Context: an optimization exercise on an open-source flow, tuned for small area and few clock cycles. The choices shown serve that exercise and are no tape-out recipe. In this exercise RTL edits were held to simulation tests only and were not proved equivalent to the original. The series may have gaps, and a smaller design here may also do less where the tests do not look. Power figures rest on the tool's default switching activity, not on a simulated workload.

**Run 1: the whole layout, all layers**

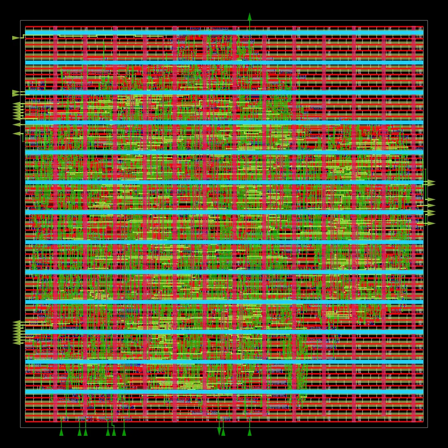
**Run 1: sizing map**

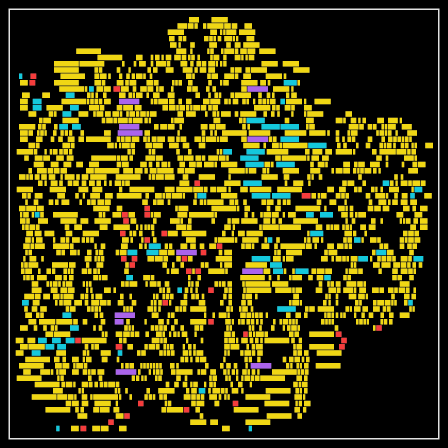
**Run 1: pin map**

The bar under the picture is 50 um long. Pins as bars across the die edge, other pins in grey.
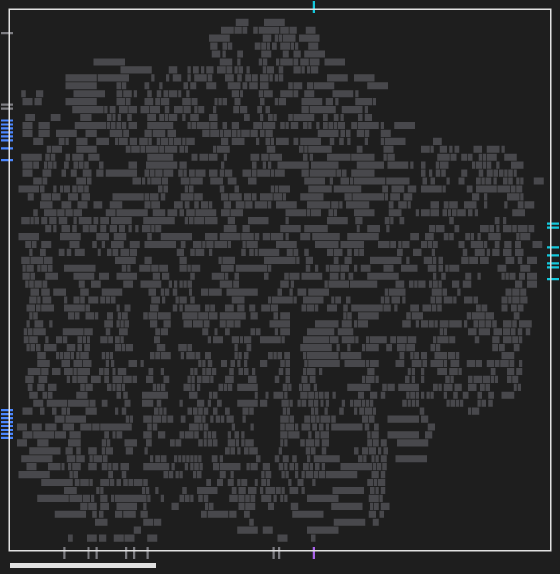
### flow/design.v
module c6502
(
    input               clock,
    input               ce,
    input               reset_n,
    output      [15:0]  address,
    input       [ 7:0]  in,
    output reg  [ 7:0]  out,
    output reg          we
);
assign address = cp ? ab : pc;
localparam
    LDC = 0,
    ZP  = 1,    ZPX = 2,    ZPY = 3,
    ABS = 4,    ABX = 5,    ABY = 6,    ABZ = 7,
    IX  = 8,    IX2 = 9,    IX3 = 10,
    IY  = 11,   IY2 = 12,   IY3 = 13,
    RUN = 14,   BRA = 15,
    JP1 = 16,   JP2 = 17,
    JND = 18,   TRM = 19,   POP = 20,   JSR = 21,
    RTS = 22;
localparam
    ORA = 0,    AND = 1,    EOR = 2,    ADC = 3,
    STA = 4,    LDA = 5,    CMP = 6,    SBC = 7,
    ASL = 8,    ROL = 9,    LSR = 10,   ROR = 11,
    BIT = 13,   DEC = 14,   INC = 15;
localparam
    DST_A = 0,  DST_X = 1,  DST_Y = 2,  DST_S = 3,
    SRC_D = 0,  SRC_X = 1,  SRC_Y = 2,  SRC_A = 3;
reg [ 7:0]  a, x, y, s, p;
reg         cp;
reg [ 4:0]  t;           
reg [ 2:0]  m;           
reg [15:0]  ab, pc;
reg [ 7:0]  op, w;       
reg [ 3:0]  alu;         
reg [ 1:0]  dst, src;
wire [8:0] zpx = in + x;
wire [8:0] zpy = in + y;
wire [3:0] bra = {p[1], p[0], p[6], p[7]};  
wire [7:0] sn  = s + 1;
always @(posedge clock)
if (reset_n == 1'b0) begin
    p  <= 8'b01100001;
    t  <= 1'b0;
    cp <= 1'b0;
    pc <= 16'h0000;
    a  <= 8'h80;
    x  <= 8'hFE;
    y  <= 8'hDA;
    s  <= 8'h00;
    we <= 1'b0;
end
else if (ce) begin
    we  <= 1'b0;
    case (t)
    LDC: begin
        pc  <= pc + 1;
        m   <= 0;
        op  <= in;
        dst <= DST_A;
        src <= SRC_D;
        casex (in)
        8'b010_011_00: t <= JP1;  
        8'b011_011_00: t <= JND;  
        8'b001_000_00: t <= JSR;  
        8'b011_000_00: t <= RTS;  
        8'bxxx_000_x1: t <= IX;
        8'bxxx_010_x1,
        8'b1xx_000_x0: t <= RUN;  
        8'bxxx_100_x1: t <= IY;
        8'bxxx_110_x1: t <= ABY;
        8'bxxx_001_xx: t <= ZP;
        8'bxxx_011_xx,
        8'b001_000_00: t <= ABS;
        8'b10x_101_1x: t <= ZPY;
        8'bxxx_101_xx: t <= ZPX;
        8'b10x_111_1x: t <= ABY;
        8'bxxx_111_xx: t <= ABX;
        8'bxxx_100_00: t <= BRA;
        default:       t <= RUN;
        endcase
        casex (in)
        8'bxxx_xxx_01: begin alu <= in[7:5]; end
        8'b100_xx1_x0: begin alu <= STA; end
        8'b101_xx1_x0,
        8'b101_000_x0,
        8'b101_010_00,
        8'b10x_010_10,
        8'b100_110_00: begin alu <= LDA; end
        8'b11x_000_00,
        8'b11x_xx1_00: begin alu <= CMP; end
        8'b001_0x1_00: begin alu <= BIT; end
        8'b110_xx1_10,
        8'b100_010_00,
        8'b110_010_10: begin alu <= DEC; end
        8'b111_xx1_10,
        8'b11x_010_00: begin alu <= INC; end
        8'b00x_110_00: begin p[0] <= in[5]; t <= LDC; end  
        8'b01x_110_00: begin p[2] <= in[5]; t <= LDC; end  
        8'b101_110_00: begin p[6] <= 1'b0;  t <= LDC; end  
        8'b11x_110_00: begin p[3] <= in[5]; t <= LDC; end  
        8'b0xx_010_10: begin alu <= {1'b1, in[7:5]}; src <= SRC_A; end
        8'b0xx_xx1_10: begin alu <= {1'b1, in[7:5]}; end
        8'b111_010_10: begin t <= LDC; end
        8'b100_110_10: begin t <= LDC; s <= x; end
        8'b101_110_10: begin x <= s; p[7] <= s[7]; p[1] <= s == 0; t <= LDC; end
        8'b0x0_010_00: begin
            t   <= TRM;
            we  <= 1;
            cp  <= 1;
            out <= in[6] ? a : (p | 8'h30);
            ab  <= {8'h01, s};
            s   <= s - 1;
        end
        8'b0x1_010_00: begin t <= POP; cp <= 1; ab <= {8'h01, sn}; s <= sn; end
        8'b011_000_00: begin cp <= 1; ab <= {8'h01, sn}; end
        endcase
        casex (in)
        8'h86, 8'hA6, 8'hB6, 8'h96, 8'h8E, 8'hAE,
        8'hBE, 8'hA2, 8'hCA, 8'hE8, 8'h9A,
        8'hE0, 8'b111_xx1_00:
            dst <= DST_X;
        8'hA0, 8'h84, 8'hA4, 8'h88, 8'hC8,
        8'h8C, 8'hAC, 8'h94, 8'hB4, 8'hBC,
        8'hC0, 8'b110_xx1_00:
            dst <= DST_Y;
        endcase
        case (in)
        8'hE8, 8'hCA, 8'h8A: src <= SRC_X;  
        8'h88, 8'hC8, 8'h98: src <= SRC_Y;  
        8'hA8, 8'hAA: src <= SRC_A;  
        endcase
    end
    ZP:  begin t <= RUN; ab <= in;       cp <= 1; pc <= pc + 1; end
    ZPX: begin t <= RUN; ab <= zpx[7:0]; cp <= 1; pc <= pc + 1; end
    ZPY: begin t <= RUN; ab <= zpy[7:0]; cp <= 1; pc <= pc + 1; end
    ABS: begin t <= ABZ; pc <= pc + 1; ab <= in; end
    ABX: begin t <= ABZ; pc <= pc + 1; ab <= zpx; end
    ABY: begin t <= ABZ; pc <= pc + 1; ab <= zpy; end
    ABZ: begin t <= RUN; pc <= pc + 1; ab[15:8] <= ab[15:8] + in; cp <= 1; end
    IX:  begin t <= IX2; pc <= pc + 1; cp <= 1; ab <= zpx[7:0]; end
    IY:  begin t <= IY2; pc <= pc + 1; cp <= 1; ab <= in; end
    IX2: begin t <= IX3; w  <= in; ab[7:0] <= ab[7:0] + 1; end
    IY2: begin t <= IY3; w  <= in; ab[7:0] <= ab[7:0] + 1; end
    IX3: begin t <= RUN; ab <= {in, w}; end
    IY3: begin t <= RUN; ab <= {in, w} + y; end
    BRA: begin t <= LDC; pc <= pc + 1 + ((bra[op[7:6]] == op[5]) ? {{8{in[7]}}, in[7:0]} : 0); end
    JP1: begin t <= JP2; pc <= pc + 1; w <= in; end
    JP2: begin t <= LDC; pc <= {in, w}; end
    JND: case (m)
        0: begin m <= 1;   ab[ 7:0] <= in; pc <= pc + 1; end
        1: begin m <= 2;   ab[15:8] <= in; pc <= pc + 1; cp <= 1; end
        2: begin m <= 3;   pc[ 7:0] <= in; ab[7:0] <= ab[7:0] + 1; end
        3: begin t <= LDC; pc[15:8] <= in; cp <= 0; end
    endcase
    POP: begin t <= LDC; cp <= 0; if (op[6]) begin a <= in; p[7] <= in[7]; p[1] <= in == 0; end else p <= in; end
    JSR: case (m)
        0: begin m <= 1; w  <= in; pc <= pc + 1; end
        1: begin m <= 2; we <= 1; out <= pc[15:8]; ab      <= {8'h01, s};  pc[15:8] <= in; cp <= 1;end
        2: begin m <= 3; we <= 1; out <= pc[ 7:0]; ab[7:0] <= ab[7:0] - 1; pc[7:0]  <= w;  end
        3: begin t <= LDC; cp <= 0; s <= s - 2; end
    endcase
    RTS: case (m)
        0: begin m <= 1;   pc[7:0] <= in; ab[7:0] <= ab[7:0] + 1; end
        1: begin t <= LDC; pc <= {in, pc[7:0]} + 1; s <= s + 2; cp <= 0; end
    endcase
    RUN: begin
        cp <= 0;
        t  <= LDC;
        casex (op) 8'bxxx_010_x1, 8'b1xx_000_x0: pc <= pc + 1; endcase
        casex (op)
            8'b100_xxx_01,
            8'b100_xx1_x0: begin t <= TRM; out <= R; we <= 1'b1; cp <= 1'b1; end
            8'bxxx_xxx_01,
            8'b0xx_010_10,
            8'b100_010_10,
            8'b100_110_00: begin a <= R; p <= F; end
            8'b101_xx1_00,
            8'b101_000_00,
            8'b1x0_010_00,
            8'b101_010_00: begin y <= R; p <= F; end
            8'b101_xx1_10,
            8'b101_000_10,
            8'b111_010_00,
            8'b110_010_10,
            8'b101_010_10: begin x <= R; p <= F; end
            8'b0xx_xx1_10,
            8'b11x_xx1_10: begin t <= TRM; out <= R; we <= 1'b1; cp <= 1'b1; p <= F; end
            8'b110_xxx_01,
            8'b11x_000_00,
            8'b11x_xx1_00,
            8'b001_0x1_00: begin p <= F; end
        endcase
    end
    TRM: begin cp <= 0; t <= LDC; end
    endcase
end
wire [7:0] op1 =
    dst == DST_A ? a :
    dst == DST_X ? x :
    dst == DST_Y ? y : s;
wire [7:0] op2 =
    src == SRC_A ? a :
    src == SRC_X ? x :
    src == SRC_Y ? y : in;
wire [8:0] R =
    alu == ORA ? op1 | op2 :
    alu == AND ? op1 & op2 :
    alu == EOR ? op1 ^ op2 :
    alu == ADC ? op1 + op2 + cin :
    alu == STA ? op1 :
    alu == LDA ? op2 :
    alu == CMP ? op1 - op2 :
    alu == SBC ? op1 - op2 - !cin :
    alu == ASL ? {op2[6:0], 1'b0} :
    alu == ROL ? {op2[6:0], cin} :
    alu == LSR ? {1'b0, op2[7:1]} :
    alu == ROR ? {cin, op2[7:1]} :
    alu == BIT ? op1 & op2 :
    alu == DEC ? op2 - 1 :
    alu == INC ? op2 + 1 : 0;
wire sign  =  R[7];         
wire zero  = ~|R[7:0];      
wire oadc  = (op1[7] ^ op2[7] ^ 1'b1) & (op1[7] ^ R[7]);
wire osbc  = (op1[7] ^ op2[7] ^ 1'b0) & (op1[7] ^ R[7]);
wire cin   =  p[0];
wire carry =  R[8];
wire [7:0] F =
    alu == ADC ? {sign, oadc, p[5:2], zero,  carry} :
    alu == CMP ? {sign,       p[6:2], zero, ~carry} :
    alu == SBC ? {sign, osbc, p[5:2], zero, ~carry} :
    alu == ASL || alu == ROL ? {sign, p[6:2], zero, op2[7]} :
    alu == LSR || alu == ROR ? {sign, p[6:2], zero, op2[0]} :
    alu == BIT ? {op2[7:6], p[5:2], zero, p[0]} :
                 {sign,     p[6:2], zero, p[0]};
endmodule
### flow/run.sh
#!/bin/bash
# synth_recipe.tcl (not shown) runs the flow's synth.tcl, then flattens the netlist and writes it again
# the make line also repeats each setting of config.mk as NAME=value (left out here)
make -C /OpenROAD-flow-scripts/flow DESIGN_CONFIG=/design/flow/config.mk WORK_HOME=/design/flow/orfs CLKGATE_MAP_FILE= SYNTH_SCRIPT=/design/flow/synth_recipe.tcl finish
### flow/config.mk
export PLATFORM = sky130hd
export DESIGN_NAME = c6502
export DESIGN_NICKNAME = c6502
export VERILOG_FILES = /design/flow/design.v
export SDC_FILE = /design/flow/constraint.sdc
export NUM_CORES = 4
export LEC_CHECK = 0
export CAP_MARGIN = 20
export CORE_MARGIN = 2
export CORE_UTILIZATION = 40
export SLEW_MARGIN = 20
### flow/constraint.sdc
create_clock -name core_clock -period 10.0 [get_ports {clock}]
set_input_delay 2.0000 -clock core_clock [delete_from_list [all_inputs] [get_ports {clock}]]
set_output_delay 2.0000 -clock core_clock [all_outputs]
set_load 0.01 [all_outputs]
==> impl_metrics.py, run 1 <==
metrics = {
    "run_status": {
        "status": "timing/DRC/antenna clean",
    },
    "logic_synthesis": {
        "yosys-top-cells-area": "edfxtp_1, dfxtp_1, ha_1, a21oi_1, nand2_1",
        "synth_edf_count": 50,
        "yosysTopAreaCell": "edfxtp_1",
        "synth_fp_nets": 1839,
        "yosys_warnings": 1,
        "yosysTopAreaCellShare_pct": 11.44,
        "synth-seq-cells": 111,
        "postSynthCellCount": 1739,
        "synth.distinct_cells": 96,
        "async_flop_share_pct": 0,
        "dominantRegCellSynth": "dfxtp_1",
        "yosysSeqAreaShare_pct": 20.75,
        "yosysMostFrequentCell": "nand2_1",
        "netlist_top_cells_count": "nand2_1, a21oi_1, nor2_1",
        "syn_area_per_cell_sq_um": 7.544,
        "syn-cell-area_sq_um": 13120,
    },
    "run": {
        "cap_violations": 0,
    },
    "critical_path": {
        "worstSetupStartpointType": "input pin",
        "cp.arrival_ns": 6.13,
        "r2r_start": "op[7]$_DFFE_PP_",
        "crit_start": "in[2]",
        "end_kind": "register",
        "crit_type": "in2reg",
        "path_max_fanout": 32,
        "required_ns": 10.13,
    },
    "timing": {
        "drv_slew": 0,
        "post-route-min-period_ns": 5.999,
        "worst_slew_pin_slew_ns": 1.156,
        "rsz0062_at_grt": "no",
        "fmax_mhz": 166.7,
        "fin_skew_ns": 0.01339,
        "hold_violations": 0,
        "relSlewSlack_pct": 22.36,
        "setup_tns_ns": 0,
        "setup_slack_ns": 4.001,
        "whs_ns": 0.5083,
        "post-route-period-util_pct": 59.99,
        "finalSetupViolations": 0,
    },
    "hold_path": {
        "hold_start": "p[7]$_SDFFE_PN0P_",
        "min-delay-path-class": "reg2reg",
    },
    "route": {
        "vias_per_cell": 6.484,
        "drc": 0,
        "drt-wirelength-per-cell_um": 23.04,
        "route.antenna.remaining_nets": 0,
        "drt_iter0_drc": 1694,
        "dr.pass1.iters": 9,
        "vias": 13880,
    },
    "placed_design": {
        "dpl.hpwl_um": 36230,
        "dpl_cell_area_sq_um": 13760,
        "dp_cells": 2123,
        "gp_congestion": 0.9746,
        "place_ws_ns": 3.637,
    },
    "clocking": {
        "path_clk_slew_ns": 0.09,
        "cts_sinks": 111,
        "cts_max_path_buffers": 2,
        "insertion_delay_ns": 0.38,
        "postCtsSetupRepairBufs": 0,
        "hold_buffers": 0,
        "htreeDepth": 3,
        "ctsResizeCount": 0,
        "tritoncts": "built",
        "numCtsBuffers": 9,
        "cts-root-buf": "clkbuf_16",
    },
    "power": {
        "powerDensity_nw_per_um2": 117.6,
        "peakVddDrop_mv": 0.08071,
        "power.leakage_nw": 5.280,
    },
    "grt": {
        "grt.overflow.total": 0,
        "grt_pass1_wl_um": 76340,
        "antenna_found_initial": 0,
        "grt_max_degree": 48,
        "grtUsageTotal_pct": 28.88,
        "grt_pass1_vias": 12930,
    },
    "layout": {
        "reg_top3": "ab x16, pc x16",
        "drive_gt1_share_pct": 6.423,
        "layoutNonFillerInstCount": 2140,
        "fin_nets": 1792,
    },
    "floorplan": {
        "rows": 66,
        "start_util_pct": 40.42,
        "io_pins": 36,
        "core_sq_um": 32450,
        "die_area_sq_um": 34260,
    },
}
Testbench counts for the RTL of run 1, summed over its fixed seeds: cycles 95,498.
-- 'the whole layout, all layers' (at the start) --
DIE WIDTH: 185.1 um
die height: 185.1 um
Routed WL: 49300 um

-- 'sizing map' (at the start) --
| colour | size | cells |
|---|---|---|
| cyan | _2 cells | 62 |
| yellow | _0 and _1 cells | 1588 |
| red | _3 and _4 cells | 36 |
| purple | _6 and larger | 11 |
Syn-to-layout area delta: 7.182%
non-clock buffer count: 67
final instance area: 14060 sq um

-- 'pin map' (at the start) --
| colour | port | pins | direction | edge |
|---|---|---|---|---|
| blue | `address` | 16 | output | west |
| purple | `reset_n` | 1 | input | south |
| cyan | `out` | 8 | output | 7 east, 1 north |
all pins by edge: 19 west, 9 south, 7 east, 1 north
Port Buf Inserts: 35

run 1: worst paths after layout:
check / endpoint / slack [ns] / depth (start not counted)
max: out[7]$_DFFE_PP_ / 4.00 / 16
max reg2reg: pc[15]$_SDFFE_PN0P_ / 5.06 / 15
min: p[7]$_SDFFE_PN0P_ / 0.51 / 2
min reg2reg: p[7]$_SDFFE_PN0P_ / 0.51 / 2
run 1: layer usage:
layer / track usage (%) / vias to the layer above / wire (um)
met1: 37.10 / 6603 / 19900
met4: 12.19 / 0 / 2037
met5: 0 / - / 0
li1: - / 6402 / -
met3: 4.778 / 135 / 4448
met2: 47.93 / 735 / 22910
run 1: critical path, stage by stage:
cell and delay, ns:
clkdlybuf4s50_1 0.45, buf_4 0.36, mux4_2 0.48, inv_1 0.12
ha_1 0.37, or2_2 0.33, a21o_1 0.18, o41ai_1 0.07
xnor2_1 0.34, nand4_1 0.23, nor4_1 0.29, o21ai_1 0.18
a21oi_2 0.28, o41ai_2 0.18, a21oi_1 0.17, o21ai_0 0.08
run 1: cell usage in the layout, fill, tap and decap left out, types with 34 or more instances in the layout:
master    count
nor2_1      158
nor3_1       56
ha_1         81
edfxtp_1     50
xor2_1       34
a21oi_1     159
xnor2_1      63
nand2_1     195
dfxtp_1      61
inv_1        69
o21ai_0     133
nand3_1      45
run 1: power by group:
| group | internal, W | switching [W] | total, W |
|---|---|---|---|
| sequential | 0.000509 | 0.0000575 | 0.000566 |
| clock | 0.000198 | 0.000190 | 0.000388 |
| combinational | 0.000274 | 0.000426 | 0.000700 |
run 1: cell families after synthesis:
kind of cell	after synthesis	share of synthesized area, %
AO/OA/AOI/OAI	600	30.41
AND/OR/NAND/NOR	577	20.12
buffers and inverters	198	5.951
flip-flops	111	20.75
XOR/XNOR	97	6.476
adder cells (fa/ha/maj)	89	8.946
multiplexers	67	7.334
run 1: layout make-up:
class	instances	area (sq um)
inverters	73	274.0
multi-input cells	1430	9635
flip-flops and latches	111	2723
fillers	3365	18390
clock buffers	11	232.7
repair buffers	67	575.6
diodes	1	2.502
clock inverters	5	65.06
well taps	442	553.0
run 1: per-stage QoR:
step	util (%)	power, W
after floorplan	-	0.001043
after global placement	42.39	0.001254
after detailed placement	42.40	0.001257
after CTS	43.32	0.001649
after global routing	43.32	0.001747
final	43.33	0.001654
## Run 2: files that changed since run 1, shown whole
==> flow/design.v <==
module c6502
(
    input               clock,
    input               ce,
    input               reset_n,
    output reg  [15:0]  address,
    input       [ 7:0]  in,
    output      [ 7:0]  out,
    output              we
);
localparam [3:0]
    F   = 4'd0,      
    FA  = 4'd1,      
    OP1 = 4'd2,      
    OP2 = 4'd3,      
    IP1 = 4'd4,      
    IP2 = 4'd5,      
    DAT = 4'd6,      
    BR  = 4'd7,      
    BRH = 4'd8,      
    PSH = 4'd9,      
    PUL = 4'd10,     
    JS1 = 4'd11,     
    JS2 = 4'd12,     
    PL  = 4'd13,     
    PH  = 4'd14;     
localparam [3:0]
    LA = 4'd0, LX = 4'd1, LY = 4'd2, LS = 4'd3, LP = 4'd4,
    LPL = 4'd5, LPH = 4'd6, L0 = 4'd7, LFF = 4'd8;
localparam [1:0] RIN = 2'd0, RNOT = 2'd1, R00 = 2'd2, RFF = 2'd3;
localparam [1:0] C0 = 2'd0, C1 = 2'd1, CC = 2'd2, CT_ = 2'd3;
localparam [2:0] OSUM = 3'd0, OAND = 3'd1, OOR = 3'd2, OEOR = 3'd3, OSL = 3'd4, OSR = 3'd5;
reg [7:0] A, X, Y, S, IR, ABL, ABH, PCL, PCH;
reg       N, V, D, I, Z, C, CT;
reg [3:0] st;
wire [8:0] sum;
wire       cout;
wire isF = (st == F) | (st == FA);
wire [7:0] op = isF ? in : IR;
wire [2:0] aaa = op[7:5];
wire [2:0] bbb = op[4:2];
wire [1:0] cc  = op[1:0];
reg [3:0] e_l;
reg [1:0] e_r, e_c;
reg [2:0] e_o;
reg e_wA, e_wX, e_wY, e_wS, e_nz, e_wC, e_wV, e_bit, e_mem;
reg e_fC, e_fI, e_fD, e_fV;
always @* begin
    e_l = L0; e_r = R00; e_c = C0; e_o = OOR;
    e_wA = 0; e_wX = 0; e_wY = 0; e_wS = 0; e_nz = 0; e_wC = 0; e_wV = 0;
    e_bit = 0; e_mem = 0; e_fC = 0; e_fI = 0; e_fD = 0; e_fV = 0;
    case (cc)
    2'b01: case (aaa)
        3'd0: begin e_l = LA; e_r = RIN; e_o = OOR;  e_wA = 1; e_nz = 1; end
        3'd1: begin e_l = LA; e_r = RIN; e_o = OAND; e_wA = 1; e_nz = 1; end
        3'd2: begin e_l = LA; e_r = RIN; e_o = OEOR; e_wA = 1; e_nz = 1; end
        3'd3: begin e_l = LA; e_r = RIN; e_c = CC; e_o = OSUM; e_wA = 1; e_nz = 1; e_wC = 1; e_wV = 1; end
        3'd4: begin e_l = LA; e_mem = 1; end
        3'd5: begin e_r = RIN; e_wA = 1; e_nz = 1; end
        3'd6: begin e_l = LA; e_r = RNOT; e_c = C1; e_o = OSUM; e_wA = 1; e_nz = 1; e_wC = 1; end
        3'd7: begin e_l = LA; e_r = RNOT; e_c = CC; e_o = OSUM; e_wA = 1; e_nz = 1; e_wC = 1; e_wV = 1; end
    endcase
    2'b10: case (aaa)
        3'd0, 3'd1, 3'd2, 3'd3: begin
            e_o = aaa[1] ? OSR : OSL; e_nz = 1; e_wC = 1;
            if (bbb == 3'b010) begin e_l = LA; e_wA = 1; end
            else begin e_r = RIN; e_mem = 1; end
        end
        3'd4: begin
            e_l = LX;
            if (bbb == 3'b010) begin e_wA = 1; e_nz = 1; end
            else if (bbb == 3'b110) e_wS = 1;
            else e_mem = 1;
        end
        3'd5: begin
            e_nz = 1; e_wX = 1;
            if (bbb == 3'b010) e_l = LA;
            else if (bbb == 3'b110) e_l = LS;
            else e_r = RIN;
        end
        3'd6: begin
            e_o = OSUM; e_nz = 1;
            if (bbb == 3'b010) begin e_l = LX; e_r = RFF; e_wX = 1; end
            else begin e_l = LFF; e_r = RIN; e_mem = 1; end
        end
        3'd7: begin
            if (bbb != 3'b010) begin e_r = RIN; e_c = C1; e_o = OSUM; e_nz = 1; e_mem = 1; end
        end
    endcase
    default: begin  
        if (bbb == 3'b110) case (aaa)
            3'd0, 3'd1: e_fC = 1;
            3'd2, 3'd3: e_fI = 1;
            3'd4: begin e_l = LY; e_wA = 1; e_nz = 1; end
            3'd5: e_fV = 1;
            default: e_fD = 1;
        endcase
        else if (bbb == 3'b010) case (aaa)
            3'd4: begin e_l = LY; e_r = RFF; e_o = OSUM; e_wY = 1; e_nz = 1; end
            3'd5: begin e_l = LA; e_wY = 1; e_nz = 1; end
            3'd6: begin e_l = LY; e_c = C1; e_o = OSUM; e_wY = 1; e_nz = 1; end
            default: begin e_l = LX; e_c = C1; e_o = OSUM; e_wX = 1; e_nz = 1; end
        endcase
        else case (aaa)
            3'd4: begin e_l = LY; e_mem = 1; end
            3'd5: begin e_r = RIN; e_wY = 1; e_nz = 1; end
            3'd6: begin e_l = LY; e_r = RNOT; e_c = C1; e_o = OSUM; e_nz = 1; e_wC = 1; end
            3'd7: begin e_l = LX; e_r = RNOT; e_c = C1; e_o = OSUM; e_nz = 1; e_wC = 1; end
            default: begin e_l = LA; e_r = RIN; e_o = OAND; e_bit = 1; end
        endcase
    end
    endcase
end
wire i_impl = (in[1:0] == 2'b00) ? ((in[4:2] == 3'b110) | (in[4:2] == 3'b010 & in[7]))
                                 : (~in[0] & ((in[4:2] == 3'b010) | (in[4:2] == 3'b110)));
wire i_bra  = in[4:0] == 5'b10000;
wire i_psh  = {in[7], in[5:0]} == 7'b0_001000 & ~in[5];
wire i_pul  = {in[7], in[5:0]} == 7'b0_101000;
wire i_rts  = in == 8'h60;
wire m_imm  = (IR[1:0] == 2'b01) ? (IR[4:2] == 3'b010) : (IR[4:2] == 3'b000 & IR[7]);
wire m_zp   = IR[3:2] == 2'b01;                                
wire m_ind  = IR[1:0] == 2'b01 & IR[3:2] == 2'b00;             
wire m_jsr  = IR == 8'h20;
wire m_jmp  = IR[7:6] == 2'b01 & IR[4:0] == 5'b01100;          
wire useY   = (IR[1:0] == 2'b01) ? (IR[4:2] == 3'b110)
                                 : (IR[1:0] == 2'b10 & IR[7:6] == 2'b10 & IR[4]);
wire useX   = IR[4] & ~useY & ~(IR[1:0] == 2'b01 & IR[4:2] == 3'b100) |
              (IR[1:0] == 2'b01 & IR[4:2] == 3'b000);
reg fsel;
always @* case (in[7:6])
    2'b00: fsel = N;
    2'b01: fsel = V;
    2'b10: fsel = C;
    default: fsel = Z;
endcase
wire taken = fsel == in[5];
reg [3:0] lsel;
reg [1:0] rmode, csel;
reg [2:0] osel;
reg [3:0] nst;
reg wA, wX, wY, wSr, sinc, sdec, wnz, wC, wV, bitop, plp, wm;
reg fC, fI, fD, fV;
reg pcinc, skip, wPCL, wPCH, wABL, ablinc, ablh, wABH, wIR, zpf;
reg [1:0] asel;  
always @* begin
    lsel = L0; rmode = R00; csel = C0; osel = OOR; nst = st;
    wA = 0; wX = 0; wY = 0; wSr = 0; sinc = 0; sdec = 0; wnz = 0; wC = 0; wV = 0;
    bitop = 0; plp = 0; wm = 0; fC = 0; fI = 0; fD = 0; fV = 0;
    pcinc = 0; skip = 0; wPCL = 0; wPCH = 0; wABL = 0; ablinc = 0; ablh = 0; wABH = 0;
    wIR = 0; zpf = 0; asel = 2'd0;
    case (st)
    F, FA: begin
        asel = (st == FA) ? 2'd1 : 2'd0;
        wIR = 1; pcinc = 1;
        if (i_impl) begin
            lsel = e_l; rmode = e_r; csel = e_c; osel = e_o;
            wA = e_wA; wX = e_wX; wY = e_wY; wSr = e_wS; wnz = e_nz; wC = e_wC;
            fC = e_fC; fI = e_fI; fD = e_fD; fV = e_fV;
            nst = F;
        end else if (i_bra) begin
            skip = ~taken;
            nst = taken ? BR : F;
        end else if (i_psh) nst = PSH;
        else if (i_pul) begin sinc = 1; nst = PUL; end
        else if (i_rts) begin sinc = 1; nst = PL; end
        else nst = OP1;
    end
    OP1: begin
        pcinc = 1;
        if (m_imm) begin
            lsel = e_l; rmode = e_r; csel = e_c; osel = e_o;
            wA = e_wA; wX = e_wX; wY = e_wY; wnz = e_nz; wC = e_wC; wV = e_wV; bitop = e_bit;
            nst = F;
        end else begin
            lsel = useX ? LX : useY ? LY : L0; rmode = RIN; osel = OSUM; wABL = 1;
            nst = m_jsr ? JS1 : m_ind ? IP1 : m_zp ? DAT : OP2;
        end
    end
    OP2: begin
        pcinc = 1; rmode = RIN; csel = CT_; osel = OSUM; wABH = 1;
        nst = m_jsr | IR == 8'h4C ? FA : m_jmp ? PL : DAT;
    end
    IP1: begin
        asel = 2'd1; zpf = 1;
        lsel = IR[4] ? LY : L0; rmode = RIN; osel = OSUM; wABH = 1;
        wABL = 1; ablinc = 1;
        nst = IP2;
    end
    IP2: begin
        asel = 2'd1; zpf = 1;
        rmode = RIN; csel = CT_; osel = OSUM; wABH = 1;
        wABL = 1; ablh = 1;
        nst = DAT;
    end
    DAT: begin
        asel = 2'd1; zpf = m_zp;
        lsel = e_l; rmode = e_r; csel = e_c; osel = e_o;
        wA = e_wA; wX = e_wX; wY = e_wY; wnz = e_nz; wC = e_wC; wV = e_wV; bitop = e_bit;
        wm = e_mem;
        nst = F;
    end
    BR: begin
        lsel = LPL; rmode = RIN; csel = C1; osel = OSUM; wPCL = 1;
        nst = (cout ^ in[7]) ? BRH : F;
    end
    BRH: begin
        lsel = LPH; rmode = CT ? R00 : RFF; csel = CT_; osel = OSUM; wPCH = 1;
        nst = F;
    end
    PSH: begin
        asel = 2'd2; lsel = IR[6] ? LA : LP; wm = 1; sdec = 1;
        nst = F;
    end
    PUL: begin
        asel = 2'd2; rmode = RIN;
        if (IR[6]) begin wA = 1; wnz = 1; end else plp = 1;
        nst = F;
    end
    JS1: begin
        asel = 2'd2; lsel = LPH; wm = 1; sdec = 1;
        nst = JS2;
    end
    JS2: begin
        asel = 2'd2; lsel = LPL; wm = 1; sdec = 1;
        nst = OP2;
    end
    PL: begin
        asel = IR[3] ? 2'd1 : 2'd2; rmode = RIN; csel = IR[3] ? C0 : C1; osel = OSUM; wPCL = 1;
        wABL = 1; ablinc = 1; sinc = ~IR[3];
        nst = PH;
    end
    PH: begin
        asel = IR[3] ? 2'd1 : 2'd2; rmode = RIN; csel = CT_; osel = OSUM; wPCH = 1;
        nst = F;
    end
    default: nst = F;
    endcase
end
always @* case (asel)
    2'd1:    address = {ABH & {8{~zpf}}, ABL};
    2'd2:    address = {8'h01, S};
    default: address = {PCH, PCL};
endcase
wire [15:0] ic;
assign ic[0] = ~skip;
assign ic[1] = skip | address[0];
genvar gi;
generate for (gi = 2; gi < 16; gi = gi + 1) begin : icg
    assign ic[gi] = ic[gi-1] & address[gi-1];
end endgenerate
wire [15:0] inc = address ^ ic;
reg [7:0] L;
always @* case (lsel)
    LA:  L = A;
    LX:  L = X;
    LY:  L = Y;
    LS:  L = S;
    LP:  L = {N, V, 2'b11, D, I, Z, C};
    LPL: L = PCL;
    LPH: L = PCH;
    LFF: L = 8'hFF;
    default: L = 8'h00;
endcase
reg [7:0] R;
always @* case (rmode)
    RIN:  R = in;
    RNOT: R = ~in;
    R00:  R = 8'h00;
    default: R = 8'hFF;
endcase
reg cin;
always @* case (csel)
    C0: cin = 1'b0;
    C1: cin = 1'b1;
    CC: cin = C;
    default: cin = CT;
endcase
assign sum = {1'b0, L} + {1'b0, R} + {8'd0, cin};
assign cout = sum[8];
wire [7:0] lor = L | R;
wire       sin = op[5] & C;      
reg [7:0] res;
always @* case (osel)
    OSUM: res = sum[7:0];
    OAND: res = L & R;
    OEOR: res = L ^ R;
    OSL:  res = {lor[6:0], sin};
    OSR:  res = {sin, lor[7:1]};
    default: res = lor;
endcase
wire ovf = (L[7] ~^ R[7]) & (L[7] ^ sum[7]);
wire cnew = (osel == OSL) ? lor[7] : (osel == OSR) ? lor[0] : cout;
assign out = res;
assign we  = wm;
always @(posedge clock)
if (!reset_n) begin
    st  <= F;
    PCL <= 8'h00; PCH <= 8'h00;
    A   <= 8'h80; X <= 8'hFE; Y <= 8'hDA; S <= 8'h00;
    N <= 0; V <= 1; D <= 0; I <= 0; Z <= 0; C <= 1;
end else if (ce) begin
    st <= nst;
    CT <= cout;
    if (wIR) IR <= in;
    if (wA) A <= res;
    if (wX) X <= res;
    if (wY) Y <= res;
    if (wSr) S <= res;
    else if (sinc | sdec) S <= S + {{7{sdec}}, 1'b1};
    if (pcinc) begin PCL <= inc[7:0]; PCH <= inc[15:8]; end
    if (wPCL) PCL <= res;
    if (wPCH) PCH <= res;
    if (wABL) ABL <= ablinc ? inc[7:0] : ablh ? ABH : res;
    if (wABH) ABH <= res;
    if (wnz) begin N <= res[7]; Z <= res == 8'h00; end
    if (wC) C <= cnew;
    if (wV) V <= ovf;
    if (bitop) begin N <= in[7]; V <= in[6]; Z <= res == 8'h00; end
    if (plp) begin N <= res[7]; V <= res[6]; D <= res[3]; I <= res[2]; Z <= res[1]; C <= res[0]; end
    if (fC) C <= in[5];
    if (fI) I <= in[5];
    if (fD) D <= in[5];
    if (fV) V <= 1'b0;
end
endmodule
==> flow/config.mk <==
export PLATFORM = sky130hd
export DESIGN_NAME = c6502
export DESIGN_NICKNAME = c6502
export VERILOG_FILES = /design/flow/design.v
export SDC_FILE = /design/flow/constraint.sdc
export NUM_CORES = 4
export LEC_CHECK = 0
export ABC_AREA = 1
export CAP_MARGIN = 20
export CORE_MARGIN = 2
export CORE_UTILIZATION = 40
export SLEW_MARGIN = 20
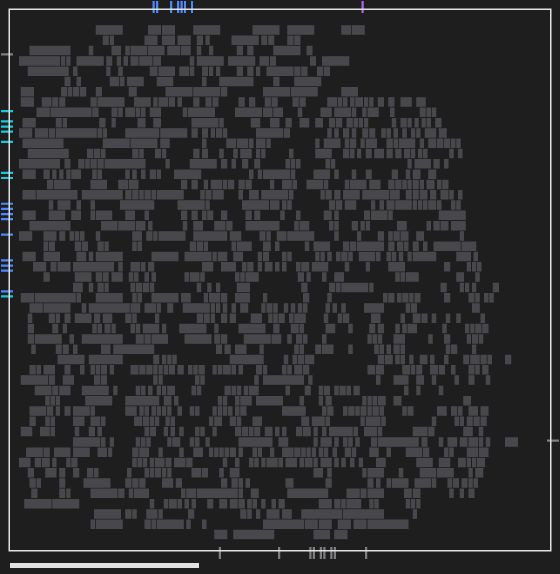
**Above:** run 2 (pin map).
The bar under the picture is 50 um long. Pins as bars across the die edge, other pins in grey.
| colour | port | pins | direction | edge |
|---|---|---|---|---|
| cyan | `out` | 8 | output | west |
| blue | `address` | 16 | output | 9 west, 7 north |
| purple | `reset_n` | 1 | input | north |
all pins by edge: 18 west, 9 south, 8 north, 1 east
die height: 142.6 um
DIE WIDTH: 142.6 um

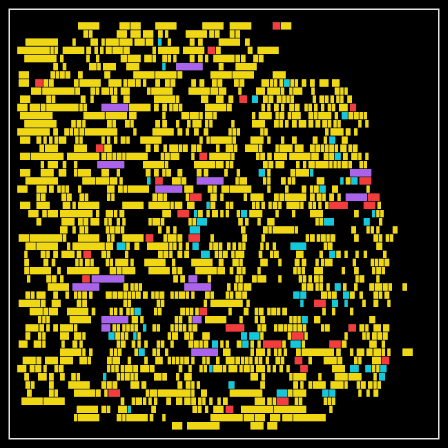
**Above:** run 2 (sizing map).
| colour | size | cells |
|---|---|---|
| yellow | _0 and _1 cells | 1119 |
| red | _3 and _4 cells | 31 |
| cyan | _2 cells | 55 |
| purple | _6 and larger | 15 |
final instance area: 8591 sq um
Syn-to-layout area delta: 11.73%
final setup margin: 0.4517 ns
non-clock buffer count: 48

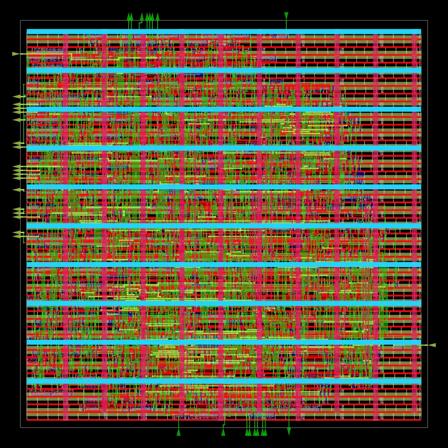
**Above:** run 2 (the whole layout, all layers).
Finished Layout Cells: 1454
boundary pin count: 36
Finished Core Util: 45.77%

==> run 2 against run 1 <==
Compared with the run above: die area decreased by 41%; clock skew shrank 0.0035 ns; via count down 41%; largest power group unchanged; non-clock buffer count shrank 19; design area down 39%; sequential share of layout area increased by 2.9 points; register-to-register slack worse by 1.4 ns; still clean.
==> impl_metrics.py, run 2 <==
metrics = {
    "run_status": {
        "status": "timing/DRC/antenna clean",
    },
    "timing": {
        "setup_tns_ns": 0,
        "rsz0062_at_grt": "no",
        "post-route-period-util_pct": 95.48,
        "post-route-min-period_ns": 9.548,
        "fmax_mhz": 104.7,
        "finalSetupViolations": 0,
        "worst_slew_pin_slew_ns": 1.068,
        "drv_slew": 0,
        "fin_skew_ns": 0.009889,
        "relSlewSlack_pct": 28.48,
        "hold_violations": 0,
    },
    "critical_path": {
        "path_max_fanout": 10,
        "slowest_stage": "clkdlybuf4s50_1",
        "crit_type": "in2out",
        "path_common_cell": "nand2_1",
        "worstSetupStartpointType": "input pin",
        "path_buf_inv": 7,
        "end_kind": "primary output",
        "worst_path_dominant_cell_family": "simple AND/OR/NAND/NOR gates",
        "max_stage_delay_ns": 0.55,
        "cp.arrival_ns": 7.55,
        "required_ns": 8.00,
    },
    "logic_synthesis": {
        "yosys-top-cells-area": "dfxtp_1, nand2_1, edfxtp_1, inv_1, ha_1",
        "syn_area_per_cell_sq_um": 6.483,
        "synth-seq-cells": 83,
        "yosysTopAreaCellShare_pct": 15.10,
        "syn-cell-area_sq_um": 7689,
        "postSynthCellCount": 1186,
        "netlist_top_cells_count": "nand2_1, inv_1, nor2_1",
        "synth_fp_nets": 1247,
        "yosys_warnings": 1,
        "dominantRegCellSynth": "dfxtp_1",
        "synth_edf_count": 25,
        "yosysSeqAreaShare_pct": 24.87,
        "synth.distinct_cells": 52,
        "async_flop_share_pct": 0,
        "yosysMostFrequentCell": "nand2_1",
        "yosysTopAreaCell": "dfxtp_1",
    },
    "route": {
        "drt_iter0_drc": 912,
        "vias": 8234,
        "route.antenna.remaining_nets": 0,
        "wl_um": 28070,
        "drc": 0,
        "vias_per_cell": 5.663,
        "drt-wirelength-per-cell_um": 19.30,
        "dr.pass1.iters": 6,
    },
    "run": {
        "cap_violations": 0,
    },
    "clocking": {
        "numCtsBuffers": 9,
        "hold_buffers": 0,
        "insertion_delay_ns": 0.35,
        "tritoncts": "built",
        "cts_max_path_buffers": 2,
        "cts-root-buf": "clkbuf_16",
        "htreeDepth": 3,
        "path_clk_slew_ns": 0.07,
        "cts_sinks": 83,
        "postCtsSetupRepairBufs": 0,
    },
    "layout": {
        "multi_input_area_sq_um": 4848,
        "layout.cells.most_common_list": "nand2_1, inv_1, nor2_1, a21oi_1, o21ai_0",
        "seq_area_sq_um": 1912,
        "fin_nets": 1276,
        "fillers": 1983,
        "final_common_cell": "nand2_1",
        "drive_gt1_share_pct": 8.279,
        "antennaDiodeCount": 0,
    },
    "power": {
        "p_clk_w": 0.000350,
        "p_int_w": 0.0007243,
        "peakVddDrop_mv": 0.1130,
        "p_sw_share_pct": 42.64,
        "clkPwrFrac_pct": 27.7,
        "combPwrFrac_pct": 42.7,
        "pg_seq_w": 0.000374,
        "power_frac_seq_pct": 29.6,
        "power.leakage_nw": 4.038,
        "powerDensity_nw_per_um2": 147.0,
        "power.group.top": "combinational cells",
        "p_comb_w": 0.000539,
        "p_sw_w": 0.0005384,
    },
    "placed_design": {
        "dp_cells": 1437,
        "dpl.hpwl_um": 21870,
        "place_ws_ns": 0.3711,
        "portBuffers": 35,
        "gp_congestion": 0.9809,
    },
    "floorplan": {
        "rows": 50,
        "core_sq_um": 18770,
        "die_area_sq_um": 20350,
        "start_util_pct": 40.97,
    },
    "grt": {
        "antenna_found_initial": 0,
        "grt_pass1_wl_um": 44100,
        "grt_max_degree": 39,
        "grt_pass1_vias": 7813,
        "grt.overflow.total": 0,
        "grtUsageTotal_pct": 28.17,
    },
    "hold_path": {
        "min-delay-path-class": "reg2reg",
    },
}
Testbench counts for the RTL of run 2, summed over its fixed seeds: cycles 84,884.
[run 2: cell types whose count changed after synthesis, sizes merged, moves of 39 or more]
cell	before	now
inv	69	204
clkbuf	104	20
nand2	195	261
a21oi	160	100
xnor2	63	4
o21ai	139	92
nand3	45	84
nor2	161	122
[run 2: cell type report]
cell class / count / share of cell area (%)
clock buffer: 10 / 2.665
inverter: 208 / 9.161
clock inverter: 6 / 0.8302
multi-input combinational: 865 / 56.44
tap: 234 / 3.408
sequential: 83 / 22.25
timing repair buffer: 48 / 5.243
[run 2: per-stage QoR]
step                total power [W]  util, %  cell area, sq um  hold WS (ns)
finish                     0.001263    45.77              8591        0.4649
floorplan                 0.0007113        -              7689        0.4404
CTS                        0.001253    45.59              8557        0.4648
detailed placement        0.0009053    43.99              8257        0.4542
global placement          0.0009128    43.99              8257        0.4490
global route               0.001329    45.77              8591        0.4811
[run 2: worst min-delay path: stages, from the launching register on]
cell and delay [ns]:
dfxtp_1 0.31, nand2_1 0.06, a21oi_1 0.05
[run 2: layer usage]
| metal | global-route usage (%) | vias to the layer above | wire length, um |
|---|---|---|---|
| met5 | 0 | - | 0 |
| met4 | 10.32 | 0 | 1028 |
| met3 | 3.421 | 61 | 1735 |
| met2 | 46.08 | 332 | 12820 |
| met1 | 38.20 | 3830 | 12480 |
| li1 | - | 4011 | - |
[run 2: worst paths after layout]
| check | start | cells past startpoint | endpoint | slack, ns |
|---|---|---|---|---|
| setup / recovery | in[6] | 31 | out[6] | 0.45 |
| hold / removal | PCH[3]$_SDFFE_PN0P_ | 2 | PCH[3]$_SDFFE_PN0P_ | 0.46 |
| setup reg to reg | st[3]$_SDFFE_PN0P_ | 37 | Z$_SDFFE_PN0P_ | 3.67 |
| hold reg to reg | PCH[3]$_SDFFE_PN0P_ | 2 | PCH[3]$_SDFFE_PN0P_ | 0.46 |
[run 2: cells by family (layout without fill, tap and decap cells)]
| kind of cell | after synthesis | in the layout | share of synthesized area, % |
|---|---|---|---|
| xor+xnor | 16 | 16 | 1.823 |
| simple gates | 517 | 517 | 31.07 |
| buf+inv | 238 | 272 | 12.34 |
| fa+ha+maj | 50 | 50 | 8.430 |
| compound gates | 282 | 282 | 21.48 |
| flops | 83 | 83 | 24.87 |
[run 2: repair_timing]
| action | in CTS | in global routing |
|---|---|---|
| endpoints found under the setup margin | 0 | 4 |
| endpoints found under the hold margin | 0 | 0 |
| gates resized for setup | 0 | 6 |
==> run 3, diff against run 2 <==
--- a/flow/design.v
+++ b/flow/design.v
@@ -250,16 +250,7 @@
 end endgenerate
 wire [15:0] inc = address ^ ic;
-reg [7:0] L;
-always @* case (lsel)
-    LA:  L = A;
-    LX:  L = X;
-    LY:  L = Y;
-    LS:  L = S;
-    LP:  L = {N, V, 2'b11, D, I, Z, C};
-    LPL: L = PCL;
-    LPH: L = PCH;
-    LFF: L = 8'hFF;
-    default: L = 8'h00;
-endcase
+wire [7:0] L = ({8{lsel == LA}}  & A) | ({8{lsel == LX}}  & X)   | ({8{lsel == LY}} & Y) |
+               ({8{lsel == LS}}  & S) | ({8{lsel == LP}}  & {N, V, 2'b11, D, I, Z, C}) |
+               ({8{lsel == LPL}} & PCL) | ({8{lsel == LPH}} & PCH) | {8{lsel == LFF}};
 reg [7:0] R;
 always @* case (rmode)
@@ -276,19 +267,22 @@
     default: cin = CT;
 endcase
-assign sum = {1'b0, L} + {1'b0, R} + {8'd0, cin};
-assign cout = sum[8];
-wire [7:0] lor = L | R;
+wire [7:0] p = L ^ R;
+wire [7:0] g = L & R;
+wire [8:0] c;
+assign c[0] = cin;
+generate for (gi = 0; gi < 8; gi = gi + 1) begin : acg
+    assign c[gi+1] = g[gi] | (p[gi] & c[gi]);
+end endgenerate
+assign sum  = {c[8], p ^ c[7:0]};
+assign cout = c[8];
 wire       sin = op[5] & C;      
-reg [7:0] res;
-always @* case (osel)
-    OSUM: res = sum[7:0];
-    OAND: res = L & R;
-    OEOR: res = L ^ R;
-    OSL:  res = {lor[6:0], sin};
-    OSR:  res = {sin, lor[7:1]};
-    default: res = lor;
-endcase
-wire ovf = (L[7] ~^ R[7]) & (L[7] ^ sum[7]);
-wire cnew = (osel == OSL) ? lor[7] : (osel == OSR) ? lor[0] : cout;
+wire cen  = osel == OSUM;
+wire mp   = osel != OAND;
+wire gsel = (osel == OAND) | (osel == OOR);
+wire [7:0] core = ((p & {8{mp}}) ^ (c[7:0] & {8{cen}})) | (g & {8{gsel}});
+wire [7:0] res = (osel == OSL) ? {p[6:0], sin} :
+                 (osel == OSR) ? {sin, p[7:1]} : core;
+wire ovf  = c[8] ^ c[7];
+wire cnew = (osel == OSL) ? p[7] : (osel == OSR) ? p[0] : cout;
 assign out = res;
 assign we  = wm;
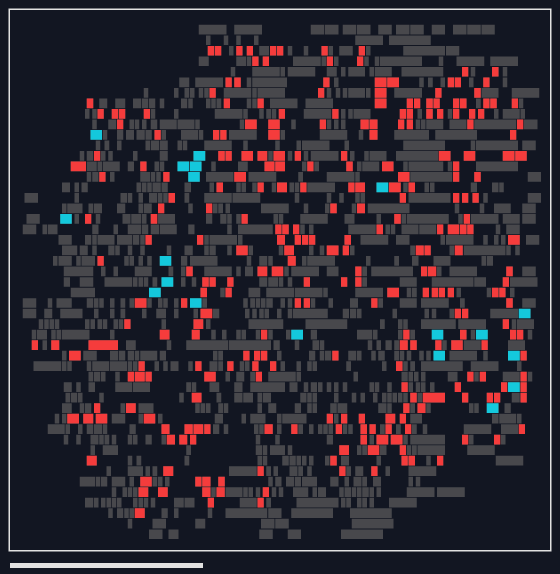
**Above:** run 3 (logic cells by family).
The bar under the picture is 50 um long.
| colour | family | cells | most used |
|---|---|---|---|
| red | aoi and oai cells | 280 | a21oi_1 |
| cyan | xor and xnor cells | 19 | xnor2_1 |
multi-input combinational area share: 55.16%
Finished Layout Cells: 1391
commonest non-fill, non-tap cell in the layout: nand2_1

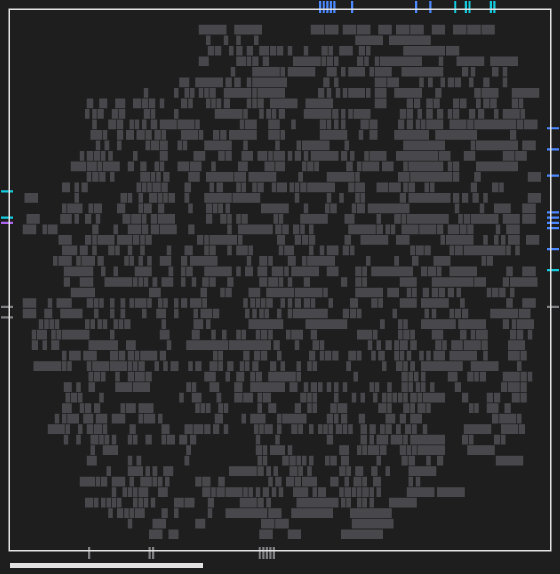
**Above:** run 3 (pin map).
The bar under the picture is 50 um long. Pins as bars across the die edge, other pins in grey.
| colour | port | pins | direction | edge |
|---|---|---|---|---|
| purple | `reset_n` | 1 | input | west |
| cyan | `out` | 8 | output | 5 north, 2 west, 1 east |
| blue | `address` | 16 | output | 8 east, 8 north |
die height: 139.7 um
DIE WIDTH: 139.7 um

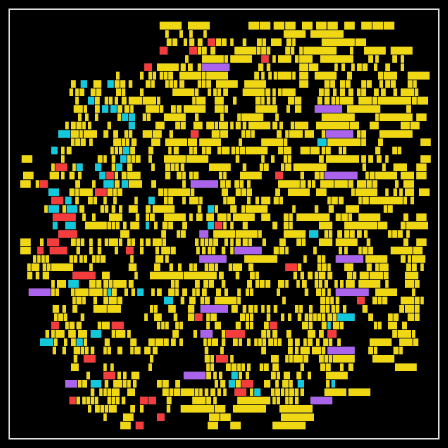
**Above:** run 3 (sizing map).
| colour | size | cells |
|---|---|---|
| cyan | _2 cells | 45 |
| purple | _6 and larger | 17 |
| red | _3 and _4 cells | 38 |
| yellow | _0 and _1 cells | 1062 |
non-clock buffer count: 53
final instance area: 8341 sq um
Syn-to-layout area delta: 13.16%
final setup margin: 0.4721 ns

==> run 3 against run 2 <==
Compared with the run above: first-iteration DRC count grew 1.6%; final cell count shrank 4.3%; wire length is 2.7% lower; non-clock buffer count grew 5; clock power up 6.9%; design area shrank 2.9%; core utilization grew 0.50 points.
==> impl_metrics.py, run 3 <==
metrics = {
    "clocking": {
        "numCtsBuffers": 9,
        "cts_sinks": 83,
        "insertion_delay_ns": 0.35,
        "cts_max_path_buffers": 2,
        "tritoncts": "built",
        "postCtsSetupRepairBufs": 0,
        "cts-root-buf": "clkbuf_16",
        "path_clk_slew_ns": 0.07,
        "hold_buffers": 0,
        "htreeDepth": 3,
    },
    "critical_path": {
        "end_kind": "primary output",
        "path_max_fanout": 8,
        "slowest_stage": "clkdlybuf4s50_1",
        "crit_type": "in2out",
        "max_stage_delay_ns": 0.60,
        "required_ns": 8.00,
        "path_common_cell": "nand2_2",
        "cp.arrival_ns": 7.53,
        "worstSetupStartpointType": "input pin",
    },
    "route": {
        "vias": 8001,
        "wl_um": 27300,
        "dr.pass1.iters": 6,
        "drt_iter0_drc": 927,
        "drt-wirelength-per-cell_um": 19.62,
        "vias_per_cell": 5.752,
        "route.antenna.remaining_nets": 0,
        "drc": 0,
    },
    "floorplan": {
        "rows": 49,
        "start_util_pct": 40.89,
        "die_area_sq_um": 19530,
        "core_sq_um": 18020,
        "io_pins": 36,
    },
    "run": {
        "cap_violations": 0,
    },
    "timing": {
        "post-route-min-period_ns": 9.528,
        "setup_tns_ns": 0,
        "worst_slew_pin_slew_ns": 1.065,
        "hold_violations": 0,
        "relSlewSlack_pct": 28.97,
        "whs_ns": 0.4664,
        "drv_slew": 0,
        "post-route-period-util_pct": 95.28,
        "fmax_mhz": 105.0,
        "finalSetupViolations": 0,
        "fin_skew_ns": 0.009060,
        "rsz0062_at_grt": "no",
    },
    "grt": {
        "grtUsageTotal_pct": 27.82,
        "grt.overflow.total": 0,
        "grt_max_degree": 58,
        "antenna_found_initial": 0,
        "grt_pass1_vias": 7366,
        "grt_pass1_wl_um": 42420,
    },
    "placed_design": {
        "portBuffers": 35,
        "gp_congestion": 0.9567,
        "dp_cells": 1375,
        "dpl_cell_area_sq_um": 8006,
        "dpl.hpwl_um": 21490,
    },
    "layout": {
        "antennaDiodeCount": 0,
        "drive_gt1_share_pct": 8.606,
        "layout.cells.most_common_list": "nand2_1, inv_1, a21oi_1, nor2_1, o21ai_0",
        "fin_nets": 1207,
    },
    "power": {
        "power.leakage_nw": 3.698,
        "peakVddDrop_mv": 0.1033,
        "powerDensity_nw_per_um2": 145.5,
    },
    "logic_synthesis": {
        "yosysTopAreaCell": "dfxtp_1",
        "synth_edf_count": 25,
        "synth.distinct_cells": 64,
        "synth-seq-cells": 83,
        "synth_fp_nets": 1171,
        "yosys-top-cells-area": "dfxtp_1, nand2_1, edfxtp_1, inv_1, a21oi_1",
        "yosysMostFrequentCell": "nand2_1",
        "async_flop_share_pct": 0,
        "postSynthCellCount": 1121,
        "yosysTopAreaCellShare_pct": 15.75,
        "yosysSeqAreaShare_pct": 25.94,
        "syn-cell-area_sq_um": 7371,
        "netlist_top_cells_count": "nand2_1, inv_1, a21oi_1",
        "dominantRegCellSynth": "dfxtp_1",
        "yosys_warnings": 1,
        "syn_area_per_cell_sq_um": 6.575,
    },
    "hold_path": {
        "min-delay-path-class": "reg2reg",
    },
    "run_status": {
        "status": "timing/DRC/antenna clean",
    },
}
Testbench counts for the RTL of run 3, summed over its fixed seeds: cycles 84,884.
run 3: per-stage QoR:
stage          total power [W]  utilization, %  setup WS [ns]
2_1_floorplan        0.0006626               -          2.304
3_3_place_gp         0.0008387           44.40         0.5362
3_5_place_dp         0.0008356           44.42         0.3866
4_1_cts               0.001207           46.22         0.3519
5_1_grt               0.001271           46.27         0.1083
6_report              0.001213           46.27         0.4721
run 3: what timing repair did:
| action | 4_1_cts | 5_1_grt |
|---|---|---|
| setup endpoints to repair | 0 | 3 |
| resized for setup | 0 | 3 |
| hold endpoints to repair | 0 | 0 |
run 3: kinds of logic (layout without fill, tap and decap cells):
family	count (synthesis)	count (layout)	synth area share (%)
AO/OA/AOI/OAI	286	286	22.80
AND/OR/NAND/NOR	475	475	30.28
buffers and inverters	219	260	12.00
XOR/XNOR	19	19	2.258
flip-flops	83	83	25.94
adder cells (fa/ha/maj)	39	39	6.722
run 3: critical path: cells and delay by family:
family | cells | cell delay [ns]
compound gates | 6 | 1.14
fa+ha+maj | 2 | 0.51
buf+inv | 6 | 1.64
simple gates | 25 | 2.20
run 3: area by class of cell:
cell class	instances	area [sq um]
Fill cell	1959	9684
Multi-Input combinational cell	819	4601
Sequential cell	83	1912
Inverter	191	730.7
Timing Repair Buffer	53	485.5
Tap cell	229	286.5
Clock buffer	9	225.2
Clock inverter	7	100.1
run 3: path summary, 6_finish.rpt:
kind	startpoint	to	slack, ns	cells after the start
hold reg to reg	PCL[2]$_SDFFE_PN0P_	PCL[2]$_SDFFE_PN0P_	0.47	2
hold / removal	PCL[2]$_SDFFE_PN0P_	PCL[2]$_SDFFE_PN0P_	0.47	2
setup / recovery	in[6]	out[7]	0.47	39
setup reg to reg	st[2]$_SDFFE_PN0P_	PCH[7]$_SDFFE_PN0P_	2.43	34
run 3: where the power goes:
| group | switching (W) | total [W] | internal (W) |
|---|---|---|---|
| logic | 0.000316 | 0.000467 | 0.000151 |
| registers | 0.00000795 | 0.000372 | 0.000364 |
| clock network | 0.000153 | 0.000374 | 0.000221 |
run 3: metal layers:
layer	share of wire, %	wire length (um)	up-vias	track usage, %
li1	-	-	3833	-
met1	45	12360	3749	40.09
met2	45	12210	368	43.77
met3	7.5	2041	51	3.441
met4	2.5	683	0	7.789
met5	0	0	-	0
==> run 4: a larger rewrite; changed files in full <==
removed: flow/run.sh
==> flow/design.v <==
module c6502
(
    input               clock,
    input               ce,
    input               reset_n,
    output reg  [15:0]  address,
    input       [ 7:0]  in,
    output      [ 7:0]  out,
    output              we
);
localparam [3:0]
    F   = 4'd0,      
    FA  = 4'd1,      
    OP1 = 4'd2,      
    OP2 = 4'd3,      
    IP1 = 4'd4,      
    IP2 = 4'd5,      
    DAT = 4'd6,      
    BR  = 4'd7,      
    BRH = 4'd8,      
    PSH = 4'd9,      
    PUL = 4'd10,     
    JS1 = 4'd11,     
    JS2 = 4'd12,     
    PL  = 4'd13,     
    PH  = 4'd14;     
localparam [1:0] C0 = 2'd0, C1 = 2'd1, CC = 2'd2, CT_ = 2'd3;
reg [7:0] A, X, Y, S, IR, ABL, ABH, PCL, PCH;
reg       N, V, D, I, Z, C, CT;
reg [3:0] st;
wire isF = (st == F) | (st == FA);
wire [2:0] aaa = IR[7:5];
wire [2:0] bbb = IR[4:2];
wire [1:0] cc  = IR[1:0];
reg eLA, eLX, eLY, eLS, eLFF, ren, rinv, emp, ecen, egsel, eshl, eshr;
reg [1:0] ecin;
reg e_wA, e_wX, e_wY, e_wS, e_nz, e_wC, e_wV, e_bit, e_mem;
reg e_fC, e_fI, e_fD, e_fV;
always @* begin
    {eLA, eLX, eLY, eLS, eLFF} = 5'b0;
    ren = 1'bx; rinv = 1'bx; ecin = 2'bxx;
    emp = 1'bx; ecen = 1'bx; egsel = 1'bx; eshl = 1'b0; eshr = 1'b0;
    e_wA = 0; e_wX = 0; e_wY = 0; e_wS = 0; e_nz = 0; e_wC = 0; e_wV = 0;
    e_bit = 0; e_mem = 0; e_fC = 0; e_fI = 0; e_fD = 0; e_fV = 0;
    case (cc)
    2'b01: begin
        eLA = aaa != 3'd5;
        ren = aaa != 3'd4;
        rinv = aaa[2] & aaa[1];
        e_wA = aaa != 3'd4;
        e_nz = aaa != 3'd4;
        e_mem = aaa == 3'd4;
        case (aaa)
            3'd0: begin emp = 1; ecen = 0; egsel = 1; end                  
            3'd1: begin emp = 0; ecen = 0; egsel = 1; end                  
            3'd2: begin emp = 1; ecen = 0; egsel = 0; end                  
            3'd3: begin emp = 1; ecen = 1; egsel = 0; ecin = CC; e_wC = 1; e_wV = 1; end  
            3'd4, 3'd5: begin emp = 1; ecen = 0; end                       
            3'd6: begin emp = 1; ecen = 1; egsel = 0; ecin = C1; e_wC = 1; end
            default: begin emp = 1; ecen = 1; egsel = 0; ecin = CC; e_wC = 1; e_wV = 1; end  
        endcase
    end
    2'b10: case (aaa)
        3'd0, 3'd1, 3'd2, 3'd3: begin                                      
            eshl = ~aaa[1]; eshr = aaa[1]; e_nz = 1; e_wC = 1;
            rinv = 0;
            if (bbb == 3'b010) begin eLA = 1; ren = 0; e_wA = 1; end
            else begin ren = 1; e_mem = 1; end
        end
        3'd4: begin                                                        
            eLX = 1; ren = 0; rinv = 0; emp = 1; ecen = 0;
            if (bbb == 3'b010) begin e_wA = 1; e_nz = 1; end
            else if (bbb == 3'b110) e_wS = 1;
            else e_mem = 1;
        end
        3'd5: begin                                                        
            e_nz = 1; e_wX = 1; rinv = 0; emp = 1; ecen = 0;
            if (bbb == 3'b010) begin eLA = 1; ren = 0; end
            else if (bbb == 3'b110) begin eLS = 1; ren = 0; end
            else ren = 1;
        end
        3'd6: begin                                                        
            emp = 1; ecen = 1; egsel = 0; ecin = C0; e_nz = 1;
            if (bbb == 3'b010) begin eLX = 1; ren = 0; rinv = 1; e_wX = 1; end
            else begin eLFF = 1; ren = 1; rinv = 0; e_mem = 1; end
        end
        default: begin                                                     
            if (bbb != 3'b010) begin
                ren = 1; rinv = 0; ecin = C1; emp = 1; ecen = 1; egsel = 0; e_nz = 1; e_mem = 1;
            end
        end
    endcase
    default: begin  
        if (bbb == 3'b110) case (aaa)
            3'd0, 3'd1: e_fC = 1;                                          
            3'd2, 3'd3: e_fI = 1;                                          
            3'd4: begin eLY = 1; ren = 0; rinv = 0; emp = 1; ecen = 0; e_wA = 1; e_nz = 1; end  
            3'd5: e_fV = 1;                                                
            default: e_fD = 1;                                             
        endcase
        else if (bbb == 3'b010) begin                                      
            ren = 0; emp = 1; e_nz = 1;
            case (aaa[1:0])
                2'd0: begin eLY = 1; rinv = 1; ecin = C0; ecen = 1; egsel = 0; e_wY = 1; end
                2'd1: begin eLA = 1; rinv = 0; ecen = 0; e_wY = 1; end
                2'd2: begin eLY = 1; rinv = 0; ecin = C1; ecen = 1; egsel = 0; e_wY = 1; end
                default: begin eLX = 1; rinv = 0; ecin = C1; ecen = 1; egsel = 0; e_wX = 1; end
            endcase
        end
        else case (aaa)
            3'd4: begin eLY = 1; ren = 0; rinv = 0; emp = 1; ecen = 0; e_mem = 1; end      
            3'd5: begin ren = 1; rinv = 0; emp = 1; ecen = 0; e_wY = 1; e_nz = 1; end     
            3'd6: begin eLY = 1; ren = 1; rinv = 1; ecin = C1; emp = 1; ecen = 1; egsel = 0; e_nz = 1; e_wC = 1; end  
            3'd7: begin eLX = 1; ren = 1; rinv = 1; ecin = C1; emp = 1; ecen = 1; egsel = 0; e_nz = 1; e_wC = 1; end  
            default: begin eLA = 1; ren = 1; rinv = 0; emp = 0; ecen = 0; egsel = 1; e_bit = 1; end  
        endcase
    end
    endcase
end
wire d_impl = (cc == 2'b00) ? ((bbb == 3'b110) | (bbb == 3'b010 & aaa[2]))
                            : (~cc[0] & ((bbb == 3'b010) | (bbb == 3'b110)));
wire d_imm  = (cc == 2'b01) ? (bbb == 3'b010) : (bbb == 3'b000 & aaa[2]);
wire m_zp   = IR[3:2] == 2'b01;                                
wire m_ind  = cc == 2'b01 & IR[3:2] == 2'b00;                  
wire m_jsr  = IR == 8'h20;
wire m_jmp  = IR[7:6] == 2'b01 & IR[4:0] == 5'b01100;          
wire useY   = (cc == 2'b01) ? (bbb == 3'b110) : (cc[1] & aaa[2:1] == 2'b10 & bbb[2]);
wire useX   = (cc == 2'b01) ? (bbb == 3'b000 | bbb == 3'b101 | bbb == 3'b111) : (bbb[2] & ~useY);
wire i_impl = (in[1:0] == 2'b00) ? ((in[4:2] == 3'b110) | (in[4:2] == 3'b010 & in[7]))
                                 : (~in[0] & ((in[4:2] == 3'b010) | (in[4:2] == 3'b110)));
wire i_bra  = in[4:0] == 5'b10000;
wire i_psh  = {in[7], in[5:0]} == 7'b0_001000;
wire i_pul  = {in[7], in[5:0]} == 7'b0_101000;
wire i_rts  = in == 8'h60;
reg sLA, sLX, sLY, sLS, sLP, sLPL, sLPH, sLFF;
reg sren, srinv, mp, cen, gsel, shl, shr;
reg [1:0] csel;
reg [3:0] nst;
reg wA, wX, wY, wSr, sinc, sdec, wnz, wC, wV, bitop, plp, wm;
reg fC, fI, fD, fV;
reg pcinc, skip, wPCL, wPCH, wABL, ablinc, ablh, wABH, zpf;
reg [1:0] asel;  
reg ex;          
reg taken;
always @* begin
    {sLA, sLX, sLY, sLS, sLP, sLPL, sLPH, sLFF} = 8'b0;
    sren = 1; srinv = 0; csel = C0; mp = 1; cen = 1; gsel = 0; shl = 0; shr = 0;
    nst = F; ex = 0;
    sinc = 0; sdec = 0; plp = 0; wm = 0; wA = 0; wnz = 0;
    pcinc = 0; skip = 0; wPCL = 0; wPCH = 0; wABL = 0; ablinc = 0; ablh = 0; wABH = 0;
    zpf = 0; asel = 2'd0;
    case (st)
    F, FA: begin
        asel = {1'b0, st == FA};
        pcinc = 1;
        ex = d_impl;
        skip = i_bra & ~taken;
        sinc = i_pul | i_rts;
        nst = i_impl | (i_bra & ~taken) ? F :
              i_bra ? BR : i_psh ? PSH : i_pul ? PUL : i_rts ? PL : OP1;
    end
    OP1: begin
        pcinc = 1;
        if (d_imm) ex = 1;
        else begin
            sLX = useX; sLY = useY; wABL = 1;
            nst = m_jsr ? JS1 : m_ind ? IP1 : m_zp ? DAT : OP2;
        end
    end
    OP2: begin
        pcinc = 1; csel = CT_; wABH = 1;
        nst = m_jsr | (m_jmp & ~IR[5]) ? FA : m_jmp ? PL : DAT;
    end
    IP1: begin
        asel = 2'd1; zpf = 1;
        sLY = IR[4]; wABH = 1;
        wABL = 1; ablinc = 1;
        nst = IP2;
    end
    IP2: begin
        asel = 2'd1; zpf = 1;
        csel = CT_; wABH = 1;
        wABL = 1; ablh = 1;
        nst = DAT;
    end
    DAT: begin
        asel = 2'd1; zpf = m_zp;
        ex = 1;
    end
    BR: begin
        sLPL = 1; csel = C1; wPCL = 1;
        nst = (CTn ^ in[7]) ? BRH : F;
    end
    BRH: begin
        sLPH = 1; sren = 0; srinv = ~CT; csel = CT_; wPCH = 1;
    end
    PSH: begin
        asel = 2'd2; sLA = IR[6]; sLP = ~IR[6]; sren = 0; wm = 1; sdec = 1;
    end
    PUL: begin
        asel = 2'd2;
        if (IR[6]) begin wA = 1; wnz = 1; end else plp = 1;
    end
    JS1: begin
        asel = 2'd2; sLPH = 1; sren = 0; wm = 1; sdec = 1;
        nst = JS2;
    end
    JS2: begin
        asel = 2'd2; sLPL = 1; sren = 0; wm = 1; sdec = 1;
        nst = OP2;
    end
    PL: begin
        asel = IR[3] ? 2'd1 : 2'd2; csel = IR[3] ? C0 : C1; wPCL = 1;
        wABL = 1; ablinc = 1; sinc = ~IR[3];
        nst = PH;
    end
    PH: begin
        asel = IR[3] ? 2'd1 : 2'd2; csel = CT_; wPCH = 1;
    end
    default: ;
    endcase
end
wire uLA  = ex ? eLA  : sLA;
wire uLX  = ex ? eLX  : sLX;
wire uLY  = ex ? eLY  : sLY;
wire uLS  = ex & eLS;
wire uLFF = ex & eLFF;
wire uren  = ex ? ren  : sren;
wire urinv = ex ? rinv : srinv;
wire [1:0] ucin = ex ? ecin : csel;
wire ump   = ex ? emp   : mp;
wire ucen  = ex ? ecen  : cen;
wire ugsel = ex ? egsel : gsel;
wire ushl  = ex & eshl;
wire ushr  = ex & eshr;
wire xA  = ex & e_wA | wA;
wire xX  = ex & e_wX;
wire xY  = ex & e_wY;
wire xS  = ex & e_wS;
wire xnz = ex & e_nz | wnz;
wire xC  = ex & e_wC;
wire xV  = ex & e_wV;
wire xbit = ex & e_bit;
wire xfC = ex & e_fC;
wire xfI = ex & e_fI;
wire xfD = ex & e_fD;
wire xfV = ex & e_fV;
assign we = ex & e_mem | wm;
always @* case (asel)
    2'd1:    address = {ABH & {8{~zpf}}, ABL};
    2'd2:    address = {8'h01, S};
    default: address = {PCH, PCL};
endcase
wire [15:0] ic;
assign ic[0] = ~skip;
assign ic[1] = skip | address[0];
genvar gi;
generate for (gi = 2; gi < 16; gi = gi + 1) begin : icg
    assign ic[gi] = ic[gi-1] & address[gi-1];
end endgenerate
wire [15:0] inc = address ^ ic;
wire [7:0] L = ({8{uLA}}  & A)   | ({8{uLX}}  & X)   | ({8{uLY}} & Y) |
               ({8{uLS}}  & S)   | ({8{sLP}}  & {N, V, 2'b11, D, I, Z, C}) |
               ({8{sLPL}} & PCL) | ({8{sLPH}} & PCH) | {8{uLFF}};
wire [7:0] R = (in & {8{uren}}) ^ {8{urinv}};
reg cin;
always @* case (ucin)
    C0: cin = 1'b0;
    C1: cin = 1'b1;
    CC: cin = C;
    default: cin = CT;
endcase
wire [7:0] p = L ^ R;
wire [7:0] g = L & R;
wire [8:0] c;
assign c[0] = cin;
generate for (gi = 0; gi < 8; gi = gi + 1) begin : acg
    assign c[gi+1] = g[gi] | (p[gi] & c[gi]);
end endgenerate
wire CTn = c[8];
wire sin = IR[5] & C;            
wire [7:0] core = ((p & {8{ump}}) ^ (c[7:0] & {8{ucen}})) | (g & {8{ugsel}});
wire [7:0] res = ushl ? {p[6:0], sin} : ushr ? {sin, p[7:1]} : core;
wire zres = res == 8'h00;
assign out = res;
wire Nn = plp ? res[7] : xbit ? in[7] : xnz ? res[7] : N;
wire Zn = plp ? res[1] : (xbit | xnz) ? zres : Z;
wire Cn = plp ? res[0] : xC ? (ushl ? p[7] : ushr ? p[0] : c[8]) : xfC ? IR[5] : C;
wire Vn = plp ? res[6] : xbit ? in[6] : xV ? c[8] ^ c[7] : ~xfV & V;
wire Dn = plp ? res[3] : xfD ? IR[5] : D;
wire In = plp ? res[2] : xfI ? IR[5] : I;
always @* case (in[7:6])
    2'b00:   taken = Nn == in[5];
    2'b01:   taken = Vn == in[5];
    2'b10:   taken = Cn == in[5];
    default: taken = Zn == in[5];
endcase
always @(posedge clock)
if (!reset_n) begin
    st  <= F;
    IR  <= 8'hEA;                
    PCL <= 8'h00; PCH <= 8'h00;
    A   <= 8'h80; X <= 8'hFE; Y <= 8'hDA; S <= 8'h00;
    N <= 0; V <= 1; D <= 0; I <= 0; Z <= 0; C <= 1;
end else if (ce) begin
    st <= nst;
    CT <= CTn;
    if (isF) IR <= in;
    if (xA) A <= res;
    if (xX) X <= res;
    if (xY) Y <= res;
    if (xS | sinc | sdec) S <= (xS ? res : S) + {{7{sdec}}, sinc | sdec};
    if (pcinc) begin PCL <= inc[7:0]; PCH <= inc[15:8]; end
    if (wPCL) PCL <= res;
    if (wPCH) PCH <= res;
    if (wABL) ABL <= ablinc ? inc[7:0] : ablh ? ABH : res;
    if (wABH) ABH <= res;
    N <= Nn; Z <= Zn; C <= Cn; V <= Vn; D <= Dn; I <= In;
end
endmodule
==> flow/flow/run.sh <==
#!/bin/bash
# Standard layout, except that the combinational part of the standard
# synthesis netlist is mapped again for area (flip-flops untouched), and the
# port buffers use the smallest buffer cell.
set -euo pipefail
RES=orfs/results/sky130hd/c6502/base
PORTBUF="BUFFER_PORTS_ARGS=-buffer_cell sky130_fd_sc_hd__buf_1"
bash standard.sh synth > synth.log 2>&1
cp $RES/1_2_yosys.v $RES/1_2_yosys_standard.v
bash flow/remap.sh $RES/1_2_yosys_standard.v $RES/1_2_yosys.v "$PWD/flow/area.abc" remap.log
rm -f $RES/1_synth.odb $RES/1_synth.sdc
bash standard.sh "$PORTBUF" finish > layout.log 2>&1
==> flow/flow/area.abc <==
strash
dch -f
amap
strash
dch -f
amap -m
topo
dnsize
==> flow/flow/dont_use.txt <==
-dont_use sky130_fd_sc_hd__lpflow_bleeder_1 -dont_use sky130_fd_sc_hd__lpflow_clkbufkapwr_1 -dont_use sky130_fd_sc_hd__lpflow_clkbufkapwr_16 -dont_use sky130_fd_sc_hd__lpflow_clkbufkapwr_2 -dont_use sky130_fd_sc_hd__lpflow_clkbufkapwr_4 -dont_use sky130_fd_sc_hd__lpflow_clkbufkapwr_8 -dont_use sky130_fd_sc_hd__lpflow_clkinvkapwr_1 -dont_use sky130_fd_sc_hd__lpflow_clkinvkapwr_16 -dont_use sky130_fd_sc_hd__lpflow_clkinvkapwr_2 -dont_use sky130_fd_sc_hd__lpflow_clkinvkapwr_4 -dont_use sky130_fd_sc_hd__lpflow_clkinvkapwr_8 -dont_use sky130_fd_sc_hd__lpflow_decapkapwr_12 -dont_use sky130_fd_sc_hd__lpflow_decapkapwr_3 -dont_use sky130_fd_sc_hd__lpflow_decapkapwr_4 -dont_use sky130_fd_sc_hd__lpflow_decapkapwr_6 -dont_use sky130_fd_sc_hd__lpflow_decapkapwr_8 -dont_use sky130_fd_sc_hd__lpflow_inputiso0n_1 -dont_use sky130_fd_sc_hd__lpflow_inputiso0p_1 -dont_use sky130_fd_sc_hd__lpflow_inputiso1n_1 -dont_use sky130_fd_sc_hd__lpflow_inputiso1p_1 -dont_use sky130_fd_sc_hd__lpflow_inputisolatch_1 -dont_use sky130_fd_sc_hd__lpflow_isobufsrc_1 -dont_use sky130_fd_sc_hd__lpflow_isobufsrc_16 -dont_use sky130_fd_sc_hd__lpflow_isobufsrc_2 -dont_use sky130_fd_sc_hd__lpflow_isobufsrc_4 -dont_use sky130_fd_sc_hd__lpflow_isobufsrc_8 -dont_use sky130_fd_sc_hd__lpflow_isobufsrckapwr_16 -dont_use sky130_fd_sc_hd__lpflow_lsbuf_lh_hl_isowell_tap_1 -dont_use sky130_fd_sc_hd__lpflow_lsbuf_lh_hl_isowell_tap_2 -dont_use sky130_fd_sc_hd__lpflow_lsbuf_lh_hl_isowell_tap_4 -dont_use sky130_fd_sc_hd__lpflow_lsbuf_lh_isowell_4 -dont_use sky130_fd_sc_hd__lpflow_lsbuf_lh_isowell_tap_1 -dont_use sky130_fd_sc_hd__lpflow_lsbuf_lh_isowell_tap_2 -dont_use sky130_fd_sc_hd__lpflow_lsbuf_lh_isowell_tap_4 -dont_use sky130_fd_sc_hd__probe_p_8 -dont_use sky130_fd_sc_hd__probec_p_8 
==> flow/flow/remap.sh <==
#!/bin/bash
# remap.sh IN_V OUT_V ABC_SCRIPT LOG
# Maps the combinational logic of the standard synthesis netlist again, with an
# area-oriented ABC script. Flip-flop instances (names, cell types and
# connections) are kept exactly as the standard synthesis made them.
set -euo pipefail
IN=$1; OUT=$2; SCR=$3; LOG=$4
HERE=$(cd "$(dirname "$0")" && pwd)
LIB=$FLOW_HOME/platforms/sky130hd/lib/sky130_fd_sc_hd__tt_025C_1v80.lib
DU=$(cat "$HERE/dont_use.txt")
SEQ=$(grep -oE "sky130_fd_sc_hd__(e?df|sdf|dl)[a-z0-9_]+" "$IN" | sort -u | tr '\n' ' ')
YS=$PWD/remap.ys
cat > "$YS" <<EOY
read_liberty -ignore_miss_func $LIB
read_verilog $IN
hierarchy -top c6502
setattr -mod -set keep_hierarchy 1 $SEQ
flatten
blackbox $SEQ
opt_clean -purge
abc -liberty $LIB $DU -D 10000 -script $SCR
opt_clean -purge
hilomap -singleton -hicell sky130_fd_sc_hd__conb_1 HI -locell sky130_fd_sc_hd__conb_1 LO
insbuf -buf sky130_fd_sc_hd__buf_4 A X
splitnets
opt_clean -purge
select -module c6502
stat -liberty $LIB
select -clear
write_verilog -noattr -nohex -nodec -selected $OUT.tmp
EOY
yosys -s "$YS" > "$LOG" 2>&1
# keep only the top module
awk '/^module c6502/{p=1} p{print} /^endmodule/{if(p) exit}' "$OUT.tmp" > "$OUT"
rm -f "$OUT.tmp"
==> flow/standard.sh <==
#!/bin/bash
# synth_recipe.tcl (not shown) runs the flow's synth.tcl, then flattens the netlist and writes it again
# the make line also repeats each setting of config.mk as NAME=value (left out here)
make -C /OpenROAD-flow-scripts/flow DESIGN_CONFIG=/design/flow/config.mk WORK_HOME=/design/flow/orfs CLKGATE_MAP_FILE= SYNTH_SCRIPT=/design/flow/synth_recipe.tcl "${@:-finish}"
==> flow/config.mk <==
export PLATFORM = sky130hd
export DESIGN_NAME = c6502
export DESIGN_NICKNAME = c6502
export VERILOG_FILES = /design/flow/design.v
export SDC_FILE = /design/flow/constraint.sdc
export NUM_CORES = 4
export LEC_CHECK = 0
export CAP_MARGIN = 20
export CORE_MARGIN = 2
export CORE_UTILIZATION = 40
export SLEW_MARGIN = 20
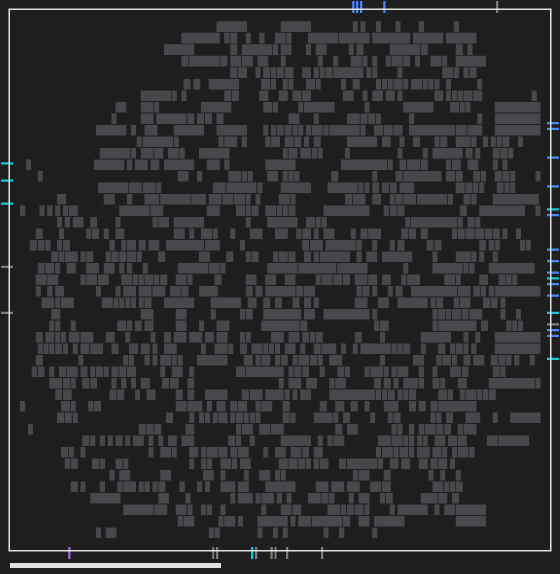
**Above:** run 4 (pin map).
The bar under the picture is 50 um long. Pins as bars across the die edge, other pins in grey.
| colour | port | pins | direction | edge |
|---|---|---|---|---|
| purple | `reset_n` | 1 | input | south |
| blue | `address` | 16 | output | 12 east, 4 north |
| cyan | `out` | 8 | output | 4 east, 3 west, 1 south |
DIE WIDTH: 127.7 um
die height: 127.7 um

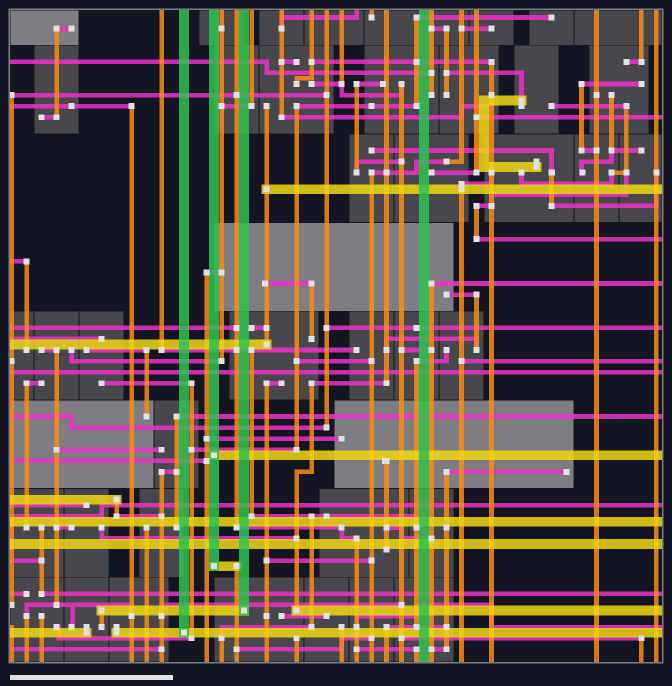
**Above:** run 4 (a small window of the routed layout).
The bar under the picture is 5 um long. Region (54, 79) to (74, 99) um. Cells in grey, sequential cells in the stronger grey; small squares are vias.
| colour | layer |
|---|---|
| orange | metal 2 |
| magenta | metal 1 |
| green | metal 4 |
| yellow | metal 3 |
most frequent: nor2_1 (9), clkinv_1 (6), a211oi_1 (4)
netlist names of flops here include: `A` (2), `X` (1)
sequential cells in the window: 3
cells with their middle in the window: 34

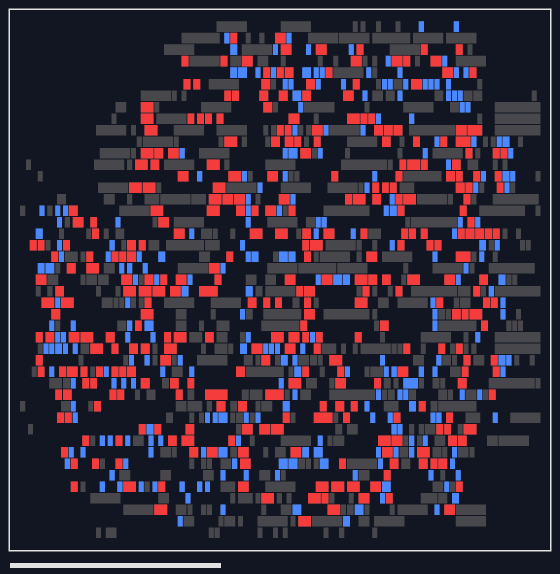
**Above:** run 4 (logic cells by family).
The bar under the picture is 50 um long.
| colour | family | cells | most used | where |
|---|---|---|---|---|
| blue | nor cells | 256 | nor2_1 | all over the die |
| red | aoi and oai cells | 327 | a21oi_1 | all over the die |
Finished Layout Cells: 1204
commonest non-fill, non-tap cell in the layout: nor2_1

==> run 4 against run 3 <==
Compared with the run above: core utilization grew 0.96 points; synthesized cell count shrank 18%; critical path depth grew 10; combinational power grew 82%; final cell count shrank 13%; via count shrank 5.0%; highest routed layer unchanged.
==> impl_metrics.py, run 4 <==
metrics = {
    "route": {
        "drc": 0,
        "wl_um": 25670,
        "drt-wirelength-per-cell_um": 21.32,
        "dr.pass1.iters": 5,
        "vias_per_cell": 6.311,
        "drt_iter0_drc": 1013,
        "vias": 7598,
        "route.antenna.remaining_nets": 0,
    },
    "floorplan": {
        "start_util_pct": 40.57,
        "rows": 45,
        "io_pins": 36,
        "core_sq_um": 15090,
        "die_area_sq_um": 16310,
    },
    "timing": {
        "fin_skew_ns": 0.007345,
        "fmax_mhz": 111.2,
        "post-route-min-period_ns": 8.996,
        "rsz0062_at_grt": "no",
        "setup_tns_ns": 0,
        "setup_slack_ns": 1.004,
        "relSlewSlack_pct": 36.57,
        "drv_slew": 0,
        "hold_violations": 0,
        "worst_slew_pin_slew_ns": 0.9515,
        "finalSetupViolations": 0,
        "post-route-period-util_pct": 89.96,
    },
    "power": {
        "combPwrFrac_pct": 53.6,
        "power_frac_seq_pct": 25.5,
        "p_sw_w": 0.0007695,
        "power_w": 0.001589,
        "p_int_w": 0.0008192,
        "powerDensity_nw_per_um2": 222.9,
        "p_sw_share_pct": 48.44,
        "peakVddDrop_mv": 0.1690,
        "power.leakage_nw": 2.323,
        "clkPwrFrac_pct": 20.9,
    },
    "clocking": {
        "numCtsBuffers": 9,
        "cts_sinks": 83,
        "cts_max_path_buffers": 2,
        "path_clk_slew_ns": 0.06,
        "insertion_delay_ns": 0.35,
        "htreeDepth": 3,
        "cts-root-buf": "clkbuf_16",
        "tritoncts": "built",
    },
    "grt": {
        "grt.overflow.total": 0,
        "grt_pass1_vias": 6840,
        "grt_pass1_wl_um": 39670,
        "grt_max_degree": 46,
        "grtUsageTotal_pct": 31.46,
        "antenna_found_initial": 0,
    },
    "layout": {
        "fillers": 1558,
        "fin_util_pct": 47.23,
        "area.growth.synth_to_final_pct": 16.41,
        "antennaDiodeCount": 0,
        "drive_gt1_share_pct": 6.398,
        "layout.cells.most_common_list": "nor2_1, clkinv_1, a21oi_1, o21ai_0, dfxtp_1",
        "multi_input_area_sq_um": 3817,
        "fin_nets": 1022,
        "seq_area_sq_um": 1832,
    },
    "critical_path": {
        "crit_type": "reg2reg",
        "cp.arrival_ns": 9.29,
        "required_ns": 10.29,
        "rrSetupSlack_ns": 1.00,
        "worstSetupStartpointType": "register",
        "max_stage_delay_ns": 0.66,
        "path_max_fanout": 10,
        "path_common_cell": "nor2_1",
        "end_kind": "register",
        "slowest_stage": "dfxtp_1",
    },
    "logic_synthesis": {
        "syn_area_per_cell_sq_um": 6.633,
        "postSynthCellCount": 923,
        "yosys_warnings": 1,
        "syn-cell-area_sq_um": 6122,
        "synth_fp_nets": 934,
    },
    "placed_design": {
        "dpl.hpwl_um": 19540,
        "gp_congestion": 1.072,
        "dp_cells": 1188,
        "place_ws_ns": 0.6877,
        "portBuffers": 35,
    },
    "run_status": {
        "status": "timing/DRC/antenna clean",
    },
    "run": {
        "cap_violations": 0,
    },
    "hold_path": {
        "min-delay-path-class": "reg2reg",
    },
}
Testbench counts for the RTL of run 4, summed over its fixed seeds: cycles 84,884.
==> run 4: per-layer routing <==
| layer | track usage [%] | routed length [um] |
|---|---|---|
| met1 | 43.24 | 11300 |
| met2 | 48.03 | 11080 |
| met3 | 6.469 | 2266 |
| met4 | 13.25 | 1030 |
| met5 | 0 | 0 |
==> run 4: timing repair <==
action / CTS / global route
endpoints found under the setup margin: 0 / 7
resized for setup: 0 / 8
buffers inserted: 0 / 0
hold buffers: 0 / 0
==> run 4: worst paths after layout <==
check                                        start             endpoint  cells past startpoint
worst max-delay path            IR[5]$_SDFFE_PN1P_  PCH[7]$_SDFFE_PN0P_                     49
worst min-delay path             A[1]$_SDFFE_PN0P_    A[1]$_SDFFE_PN0P_                      2
worst max register to register  IR[5]$_SDFFE_PN1P_  PCH[7]$_SDFFE_PN0P_                     49
worst min register to register   A[1]$_SDFFE_PN0P_    A[1]$_SDFFE_PN0P_                      2
==> run 4: area by class of cell <==
| class | count | share of cell area [%] |
|---|---|---|
| multi-input combinational | 704 | 53.56 |
| sequential | 83 | 25.70 |
| inverter | 136 | 7.216 |
| timing repair buffer | 77 | 6.268 |
| clock buffer | 13 | 3.669 |
| tap | 188 | 3.301 |
| clock inverter | 3 | 0.2809 |
==> run 4: power groups by stage <==
stage / sequential (W) / clock, W / combinational [W]
5_1_grt: 0.000408 / 0.000345 / 0.000914
3_5_place_dp: 0.000412 / 0 / 0.000817
2_1_floorplan: 0.000408 / 0 / 0.000485
4_1_cts: 0.000404 / 0.000332 / 0.000821
6_report: 0.000406 / 0.000332 / 0.000852
3_3_place_gp: 0.000411 / 0 / 0.000825
==> run 4: per-stage QoR <==
step | cell area [sq um] | hold slack [ns]
6_report | 7127 | 0.4688
5_1_grt | 7127 | 0.4809
4_1_cts | 7103 | 0.4692
3_5_place_dp | 6822 | 0.4607
3_3_place_gp | 6822 | 0.4622
2_1_floorplan | 6122 | 0.4345
==> run 4: worst max-delay path, delay by kind of cell (launching register included) <==
| family | cells | cell delay [ns] |
|---|---|---|
| AND/OR/NAND/NOR | 27 | 4.07 |
| AO/OA/AOI/OAI | 14 | 2.62 |
| buffers and inverters | 8 | 1.55 |
| flip-flops | 1 | 0.66 |
==> run 5, diff against run 4 <==
--- a/flow/config.mk
+++ b/flow/config.mk
@@ -6,6 +6,8 @@
 export NUM_CORES = 4
 export LEC_CHECK = 0
+export ABC_AREA = 1
 export CAP_MARGIN = 20
 export CORE_MARGIN = 2
 export CORE_UTILIZATION = 40
+export GPL_TIMING_DRIVEN = 0
 export SLEW_MARGIN = 20
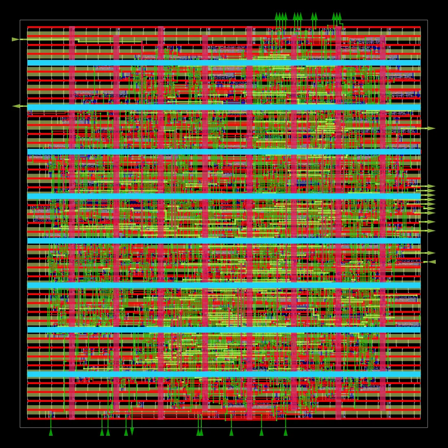
**Above:** run 5 (the whole layout, all layers).
Routed WL: 23250 um
die height: 124.6 um
Finished Layout Cells: 1132
die area: 15520 sq um
Finished Core Util: 47.83%

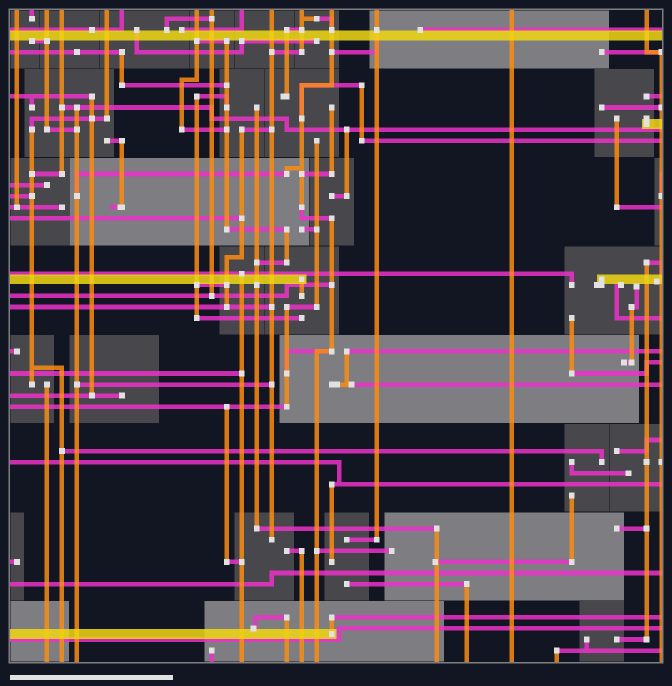
**Above:** run 5 (a small window of the routed layout).
The bar under the picture is 5 um long. Region (52, 77) to (72, 97) um. Cells in grey, sequential cells in the stronger grey; small squares are vias.
| colour | layer |
|---|---|
| orange | metal 2 |
| yellow | metal 3 |
| magenta | metal 1 |
sequential cells in the window: 5
cells with their middle in the window: 25
netlist names of flops here include: `PCL` (2)
most frequent: dfxtp_1 (4)

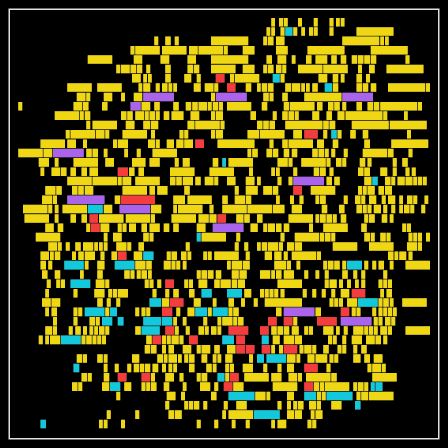
**Above:** run 5 (sizing map).
| colour | size | cells |
|---|---|---|
| cyan | _2 cells | 42 |
| yellow | _0 and _1 cells | 860 |
| red | _3 and _4 cells | 35 |
| purple | _6 and larger | 11 |
non-clock buffer count: 55
final setup margin: 0.8121 ns
Syn-to-layout area delta: 18.15%

==> run 5 against run 4 <==
Compared with the run above: register-to-register slack got worse by 0.19 ns; sequential share of layout area rose by 1.0 points; sequential power fell by 1%; critical endpoint is now PCH[6]$_SDFFE_PN0P_; critical path type unchanged; still clean; combinational power fell by 23%.
==> impl_metrics.py, run 5 <==
metrics = {
    "critical_path": {
        "path_common_cell": "nor2_1",
        "path_buf_inv": 9,
        "path_max_fanout": 10,
        "max_stage_delay_ns": 0.37,
        "worstSetupStartpointType": "register",
        "cp.arrival_ns": 9.42,
        "end_kind": "register",
        "r2r_start": "IR[3]$_SDFFE_PN1P_",
        "worst_path_dominant_cell_family": "simple AND/OR/NAND/NOR gates",
        "crit_type": "reg2reg",
        "crit_start": "IR[3]$_SDFFE_PN1P_",
        "required_ns": 10.23,
    },
    "layout": {
        "fillers": 1549,
        "antennaDiodeCount": 0,
        "layout.cells.most_common_list": "nor2_1, o21ai_0, clkinv_1, dfxtp_1, a21oi_1",
        "drive_gt1_share_pct": 9.283,
    },
    "timing": {
        "relSlewSlack_pct": 25.19,
        "drv_slew": 0,
        "post-route-period-util_pct": 91.88,
        "whs_ns": 0.4819,
        "fmax_mhz": 108.8,
        "worst_slew_pin_slew_ns": 1.110,
        "fin_skew_ns": 0.009303,
    },
    "power": {
        "power_w": 0.001398,
        "p_int_w": 0.0007690,
        "p_sw_w": 0.0006286,
        "combPwrFrac_pct": 46.7,
        "p_sw_share_pct": 44.98,
        "power.leakage_nw": 2.264,
        "powerDensity_nw_per_um2": 203.4,
    },
    "floorplan": {
        "rows": 44,
        "io_pins": 36,
        "start_util_pct": 40.48,
        "core_sq_um": 14370,
    },
    "placed_design": {
        "gp_congestion": 0.9517,
        "dp_cells": 1105,
        "place_ws_ns": -2.130,
    },
    "grt": {
        "antenna_found_initial": 0,
        "grt_pass1_wl_um": 36070,
        "grt_pass1_vias": 6319,
        "grtUsageTotal_pct": 29.49,
        "grt.overflow.total": 0,
        "grt_max_degree": 38,
    },
    "logic_synthesis": {
        "syn_area_per_cell_sq_um": 6.625,
        "synth_fp_nets": 889,
        "postSynthCellCount": 878,
        "syn-cell-area_sq_um": 5817,
        "yosys_warnings": 1,
    },
    "clocking": {
        "cts-root-buf": "clkbuf_16",
        "cts_sinks": 83,
        "path_clk_slew_ns": 0.07,
        "numCtsBuffers": 9,
        "cts_max_path_buffers": 2,
        "tritoncts": "built",
        "insertion_delay_ns": 0.36,
    },
    "hold_path": {
        "min-delay-path-class": "reg2reg",
        "hold_start": "X[7]$_SDFFE_PN1P_",
    },
    "route": {
        "route.antenna.remaining_nets": 0,
        "vias": 7058,
        "vias_per_cell": 6.235,
        "drt-wirelength-per-cell_um": 20.54,
        "dr.pass1.iters": 6,
    },
    "run_status": {
        "status": "timing/DRC/antenna clean",
    },
}
## run 5: cell count changes in the layout (fill, tap and decap cells not counted), moves of 7 or more
cell	previous run	this run
o21ai_0	75	123
nor2_1	212	185
buf_4	42	16
clkinv_1	134	113
a31oi_1	21	5
nand3_1	20	4
a21oi_1	76	63
o22ai_1	38	26
clkinvlp_4	1	9
o221ai_1	23	15
nand2_1	52	59
nor3_1	26	19
o31ai_1	7	0
## run 5: per-layer routing
metal  up-vias  global-route usage (%)  part of all wire, %
met5         -                       0                    0
met4         0                   9.584                  2.9
li1       3337                       -                    -
met3        50                   5.842                  9.3
met1      3300                   41.81                   44
met2       371                   44.97                   44
## run 5: cell type report
| cell class | count | share of cell area, % |
|---|---|---|
| clock buffers | 9 | 3.277 |
| clock inverters | 7 | 1.129 |
| repair buffers | 54 | 3.896 |
| multi-input cells | 670 | 54.34 |
| well taps | 184 | 3.350 |
| plain buffers | 1 | 0.1456 |
| flip-flops and latches | 83 | 26.71 |
| inverters | 124 | 7.155 |
## run 5: worst paths after layout
check	end	slack, ns	cells after the start
worst min-delay path	X[7]$_SDFFE_PN1P_	0.48	2
worst max-delay path	PCH[6]$_SDFFE_PN0P_	0.81	64
worst max register to register	PCH[6]$_SDFFE_PN0P_	0.81	64
worst min register to register	X[7]$_SDFFE_PN1P_	0.48	2
## run 5: tightest hold or removal path: cells and delay by family, from the launching register on
family,cells,cell delay (ns)
DFF,1,0.33
AOI/OAI and AO/OA,2,0.12
## run 5: power by group through the flow
stage	clock network [W]	logic, W	registers (W)
floorplan	0	0.000360	0.000399
global placement	0	0.000562	0.000405
detailed placement	0	0.000596	0.000405
CTS	0.000348	0.000607	0.000398
global route	0.000364	0.000701	0.000402
finish	0.000345	0.000652	0.000400
## run 5: repair_timing
item | CTS | global route
resized for setup | 20 | 31
buffers inserted | 1 | 9
pin swaps | 1 | 2
hold endpoints to repair | 0 | 0
endpoints found under the setup margin | 26 | 12
## run 5: per-stage QoR
| stage | utilization, % | TNS (ns) | instance area [sq um] |
|---|---|---|---|
| 2_1_floorplan | - | 0 | 5817 |
| 3_3_place_gp | 43.00 | -55.77 | 6178 |
| 3_5_place_dp | 43.88 | -24.48 | 6305 |
| 4_1_cts | 46.52 | 0 | 6684 |
| 5_1_grt | 47.83 | -0.04882 | 6873 |
| 6_report | 47.83 | 0 | 6873 |
==> run 6, diff against run 5 <==
--- a/flow/config.mk
+++ b/flow/config.mk
@@ -9,5 +9,5 @@
 export CAP_MARGIN = 20
 export CORE_MARGIN = 2
-export CORE_UTILIZATION = 40
+export CORE_UTILIZATION = 60
 export GPL_TIMING_DRIVEN = 0
 export SLEW_MARGIN = 20
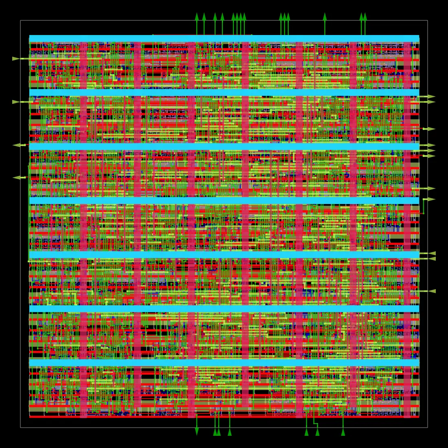
**Above:** run 6 (the whole layout, all layers).
Finished Layout Cells: 1073
die area: 10500 sq um

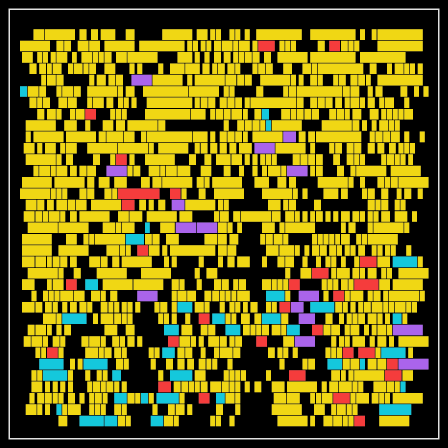
**Above:** run 6 (sizing map).
| colour | size | cells |
|---|---|---|
| purple | _6 and larger | 15 |
| cyan | _2 cells | 36 |
| yellow | _0 and _1 cells | 864 |
| red | _3 and _4 cells | 29 |
final setup margin: 0.6319 ns
Syn-to-layout area delta: 14.80%
non-clock buffer count: 51
final instance area: 6678 sq um

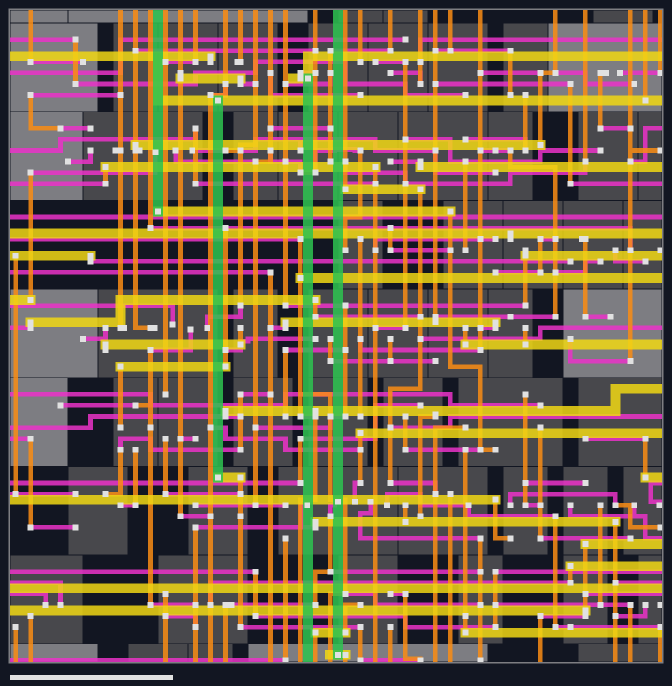
**Above:** run 6 (a small window of the routed layout).
The bar under the picture is 5 um long. Region (41, 62) to (61, 82) um. Cells in grey, sequential cells in the stronger grey; small squares are vias.
| colour | layer |
|---|---|
| green | metal 4 |
| magenta | metal 1 |
| yellow | metal 3 |
| orange | metal 2 |
cells with their middle in the window: 45
most frequent: o21ai_0 (15), a21oi_1 (6)
sequential cells in the window: 0

==> run 6 against run 5 <==
Compared with the run above: still clean on timing, DRC and antenna; via count up 4.2%; core utilization up 24 points; combinational power up 0.6%.
==> impl_metrics.py, run 6 <==
metrics = {
    "route": {
        "wl_met1_um": 8610,
        "dr.pass1.iters": 6,
        "dr_wl_met3_um": 3064,
        "wl_um": 22140,
        "route.antenna.remaining_nets": 0,
        "drt_iter0_drc": 1154,
        "wl_met2_um": 9524,
        "drt-wirelength-per-cell_um": 20.63,
        "vias": 7352,
        "vias_per_cell": 6.852,
        "drc": 0,
    },
    "power": {
        "peakVddDrop_mv": 0.1687,
        "power_w": 0.001293,
        "p_int_w": 0.0006651,
        "powerDensity_nw_per_um2": 193.6,
        "combPwrFrac_pct": 50.7,
        "p_sw_share_pct": 48.55,
        "p_sw_w": 0.0006275,
    },
    "grt": {
        "grtUsageTotal_pct": 41.42,
        "grt_pass1_vias": 6293,
        "grt_pass1_wl_um": 33010,
        "grt.overflow.total": 0,
        "grt_max_degree": 38,
    },
    "run": {
        "cap_violations": 0,
    },
    "floorplan": {
        "io_pins": 36,
        "start_util_pct": 62.36,
        "die_w_um": 102.5,
        "fp.dieH_um": 102.5,
        "rows": 35,
    },
    "layout": {
        "fin_util_pct": 71.59,
        "seq_area_sq_um": 1833,
        "multi_input_area_sq_um": 3734,
        "drive_gt1_share_pct": 8.475,
        "final_common_cell": "nor2_1",
        "fin_nets": 950,
        "layout.cells.most_common_list": "nor2_1, o21ai_0, clkinv_1, dfxtp_1, a21oi_1",
        "fillers": 834,
    },
    "placed_design": {
        "dpl_cell_area_sq_um": 6205,
        "dpl.hpwl_um": 16400,
        "dp_cells": 1047,
        "place_ws_ns": -2.605,
    },
    "timing": {
        "relSlewSlack_pct": 21.13,
        "fmax_mhz": 106.7,
        "whs_ns": 0.4910,
        "post-route-min-period_ns": 9.368,
        "post-route-period-util_pct": 93.68,
        "drv_slew": 0,
        "setup_tns_ns": 0,
        "hold_violations": 0,
        "finalSetupViolations": 0,
        "worst_slew_pin_slew_ns": 1.171,
    },
    "critical_path": {
        "max_stage_delay_ns": 0.62,
        "path_common_cell": "nor2_1",
        "worst_path_dominant_cell_family": "simple AND/OR/NAND/NOR gates",
        "path_max_fanout": 10,
        "rr_endpoint": "PCH[6]$_SDFFE_PN0P_",
        "r2r_start": "IR[1]$_SDFFE_PN1P_",
        "path_buf_inv": 10,
        "worstSetupStartpointType": "register",
        "reg2reg_depth": 56,
        "rrSetupSlack_ns": 0.63,
        "end_kind": "register",
        "crit_type": "reg2reg",
        "cp.arrival_ns": 9.62,
    },
    "clocking": {
        "htreeDepth": 3,
        "cts-root-buf": "clkbuf_8",
        "tritoncts": "built",
        "numCtsBuffers": 9,
        "cts_sinks": 83,
        "path_clk_slew_ns": 0.10,
        "insertion_delay_ns": 0.37,
        "hold_buffers": 0,
    },
    "run_status": {
        "status": "timing/DRC/antenna clean",
    },
    "hold_path": {
        "min_to": "PCL[1]$_SDFFE_PN0P_",
        "min-delay-path-class": "reg2reg",
        "hold_start": "PCL[1]$_SDFFE_PN0P_",
        "hold_depth": 2,
    },
    "logic_synthesis": {
        "synth_fp_nets": 889,
        "postSynthCellCount": 878,
        "syn_area_per_cell_sq_um": 6.625,
        "syn-cell-area_sq_um": 5817,
    },
}
## run 6: cell count changes in the layout (fill, tap and decap cells not counted), moves of 3 or more
| cell | previous run | this run |
|---|---|---|
| clkbuf_8 | 0 | 9 |
| clkinvlp_4 | 9 | 6 |
| nor2_1 | 185 | 188 |
| clkbuf_16 | 9 | 0 |
| nor2_2 | 7 | 2 |
| buf_4 | 16 | 11 |
## run 6: final cells by class
cell class | instances | share of cell area (%)
well taps | 129 | 2.417
clock buffers | 9 | 1.855
inverters | 124 | 7.326
clock inverters | 7 | 0.8806
repair buffers | 50 | 4.010
plain buffers | 1 | 0.1499
flip-flops and latches | 83 | 27.45
multi-input cells | 670 | 55.91
## run 6: worst min-delay path: cells and delay by family (launching register included)
kind | cells | cell delay (ns)
simple gates | 1 | 0.06
compound gates | 1 | 0.05
flops | 1 | 0.34
## run 6: worst max path at each step
| stage | slack, ns | start | cells after the start | to |
|---|---|---|---|---|
| global placement | -2.79 | IR[3]$_SDFFE_PN1P_ | 54 | PCH[6]$_SDFFE_PN0P_ |
| detailed placement | -2.61 | IR[3]$_SDFFE_PN1P_ | 50 | PCH[6]$_SDFFE_PN0P_ |
| finish | 0.63 | IR[1]$_SDFFE_PN1P_ | 56 | PCH[6]$_SDFFE_PN0P_ |
| floorplan | 0.83 | IR[3]$_SDFFE_PN1P_ | 59 | PCH[6]$_SDFFE_PN0P_ |
| CTS | 0.02 | IR[3]$_SDFFE_PN1P_ | 60 | PCH[6]$_SDFFE_PN0P_ |
| global route | -0.01 | IR[3]$_SDFFE_PN1P_ | 64 | PCH[6]$_SDFFE_PN0P_ |
## run 6: repair_timing
action	CTS	global route
buffers inserted	1	8
setup endpoints to repair	33	11
gates resized for setup	17	36
pin swaps	1	2
cloned	0	0
## run 6: layer usage
metal / vias up / global-route usage (%)
met2: 592 / 62.24
met3: 100 / 8.482
met1: 3332 / 57.91
met5: - / 0
li1: 3328 / -
met4: 0 / 17.33
## run 6: power groups by stage
stage	Combinational, W	Sequential [W]	Clock, W
floorplan	0.000360	0.000399	0
global placement	0.000545	0.000404	0
detailed placement	0.000582	0.000405	0
CTS	0.000593	0.000398	0.000235
global route	0.000693	0.000402	0.000249
finish	0.000656	0.000399	0.000238
==> run 7, diff against run 6 <==
==> flow/run.sh (new file) <==
#!/bin/bash
# synth_recipe.tcl (not shown) runs the flow's synth.tcl, then flattens the netlist and writes it again
# the make line also repeats each setting of config.mk as NAME=value (left out here)
make -C /OpenROAD-flow-scripts/flow DESIGN_CONFIG=/design/flow/config.mk WORK_HOME=/design/flow/orfs CLKGATE_MAP_FILE= SYNTH_SCRIPT=/design/flow/synth_recipe.tcl finish
--- a/flow/config.mk
+++ b/flow/config.mk
@@ -9,5 +9,4 @@
 export CAP_MARGIN = 20
 export CORE_MARGIN = 2
-export CORE_UTILIZATION = 60
-export GPL_TIMING_DRIVEN = 0
+export CORE_UTILIZATION = 40
 export SLEW_MARGIN = 20
removed: flow/flow/run.sh
removed: flow/flow/area.abc
removed: flow/flow/dont_use.txt
removed: flow/flow/remap.sh
removed: flow/standard.sh
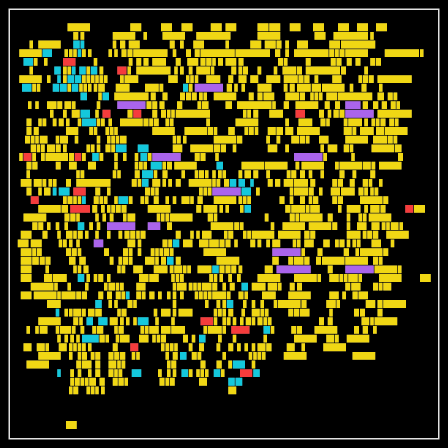
**Above:** run 7 (sizing map).
| colour | size | cells |
|---|---|---|
| cyan | _2 cells | 63 |
| purple | _6 and larger | 13 |
| red | _3 and _4 cells | 15 |
| yellow | _0 and _1 cells | 982 |
non-clock buffer count: 41
final instance area: 7634 sq um

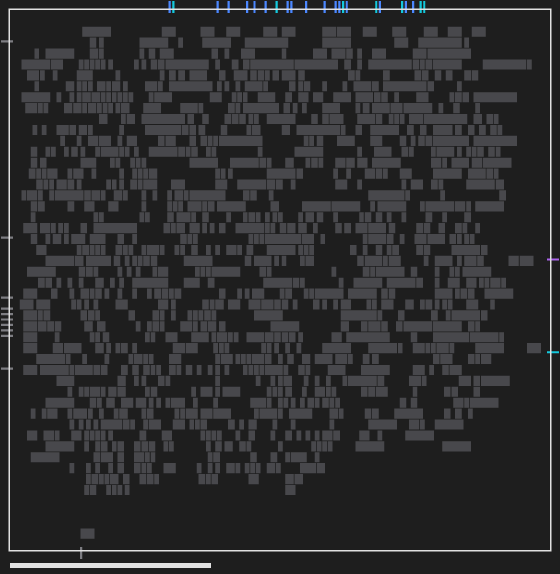
**Above:** run 7 (pin map).
The bar under the picture is 50 um long. Pins as bars across the die edge, other pins in grey.
| colour | port | pins | direction | edge |
|---|---|---|---|---|
| blue | `address` | 16 | output | north |
| purple | `reset_n` | 1 | input | east |
| cyan | `out` | 8 | output | 7 north, 1 east |
all pins by edge: 23 north, 10 west, 2 east, 1 south
die height: 134.6 um
DIE WIDTH: 134.6 um

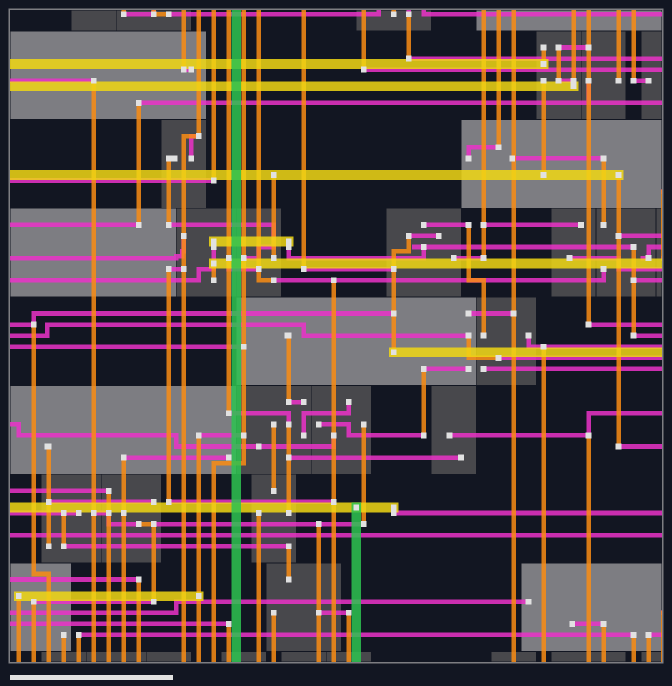
**Above:** run 7 (a small window of the routed layout).
The bar under the picture is 5 um long. Region (57, 84) to (77, 104) um. Cells in grey, sequential cells in the stronger grey; small squares are vias.
| colour | layer |
|---|---|
| magenta | metal 1 |
| yellow | metal 3 |
| green | metal 4 |
| orange | metal 2 |
most frequent: dfxtp_1 (5), a21oi_1 (4), inv_1 (3)
netlist names of flops here include: `PCH` (2)
sequential cells in the window: 6
cells with their middle in the window: 22

==> run 7 against run 6 <==
Compared with the run above: still clean on timing, DRC and antenna; area after synthesis rose by 17%; final cell count rose by 21%; synthesized cell count increased by 20%; via count decreased by 0.86%; die area grew 73%; sequential power hardly changed.
==> impl_metrics.py, run 7 <==
metrics = {
    "run_status": {
        "status": "timing/DRC/antenna clean",
    },
    "critical_path": {
        "path_buf_inv": 3,
        "worst_path_dominant_cell_family": "adder cells",
        "rr_endpoint": "PCH[7]$_SDFFE_PN0P_",
        "crit_type": "reg2reg",
        "path_max_fanout": 8,
        "max_stage_delay_ns": 0.73,
        "path_common_cell": "ha_1",
        "end_kind": "register",
        "slowest_stage": "o21ai_1",
        "worstSetupStartpointType": "register",
        "cp.arrival_ns": 8.58,
        "required_ns": 10.29,
        "rrSetupSlack_ns": 1.71,
    },
    "grt": {
        "grt.overflow.total": 0,
        "grt_pass1_vias": 6715,
        "grt_max_degree": 37,
        "grtUsageTotal_pct": 26.96,
        "grt-busiest-layer": "met2",
        "grt_pass1_wl_um": 37650,
        "grt_use_met2_pct": 43.51,
        "use_met1_pct": 36.90,
        "antenna_found_initial": 0,
    },
    "power": {
        "power_w": 0.001499,
        "power_frac_seq_pct": 26.6,
        "power.group.top": "combinational cells",
        "p_sw_share_pct": 44.96,
        "power.leakage_nw": 3.351,
        "p_sw_w": 0.0006741,
        "p_int_w": 0.0008253,
        "clkPwrFrac_pct": 23.9,
        "powerDensity_nw_per_um2": 196.4,
        "peakVddDrop_mv": 0.1113,
        "combPwrFrac_pct": 49.5,
    },
    "logic_synthesis": {
        "async_flop_share_pct": 0,
        "postSynthCellCount": 1052,
        "yosysTopAreaCellShare_pct": 19.36,
        "synth_fp_nets": 1099,
        "yosysTopAreaCell": "dfxtp_1",
        "yosysSeqAreaShare_pct": 26.84,
        "syn-cell-area_sq_um": 6825,
        "yosys-top-cells-area": "dfxtp_1, nand2_1, inv_1, o21ai_0, edfxtp_1",
        "synth-seq-cells": 83,
        "syn_area_per_cell_sq_um": 6.488,
        "synth.distinct_cells": 52,
    },
    "floorplan": {
        "rows": 47,
        "start_util_pct": 41.01,
        "core_sq_um": 16640,
        "die_area_sq_um": 18120,
        "io_pins": 36,
    },
    "clocking": {
        "path_clk_slew_ns": 0.07,
        "ctsResizeCount": 0,
        "postCtsSetupRepairBufs": 0,
        "insertion_delay_ns": 0.36,
        "cts_sinks": 83,
        "cts_max_path_buffers": 2,
        "cts-root-buf": "clkbuf_16",
        "htreeDepth": 3,
    },
    "layout": {
        "area.growth.synth_to_final_pct": 11.84,
        "fillers": 1771,
        "drive_gt1_share_pct": 8.481,
        "fin_nets": 1115,
        "final_common_cell": "nand2_1",
        "layout.cells.most_common_list": "nand2_1, inv_1, o21ai_0, nor2_1, a21oi_1",
        "antennaDiodeCount": 0,
    },
    "route": {
        "vias_per_cell": 5.637,
        "dr.pass1.iters": 5,
        "route.antenna.remaining_nets": 0,
        "drt-wirelength-per-cell_um": 18.49,
        "drt_iter0_drc": 597,
        "drc": 0,
        "wl_um": 23910,
    },
    "hold_path": {
        "hold_depth": 2,
        "hold_start": "Y[2]$_SDFFE_PN0P_",
        "min_to": "Y[2]$_SDFFE_PN0P_",
        "min-delay-path-class": "reg2reg",
    },
    "timing": {
        "post-route-period-util_pct": 82.92,
        "setup_tns_ns": 0,
        "worst_slew_pin_slew_ns": 1.017,
        "finalSetupViolations": 0,
        "fin_skew_ns": 0.009408,
        "relSlewSlack_pct": 32.20,
        "hold_violations": 0,
    },
    "placed_design": {
        "portBuffers": 35,
        "dpl.hpwl_um": 18180,
        "gp_congestion": 0.9821,
    },
}
run 7: cell count changes in the layout (fill, tap and decap cells not counted), sizes merged, moves of 23 or more:
cell           previous run  this run
inv                       9       174
clkinv                  116         3
nand3                     4        50
nor2                    197       100
ha                        0        35
buf                      48         6
a211oi                   28         3
clkdlybuf4s50             0        35
nand2                    60       250
o21ai                   131       108
o211ai                    3        28
a21oi                    66        94
run 7: area by class of cell:
cell class / count / area (sq um) / share of cell area, %
Clock buffer: 10 / 239.0 / 3.131
Clock inverter: 6 / 72.57 / 0.9507
Inverter: 172 / 648.1 / 8.490
Multi-Input combinational cell: 761 / 4172 / 54.65
Sequential cell: 83 / 1832 / 24.00
Tap cell: 220 / 275.3 / 3.606
Timing Repair Buffer: 41 / 395.4 / 5.179
run 7: metrics by stage:
step,instance area [sq um],setup WS (ns),util (%),hold WS [ns],cells
after detailed placement,7312,1.727,43.94,0.4555,1277
after floorplan,6825,2.876,-,0.4361,1052
final,7634,1.708,45.87,0.4674,1293
after global routing,7634,1.054,45.87,0.4913,1293
after CTS,7624,1.827,45.81,0.4659,1293
after global placement,7308,1.905,43.91,0.4512,1277
run 7: logic make-up (layout without fill, tap and decap cells):
logic type	Yosys count	after routing	share of synthesized area, %
flip-flops	83	83	26.84
buffers and inverters	208	229	12.34
adder cells (fa/ha/maj)	36	36	6.709
XOR/XNOR	17	17	2.182
AO/OA/AOI/OAI	281	281	24.29
AND/OR/NAND/NOR	427	427	27.64
run 7: how the worst max path moves through the flow:
stage	start	to	slack [ns]	cells after the start
after floorplan	in[0]	PCH[6]$_SDFFE_PN0P_	2.88	40
after CTS	IR[1]$_SDFFE_PN1P_	PCH[7]$_SDFFE_PN0P_	1.83	51
after global placement	in[0]	PCH[6]$_SDFFE_PN0P_	1.90	41
after global routing	IR[1]$_SDFFE_PN1P_	PCH[6]$_SDFFE_PN0P_	1.05	50
after detailed placement	in[0]	PCH[6]$_SDFFE_PN0P_	1.73	41
final	IR[3]$_SDFFE_PN1P_	PCH[7]$_SDFFE_PN0P_	1.71	51
run 7: layer usage:
layer	vias to the layer above	share of wire, %
li1	3532	-
met2	318	46
met5	-	0
met4	0	3.4
met3	55	6.7
met1	3384	44
run 7: worst min-delay path, stage by stage, from the launching register on:
cell and delay (ns):
dfxtp_1 0.30, inv_1 0.06, a211oi_1 0.06
==> run 8: too many edits to list; what changed since run 7 <==
flow/design.v: 320 -> 344 lines; modules unchanged: 0
  c6502: edited, 320 -> 344 lines
==> flow/flow/run.sh (new file) <==
#!/bin/bash
# Standard layout, except that the combinational part of the standard
# synthesis netlist is mapped again for area (flip-flops untouched), and the
# port buffers use the smallest buffer cell.
set -euo pipefail
RES=orfs/results/sky130hd/c6502/base
PORTBUF="BUFFER_PORTS_ARGS=-buffer_cell sky130_fd_sc_hd__buf_1"
bash standard.sh synth > synth.log 2>&1
cp $RES/1_2_yosys.v $RES/1_2_yosys_standard.v
bash flow/remap.sh $RES/1_2_yosys_standard.v $RES/1_2_yosys.v "$PWD/flow/area.abc" remap.log
rm -f $RES/1_synth.odb $RES/1_synth.sdc
bash standard.sh "$PORTBUF" finish > layout.log 2>&1
==> flow/flow/area.abc (new file) <==
strash
dch -f
amap
strash
dch -f
amap -m
topo
dnsize
==> flow/flow/dont_use.txt (new file) <==
-dont_use sky130_fd_sc_hd__lpflow_bleeder_1 -dont_use sky130_fd_sc_hd__lpflow_clkbufkapwr_1 -dont_use sky130_fd_sc_hd__lpflow_clkbufkapwr_16 -dont_use sky130_fd_sc_hd__lpflow_clkbufkapwr_2 -dont_use sky130_fd_sc_hd__lpflow_clkbufkapwr_4 -dont_use sky130_fd_sc_hd__lpflow_clkbufkapwr_8 -dont_use sky130_fd_sc_hd__lpflow_clkinvkapwr_1 -dont_use sky130_fd_sc_hd__lpflow_clkinvkapwr_16 -dont_use sky130_fd_sc_hd__lpflow_clkinvkapwr_2 -dont_use sky130_fd_sc_hd__lpflow_clkinvkapwr_4 -dont_use sky130_fd_sc_hd__lpflow_clkinvkapwr_8 -dont_use sky130_fd_sc_hd__lpflow_decapkapwr_12 -dont_use sky130_fd_sc_hd__lpflow_decapkapwr_3 -dont_use sky130_fd_sc_hd__lpflow_decapkapwr_4 -dont_use sky130_fd_sc_hd__lpflow_decapkapwr_6 -dont_use sky130_fd_sc_hd__lpflow_decapkapwr_8 -dont_use sky130_fd_sc_hd__lpflow_inputiso0n_1 -dont_use sky130_fd_sc_hd__lpflow_inputiso0p_1 -dont_use sky130_fd_sc_hd__lpflow_inputiso1n_1 -dont_use sky130_fd_sc_hd__lpflow_inputiso1p_1 -dont_use sky130_fd_sc_hd__lpflow_inputisolatch_1 -dont_use sky130_fd_sc_hd__lpflow_isobufsrc_1 -dont_use sky130_fd_sc_hd__lpflow_isobufsrc_16 -dont_use sky130_fd_sc_hd__lpflow_isobufsrc_2 -dont_use sky130_fd_sc_hd__lpflow_isobufsrc_4 -dont_use sky130_fd_sc_hd__lpflow_isobufsrc_8 -dont_use sky130_fd_sc_hd__lpflow_isobufsrckapwr_16 -dont_use sky130_fd_sc_hd__lpflow_lsbuf_lh_hl_isowell_tap_1 -dont_use sky130_fd_sc_hd__lpflow_lsbuf_lh_hl_isowell_tap_2 -dont_use sky130_fd_sc_hd__lpflow_lsbuf_lh_hl_isowell_tap_4 -dont_use sky130_fd_sc_hd__lpflow_lsbuf_lh_isowell_4 -dont_use sky130_fd_sc_hd__lpflow_lsbuf_lh_isowell_tap_1 -dont_use sky130_fd_sc_hd__lpflow_lsbuf_lh_isowell_tap_2 -dont_use sky130_fd_sc_hd__lpflow_lsbuf_lh_isowell_tap_4 -dont_use sky130_fd_sc_hd__probe_p_8 -dont_use sky130_fd_sc_hd__probec_p_8 
==> flow/flow/remap.sh (new file) <==
#!/bin/bash
# remap.sh IN_V OUT_V ABC_SCRIPT LOG
# Maps the combinational logic of the standard synthesis netlist again, with an
# area-oriented ABC script. Flip-flop instances (names, cell types and
# connections) are kept exactly as the standard synthesis made them.
set -euo pipefail
IN=$1; OUT=$2; SCR=$3; LOG=$4
HERE=$(cd "$(dirname "$0")" && pwd)
LIB=$FLOW_HOME/platforms/sky130hd/lib/sky130_fd_sc_hd__tt_025C_1v80.lib
DU=$(cat "$HERE/dont_use.txt")
SEQ=$(grep -oE "sky130_fd_sc_hd__(e?df|sdf|dl)[a-z0-9_]+" "$IN" | sort -u | tr '\n' ' ')
YS=$PWD/remap.ys
cat > "$YS" <<EOY
read_liberty -ignore_miss_func $LIB
read_verilog $IN
hierarchy -top c6502
setattr -mod -set keep_hierarchy 1 $SEQ
flatten
blackbox $SEQ
opt_clean -purge
abc -liberty $LIB $DU -D 10000 -script $SCR
opt_clean -purge
hilomap -singleton -hicell sky130_fd_sc_hd__conb_1 HI -locell sky130_fd_sc_hd__conb_1 LO
insbuf -buf sky130_fd_sc_hd__buf_4 A X
splitnets
opt_clean -purge
select -module c6502
stat -liberty $LIB
select -clear
write_verilog -noattr -nohex -nodec -selected $OUT.tmp
EOY
yosys -s "$YS" > "$LOG" 2>&1
# keep only the top module
awk '/^module c6502/{p=1} p{print} /^endmodule/{if(p) exit}' "$OUT.tmp" > "$OUT"
rm -f "$OUT.tmp"
==> flow/standard.sh (new file) <==
#!/bin/bash
# synth_recipe.tcl (not shown) runs the flow's synth.tcl, then flattens the netlist and writes it again
# the make line also repeats each setting of config.mk as NAME=value (left out here)
make -C /OpenROAD-flow-scripts/flow DESIGN_CONFIG=/design/flow/config.mk WORK_HOME=/design/flow/orfs CLKGATE_MAP_FILE= SYNTH_SCRIPT=/design/flow/synth_recipe.tcl "${@:-finish}"
--- a/flow/config.mk
+++ b/flow/config.mk
@@ -10,3 +10,4 @@
 export CORE_MARGIN = 2
 export CORE_UTILIZATION = 40
+export GPL_TIMING_DRIVEN = 0
 export SLEW_MARGIN = 20
removed: flow/run.sh
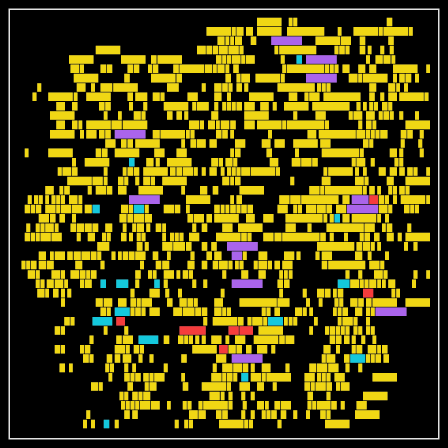
**Above:** run 8 (sizing map).
| colour | size | cells |
|---|---|---|
| purple | _6 and larger | 12 |
| yellow | _0 and _1 cells | 876 |
| cyan | _2 cells | 16 |
| red | _3 and _4 cells | 7 |
final setup margin: 0.4727 ns
non-clock buffer count: 40
final instance area: 6584 sq um

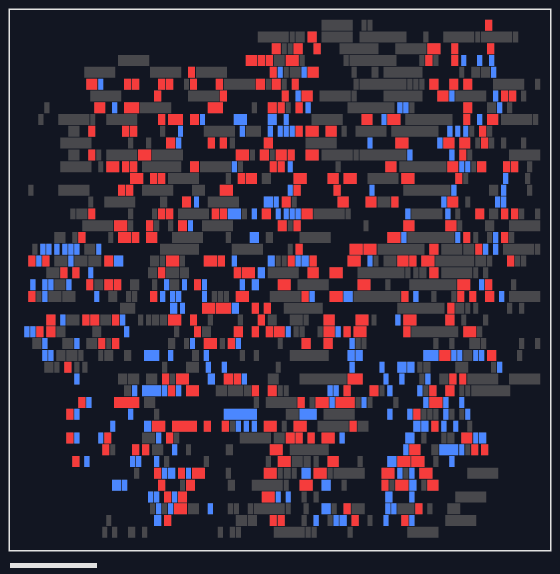
**Above:** run 8 (logic cells by family).
The bar under the picture is 20 um long.
| colour | family | cells | most used | where |
|---|---|---|---|---|
| blue | nor cells | 220 | nor2_1 | all over the die |
| red | aoi and oai cells | 285 | o21ai_0 | all over the die |
multi-input combinational area share: 54.81%
Finished Layout Cells: 1095

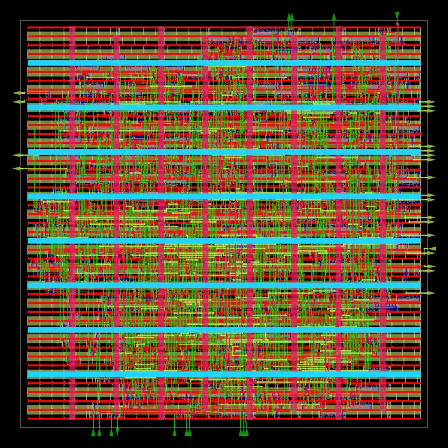
**Above:** run 8 (the whole layout, all layers).
Routed WL: 23040 um
DIE WIDTH: 124.5 um

==> run 8 against run 7 <==
Compared with the run above: still clean on timing, DRC and antenna; total power down 11%; flip-flop and latch count unchanged; sequential power up 2%; setup slack worse by 1.2 ns.
==> impl_metrics.py, run 8 <==
metrics = {
    "placed_design": {
        "dp_cells": 1078,
        "gp_congestion": 0.9622,
        "dpl.hpwl_um": 17290,
        "portBuffers": 35,
        "dpl_cell_area_sq_um": 6247,
    },
    "timing": {
        "relSlewSlack_pct": 31.62,
        "finalSetupViolations": 0,
        "worst_slew_pin_slew_ns": 1.019,
        "fin_skew_ns": 0.01238,
        "hold_violations": 0,
        "rsz0062_at_grt": "no",
        "post-route-min-period_ns": 9.527,
        "fmax_mhz": 105.0,
        "post-route-period-util_pct": 95.27,
        "drv_slew": 0,
    },
    "layout": {
        "fin_util_pct": 45.82,
        "fillers": 1497,
        "final_common_cell": "nor2_1",
        "drive_gt1_share_pct": 3.842,
        "area.growth.synth_to_final_pct": 13.28,
        "antennaDiodeCount": 0,
        "layout.cells.most_common_list": "nor2_1, clkinv_1, o21ai_0, dfxtp_1, nand2_1",
        "fin_nets": 917,
    },
    "route": {
        "drt-wirelength-per-cell_um": 21.04,
        "drc": 0,
        "vias_per_cell": 6.195,
        "dr.pass1.iters": 7,
        "vias": 6783,
        "drt_iter0_drc": 892,
        "route.antenna.remaining_nets": 0,
    },
    "floorplan": {
        "core_sq_um": 14370,
        "start_util_pct": 40.45,
        "die_area_sq_um": 15510,
        "rows": 44,
        "io_pins": 36,
    },
    "clocking": {
        "cts-root-buf": "clkbuf_16",
        "htreeDepth": 3,
        "postCtsSetupRepairBufs": 0,
        "hold_buffers": 0,
        "numCtsBuffers": 9,
        "cts_max_path_buffers": 2,
        "tritoncts": "built",
        "path_clk_slew_ns": 0.07,
        "cts_sinks": 83,
        "insertion_delay_ns": 0.36,
    },
    "hold_path": {
        "hold_depth": 2,
        "min_to": "PCH[3]$_SDFFE_PN0P_",
        "min-delay-path-class": "reg2reg",
        "hold_start": "PCH[3]$_SDFFE_PN0P_",
    },
    "power": {
        "power_frac_seq_pct": 30.5,
        "power.leakage_nw": 2.154,
        "p_sw_w": 0.0005831,
        "clkPwrFrac_pct": 25.6,
        "p_sw_share_pct": 43.75,
        "powerDensity_nw_per_um2": 202.4,
        "p_int_w": 0.0007498,
        "peakVddDrop_mv": 0.1744,
        "combPwrFrac_pct": 43.9,
    },
    "grt": {
        "grt_pass1_vias": 6263,
        "antenna_found_initial": 0,
        "grt_pass1_wl_um": 36050,
        "grt_max_degree": 50,
        "grt.overflow.total": 0,
        "grtUsageTotal_pct": 29.33,
    },
    "critical_path": {
        "path_common_cell": "nor2_1",
        "worstSetupStartpointType": "register",
        "path_max_fanout": 11,
        "end_kind": "primary output",
        "max_stage_delay_ns": 0.63,
        "rrSetupSlack_ns": 1.45,
        "crit_type": "reg2out",
        "reg2reg_depth": 39,
        "r2r_start": "IR[3]$_SDFFE_PN1P_",
        "rr_endpoint": "S[7]$_SDFFE_PN0P_",
        "required_ns": 8.00,
        "cp.arrival_ns": 7.53,
        "slowest_stage": "or3_1",
    },
    "logic_synthesis": {
        "synth_fp_nets": 866,
        "syn-cell-area_sq_um": 5812,
        "syn_area_per_cell_sq_um": 6.797,
        "postSynthCellCount": 855,
        "yosys_warnings": 1,
    },
    "run_status": {
        "status": "timing/DRC/antenna clean",
    },
    "run": {
        "cap_violations": 0,
    },
}
Testbench counts for the RTL of run 8, summed over its fixed seeds: cycles 85,565.
run 8: worst max path at each step:
stage | startpoint | slack [ns] | to
final | IR[3]$_SDFFE_PN1P_ | 0.47 | out[7]
after global routing | IR[3]$_SDFFE_PN1P_ | 0.02 | out[7]
after CTS | IR[3]$_SDFFE_PN1P_ | 0.15 | out[7]
after detailed placement | IR[3]$_SDFFE_PN1P_ | -0.50 | out[7]
after global placement | IR[3]$_SDFFE_PN1P_ | -1.30 | out[7]
after floorplan | IR[3]$_SDFFE_PN1P_ | 2.09 | out[7]
run 8: per-stage QoR:
step                      TNS, ns  total power [W]  hold slack [ns]  setup slack, ns
after floorplan                 0        0.0007780           0.4283            2.088
after global placement     -6.022        0.0009704           0.4563           -1.299
after detailed placement  -0.6659        0.0009739           0.4562          -0.5037
after CTS                       0         0.001313           0.4660           0.1523
after global routing            0         0.001394           0.4901          0.01550
final                           0         0.001333           0.4631           0.4727
run 8: layout make-up:
| type | instances | area, sq um | share of cell area, % |
|---|---|---|---|
| inverter | 119 | 449.2 | 6.823 |
| multi-input combinational | 653 | 3608 | 54.81 |
| clock inverter | 4 | 31.28 | 0.4751 |
| tap | 184 | 230.2 | 3.497 |
| sequential | 83 | 1832 | 27.82 |
| timing repair buffer | 40 | 165.2 | 2.509 |
| clock buffer | 12 | 267.8 | 4.067 |
run 8: worst max-delay path, delay by kind of cell, from the launching register on:
kind                   cells  cell delay [ns]
AO/OA/AOI/OAI             12             2.66
buffers and inverters      6             1.45
flip-flops                 1             0.41
AND/OR/NAND/NOR           16             2.64
run 8: metal layers:
metal  up-vias  wire, um  GRT usage (%)
li1       3257         -              -
met5         -         0              0
met2       329     10240          45.64
met4         0       676          10.44
met1      3142     10370          41.07
met3        55      1746          4.854
run 8: timing repair:
action,CTS,global route
endpoints found under the setup margin,4,3
resized for setup,5,4
pin swaps,0,1
run 8: power groups by stage:
stage	registers, W	logic [W]	clock network [W]
2_1_floorplan	0.000403	0.000375	0
3_3_place_gp	0.000412	0.000558	0
3_5_place_dp	0.000413	0.000561	0
4_1_cts	0.000406	0.000567	0.000341
5_1_grt	0.000409	0.000634	0.000352
6_report	0.000407	0.000585	0.000341

-- what the ideal ports hide --
Ports are ideal in the flow. The routed layouts listed here were re-timed in OpenROAD.
Step 1 assumes that a clkbuf_16 drives the clock port and a buf_2 every other input.
Step 2, shift: input delay + t, output delay - t, t = (earliest + latest rising clock arrival at the registers) / 2. This alone moves slack from input paths to output paths.
a / b / c = ideal / step 1 / step 2; a / b = the first two.
run	t (ns)	setup slack, ns	clock arrival spread, ns	worst register clock-pin slew, ns
run 1	0.429	4.001 / 4.032 / 3.602	0.014 / 0.013	0.09 / 0.09
run 2	0.392	0.452 / 0.430 / 0.430	0.010 / 0.009	0.07 / 0.07
run 3	0.394	0.472 / 0.450 / 0.450	0.009 / 0.009	0.07 / 0.07
run 4	0.392	1.004 / 1.004 / 0.972	0.008 / 0.007	0.07 / 0.07
run 5	0.397	0.812 / 0.812 / 0.779	0.009 / 0.009	0.07 / 0.07
run 6	0.400	0.632 / 0.632 / 0.632	0.012 / 0.012	0.10 / 0.10
run 7	0.396	1.708 / 1.708 / 1.647	0.010 / 0.010	0.07 / 0.07
run 8	0.399	0.473 / 0.426 / 0.825	0.012 / 0.012	0.07 / 0.07
After both steps setup and hold are still met in every run listed. The setup slack of run 1, which loses most, moves by +0.031 ns with the drivers and by -0.399 ns with both steps.
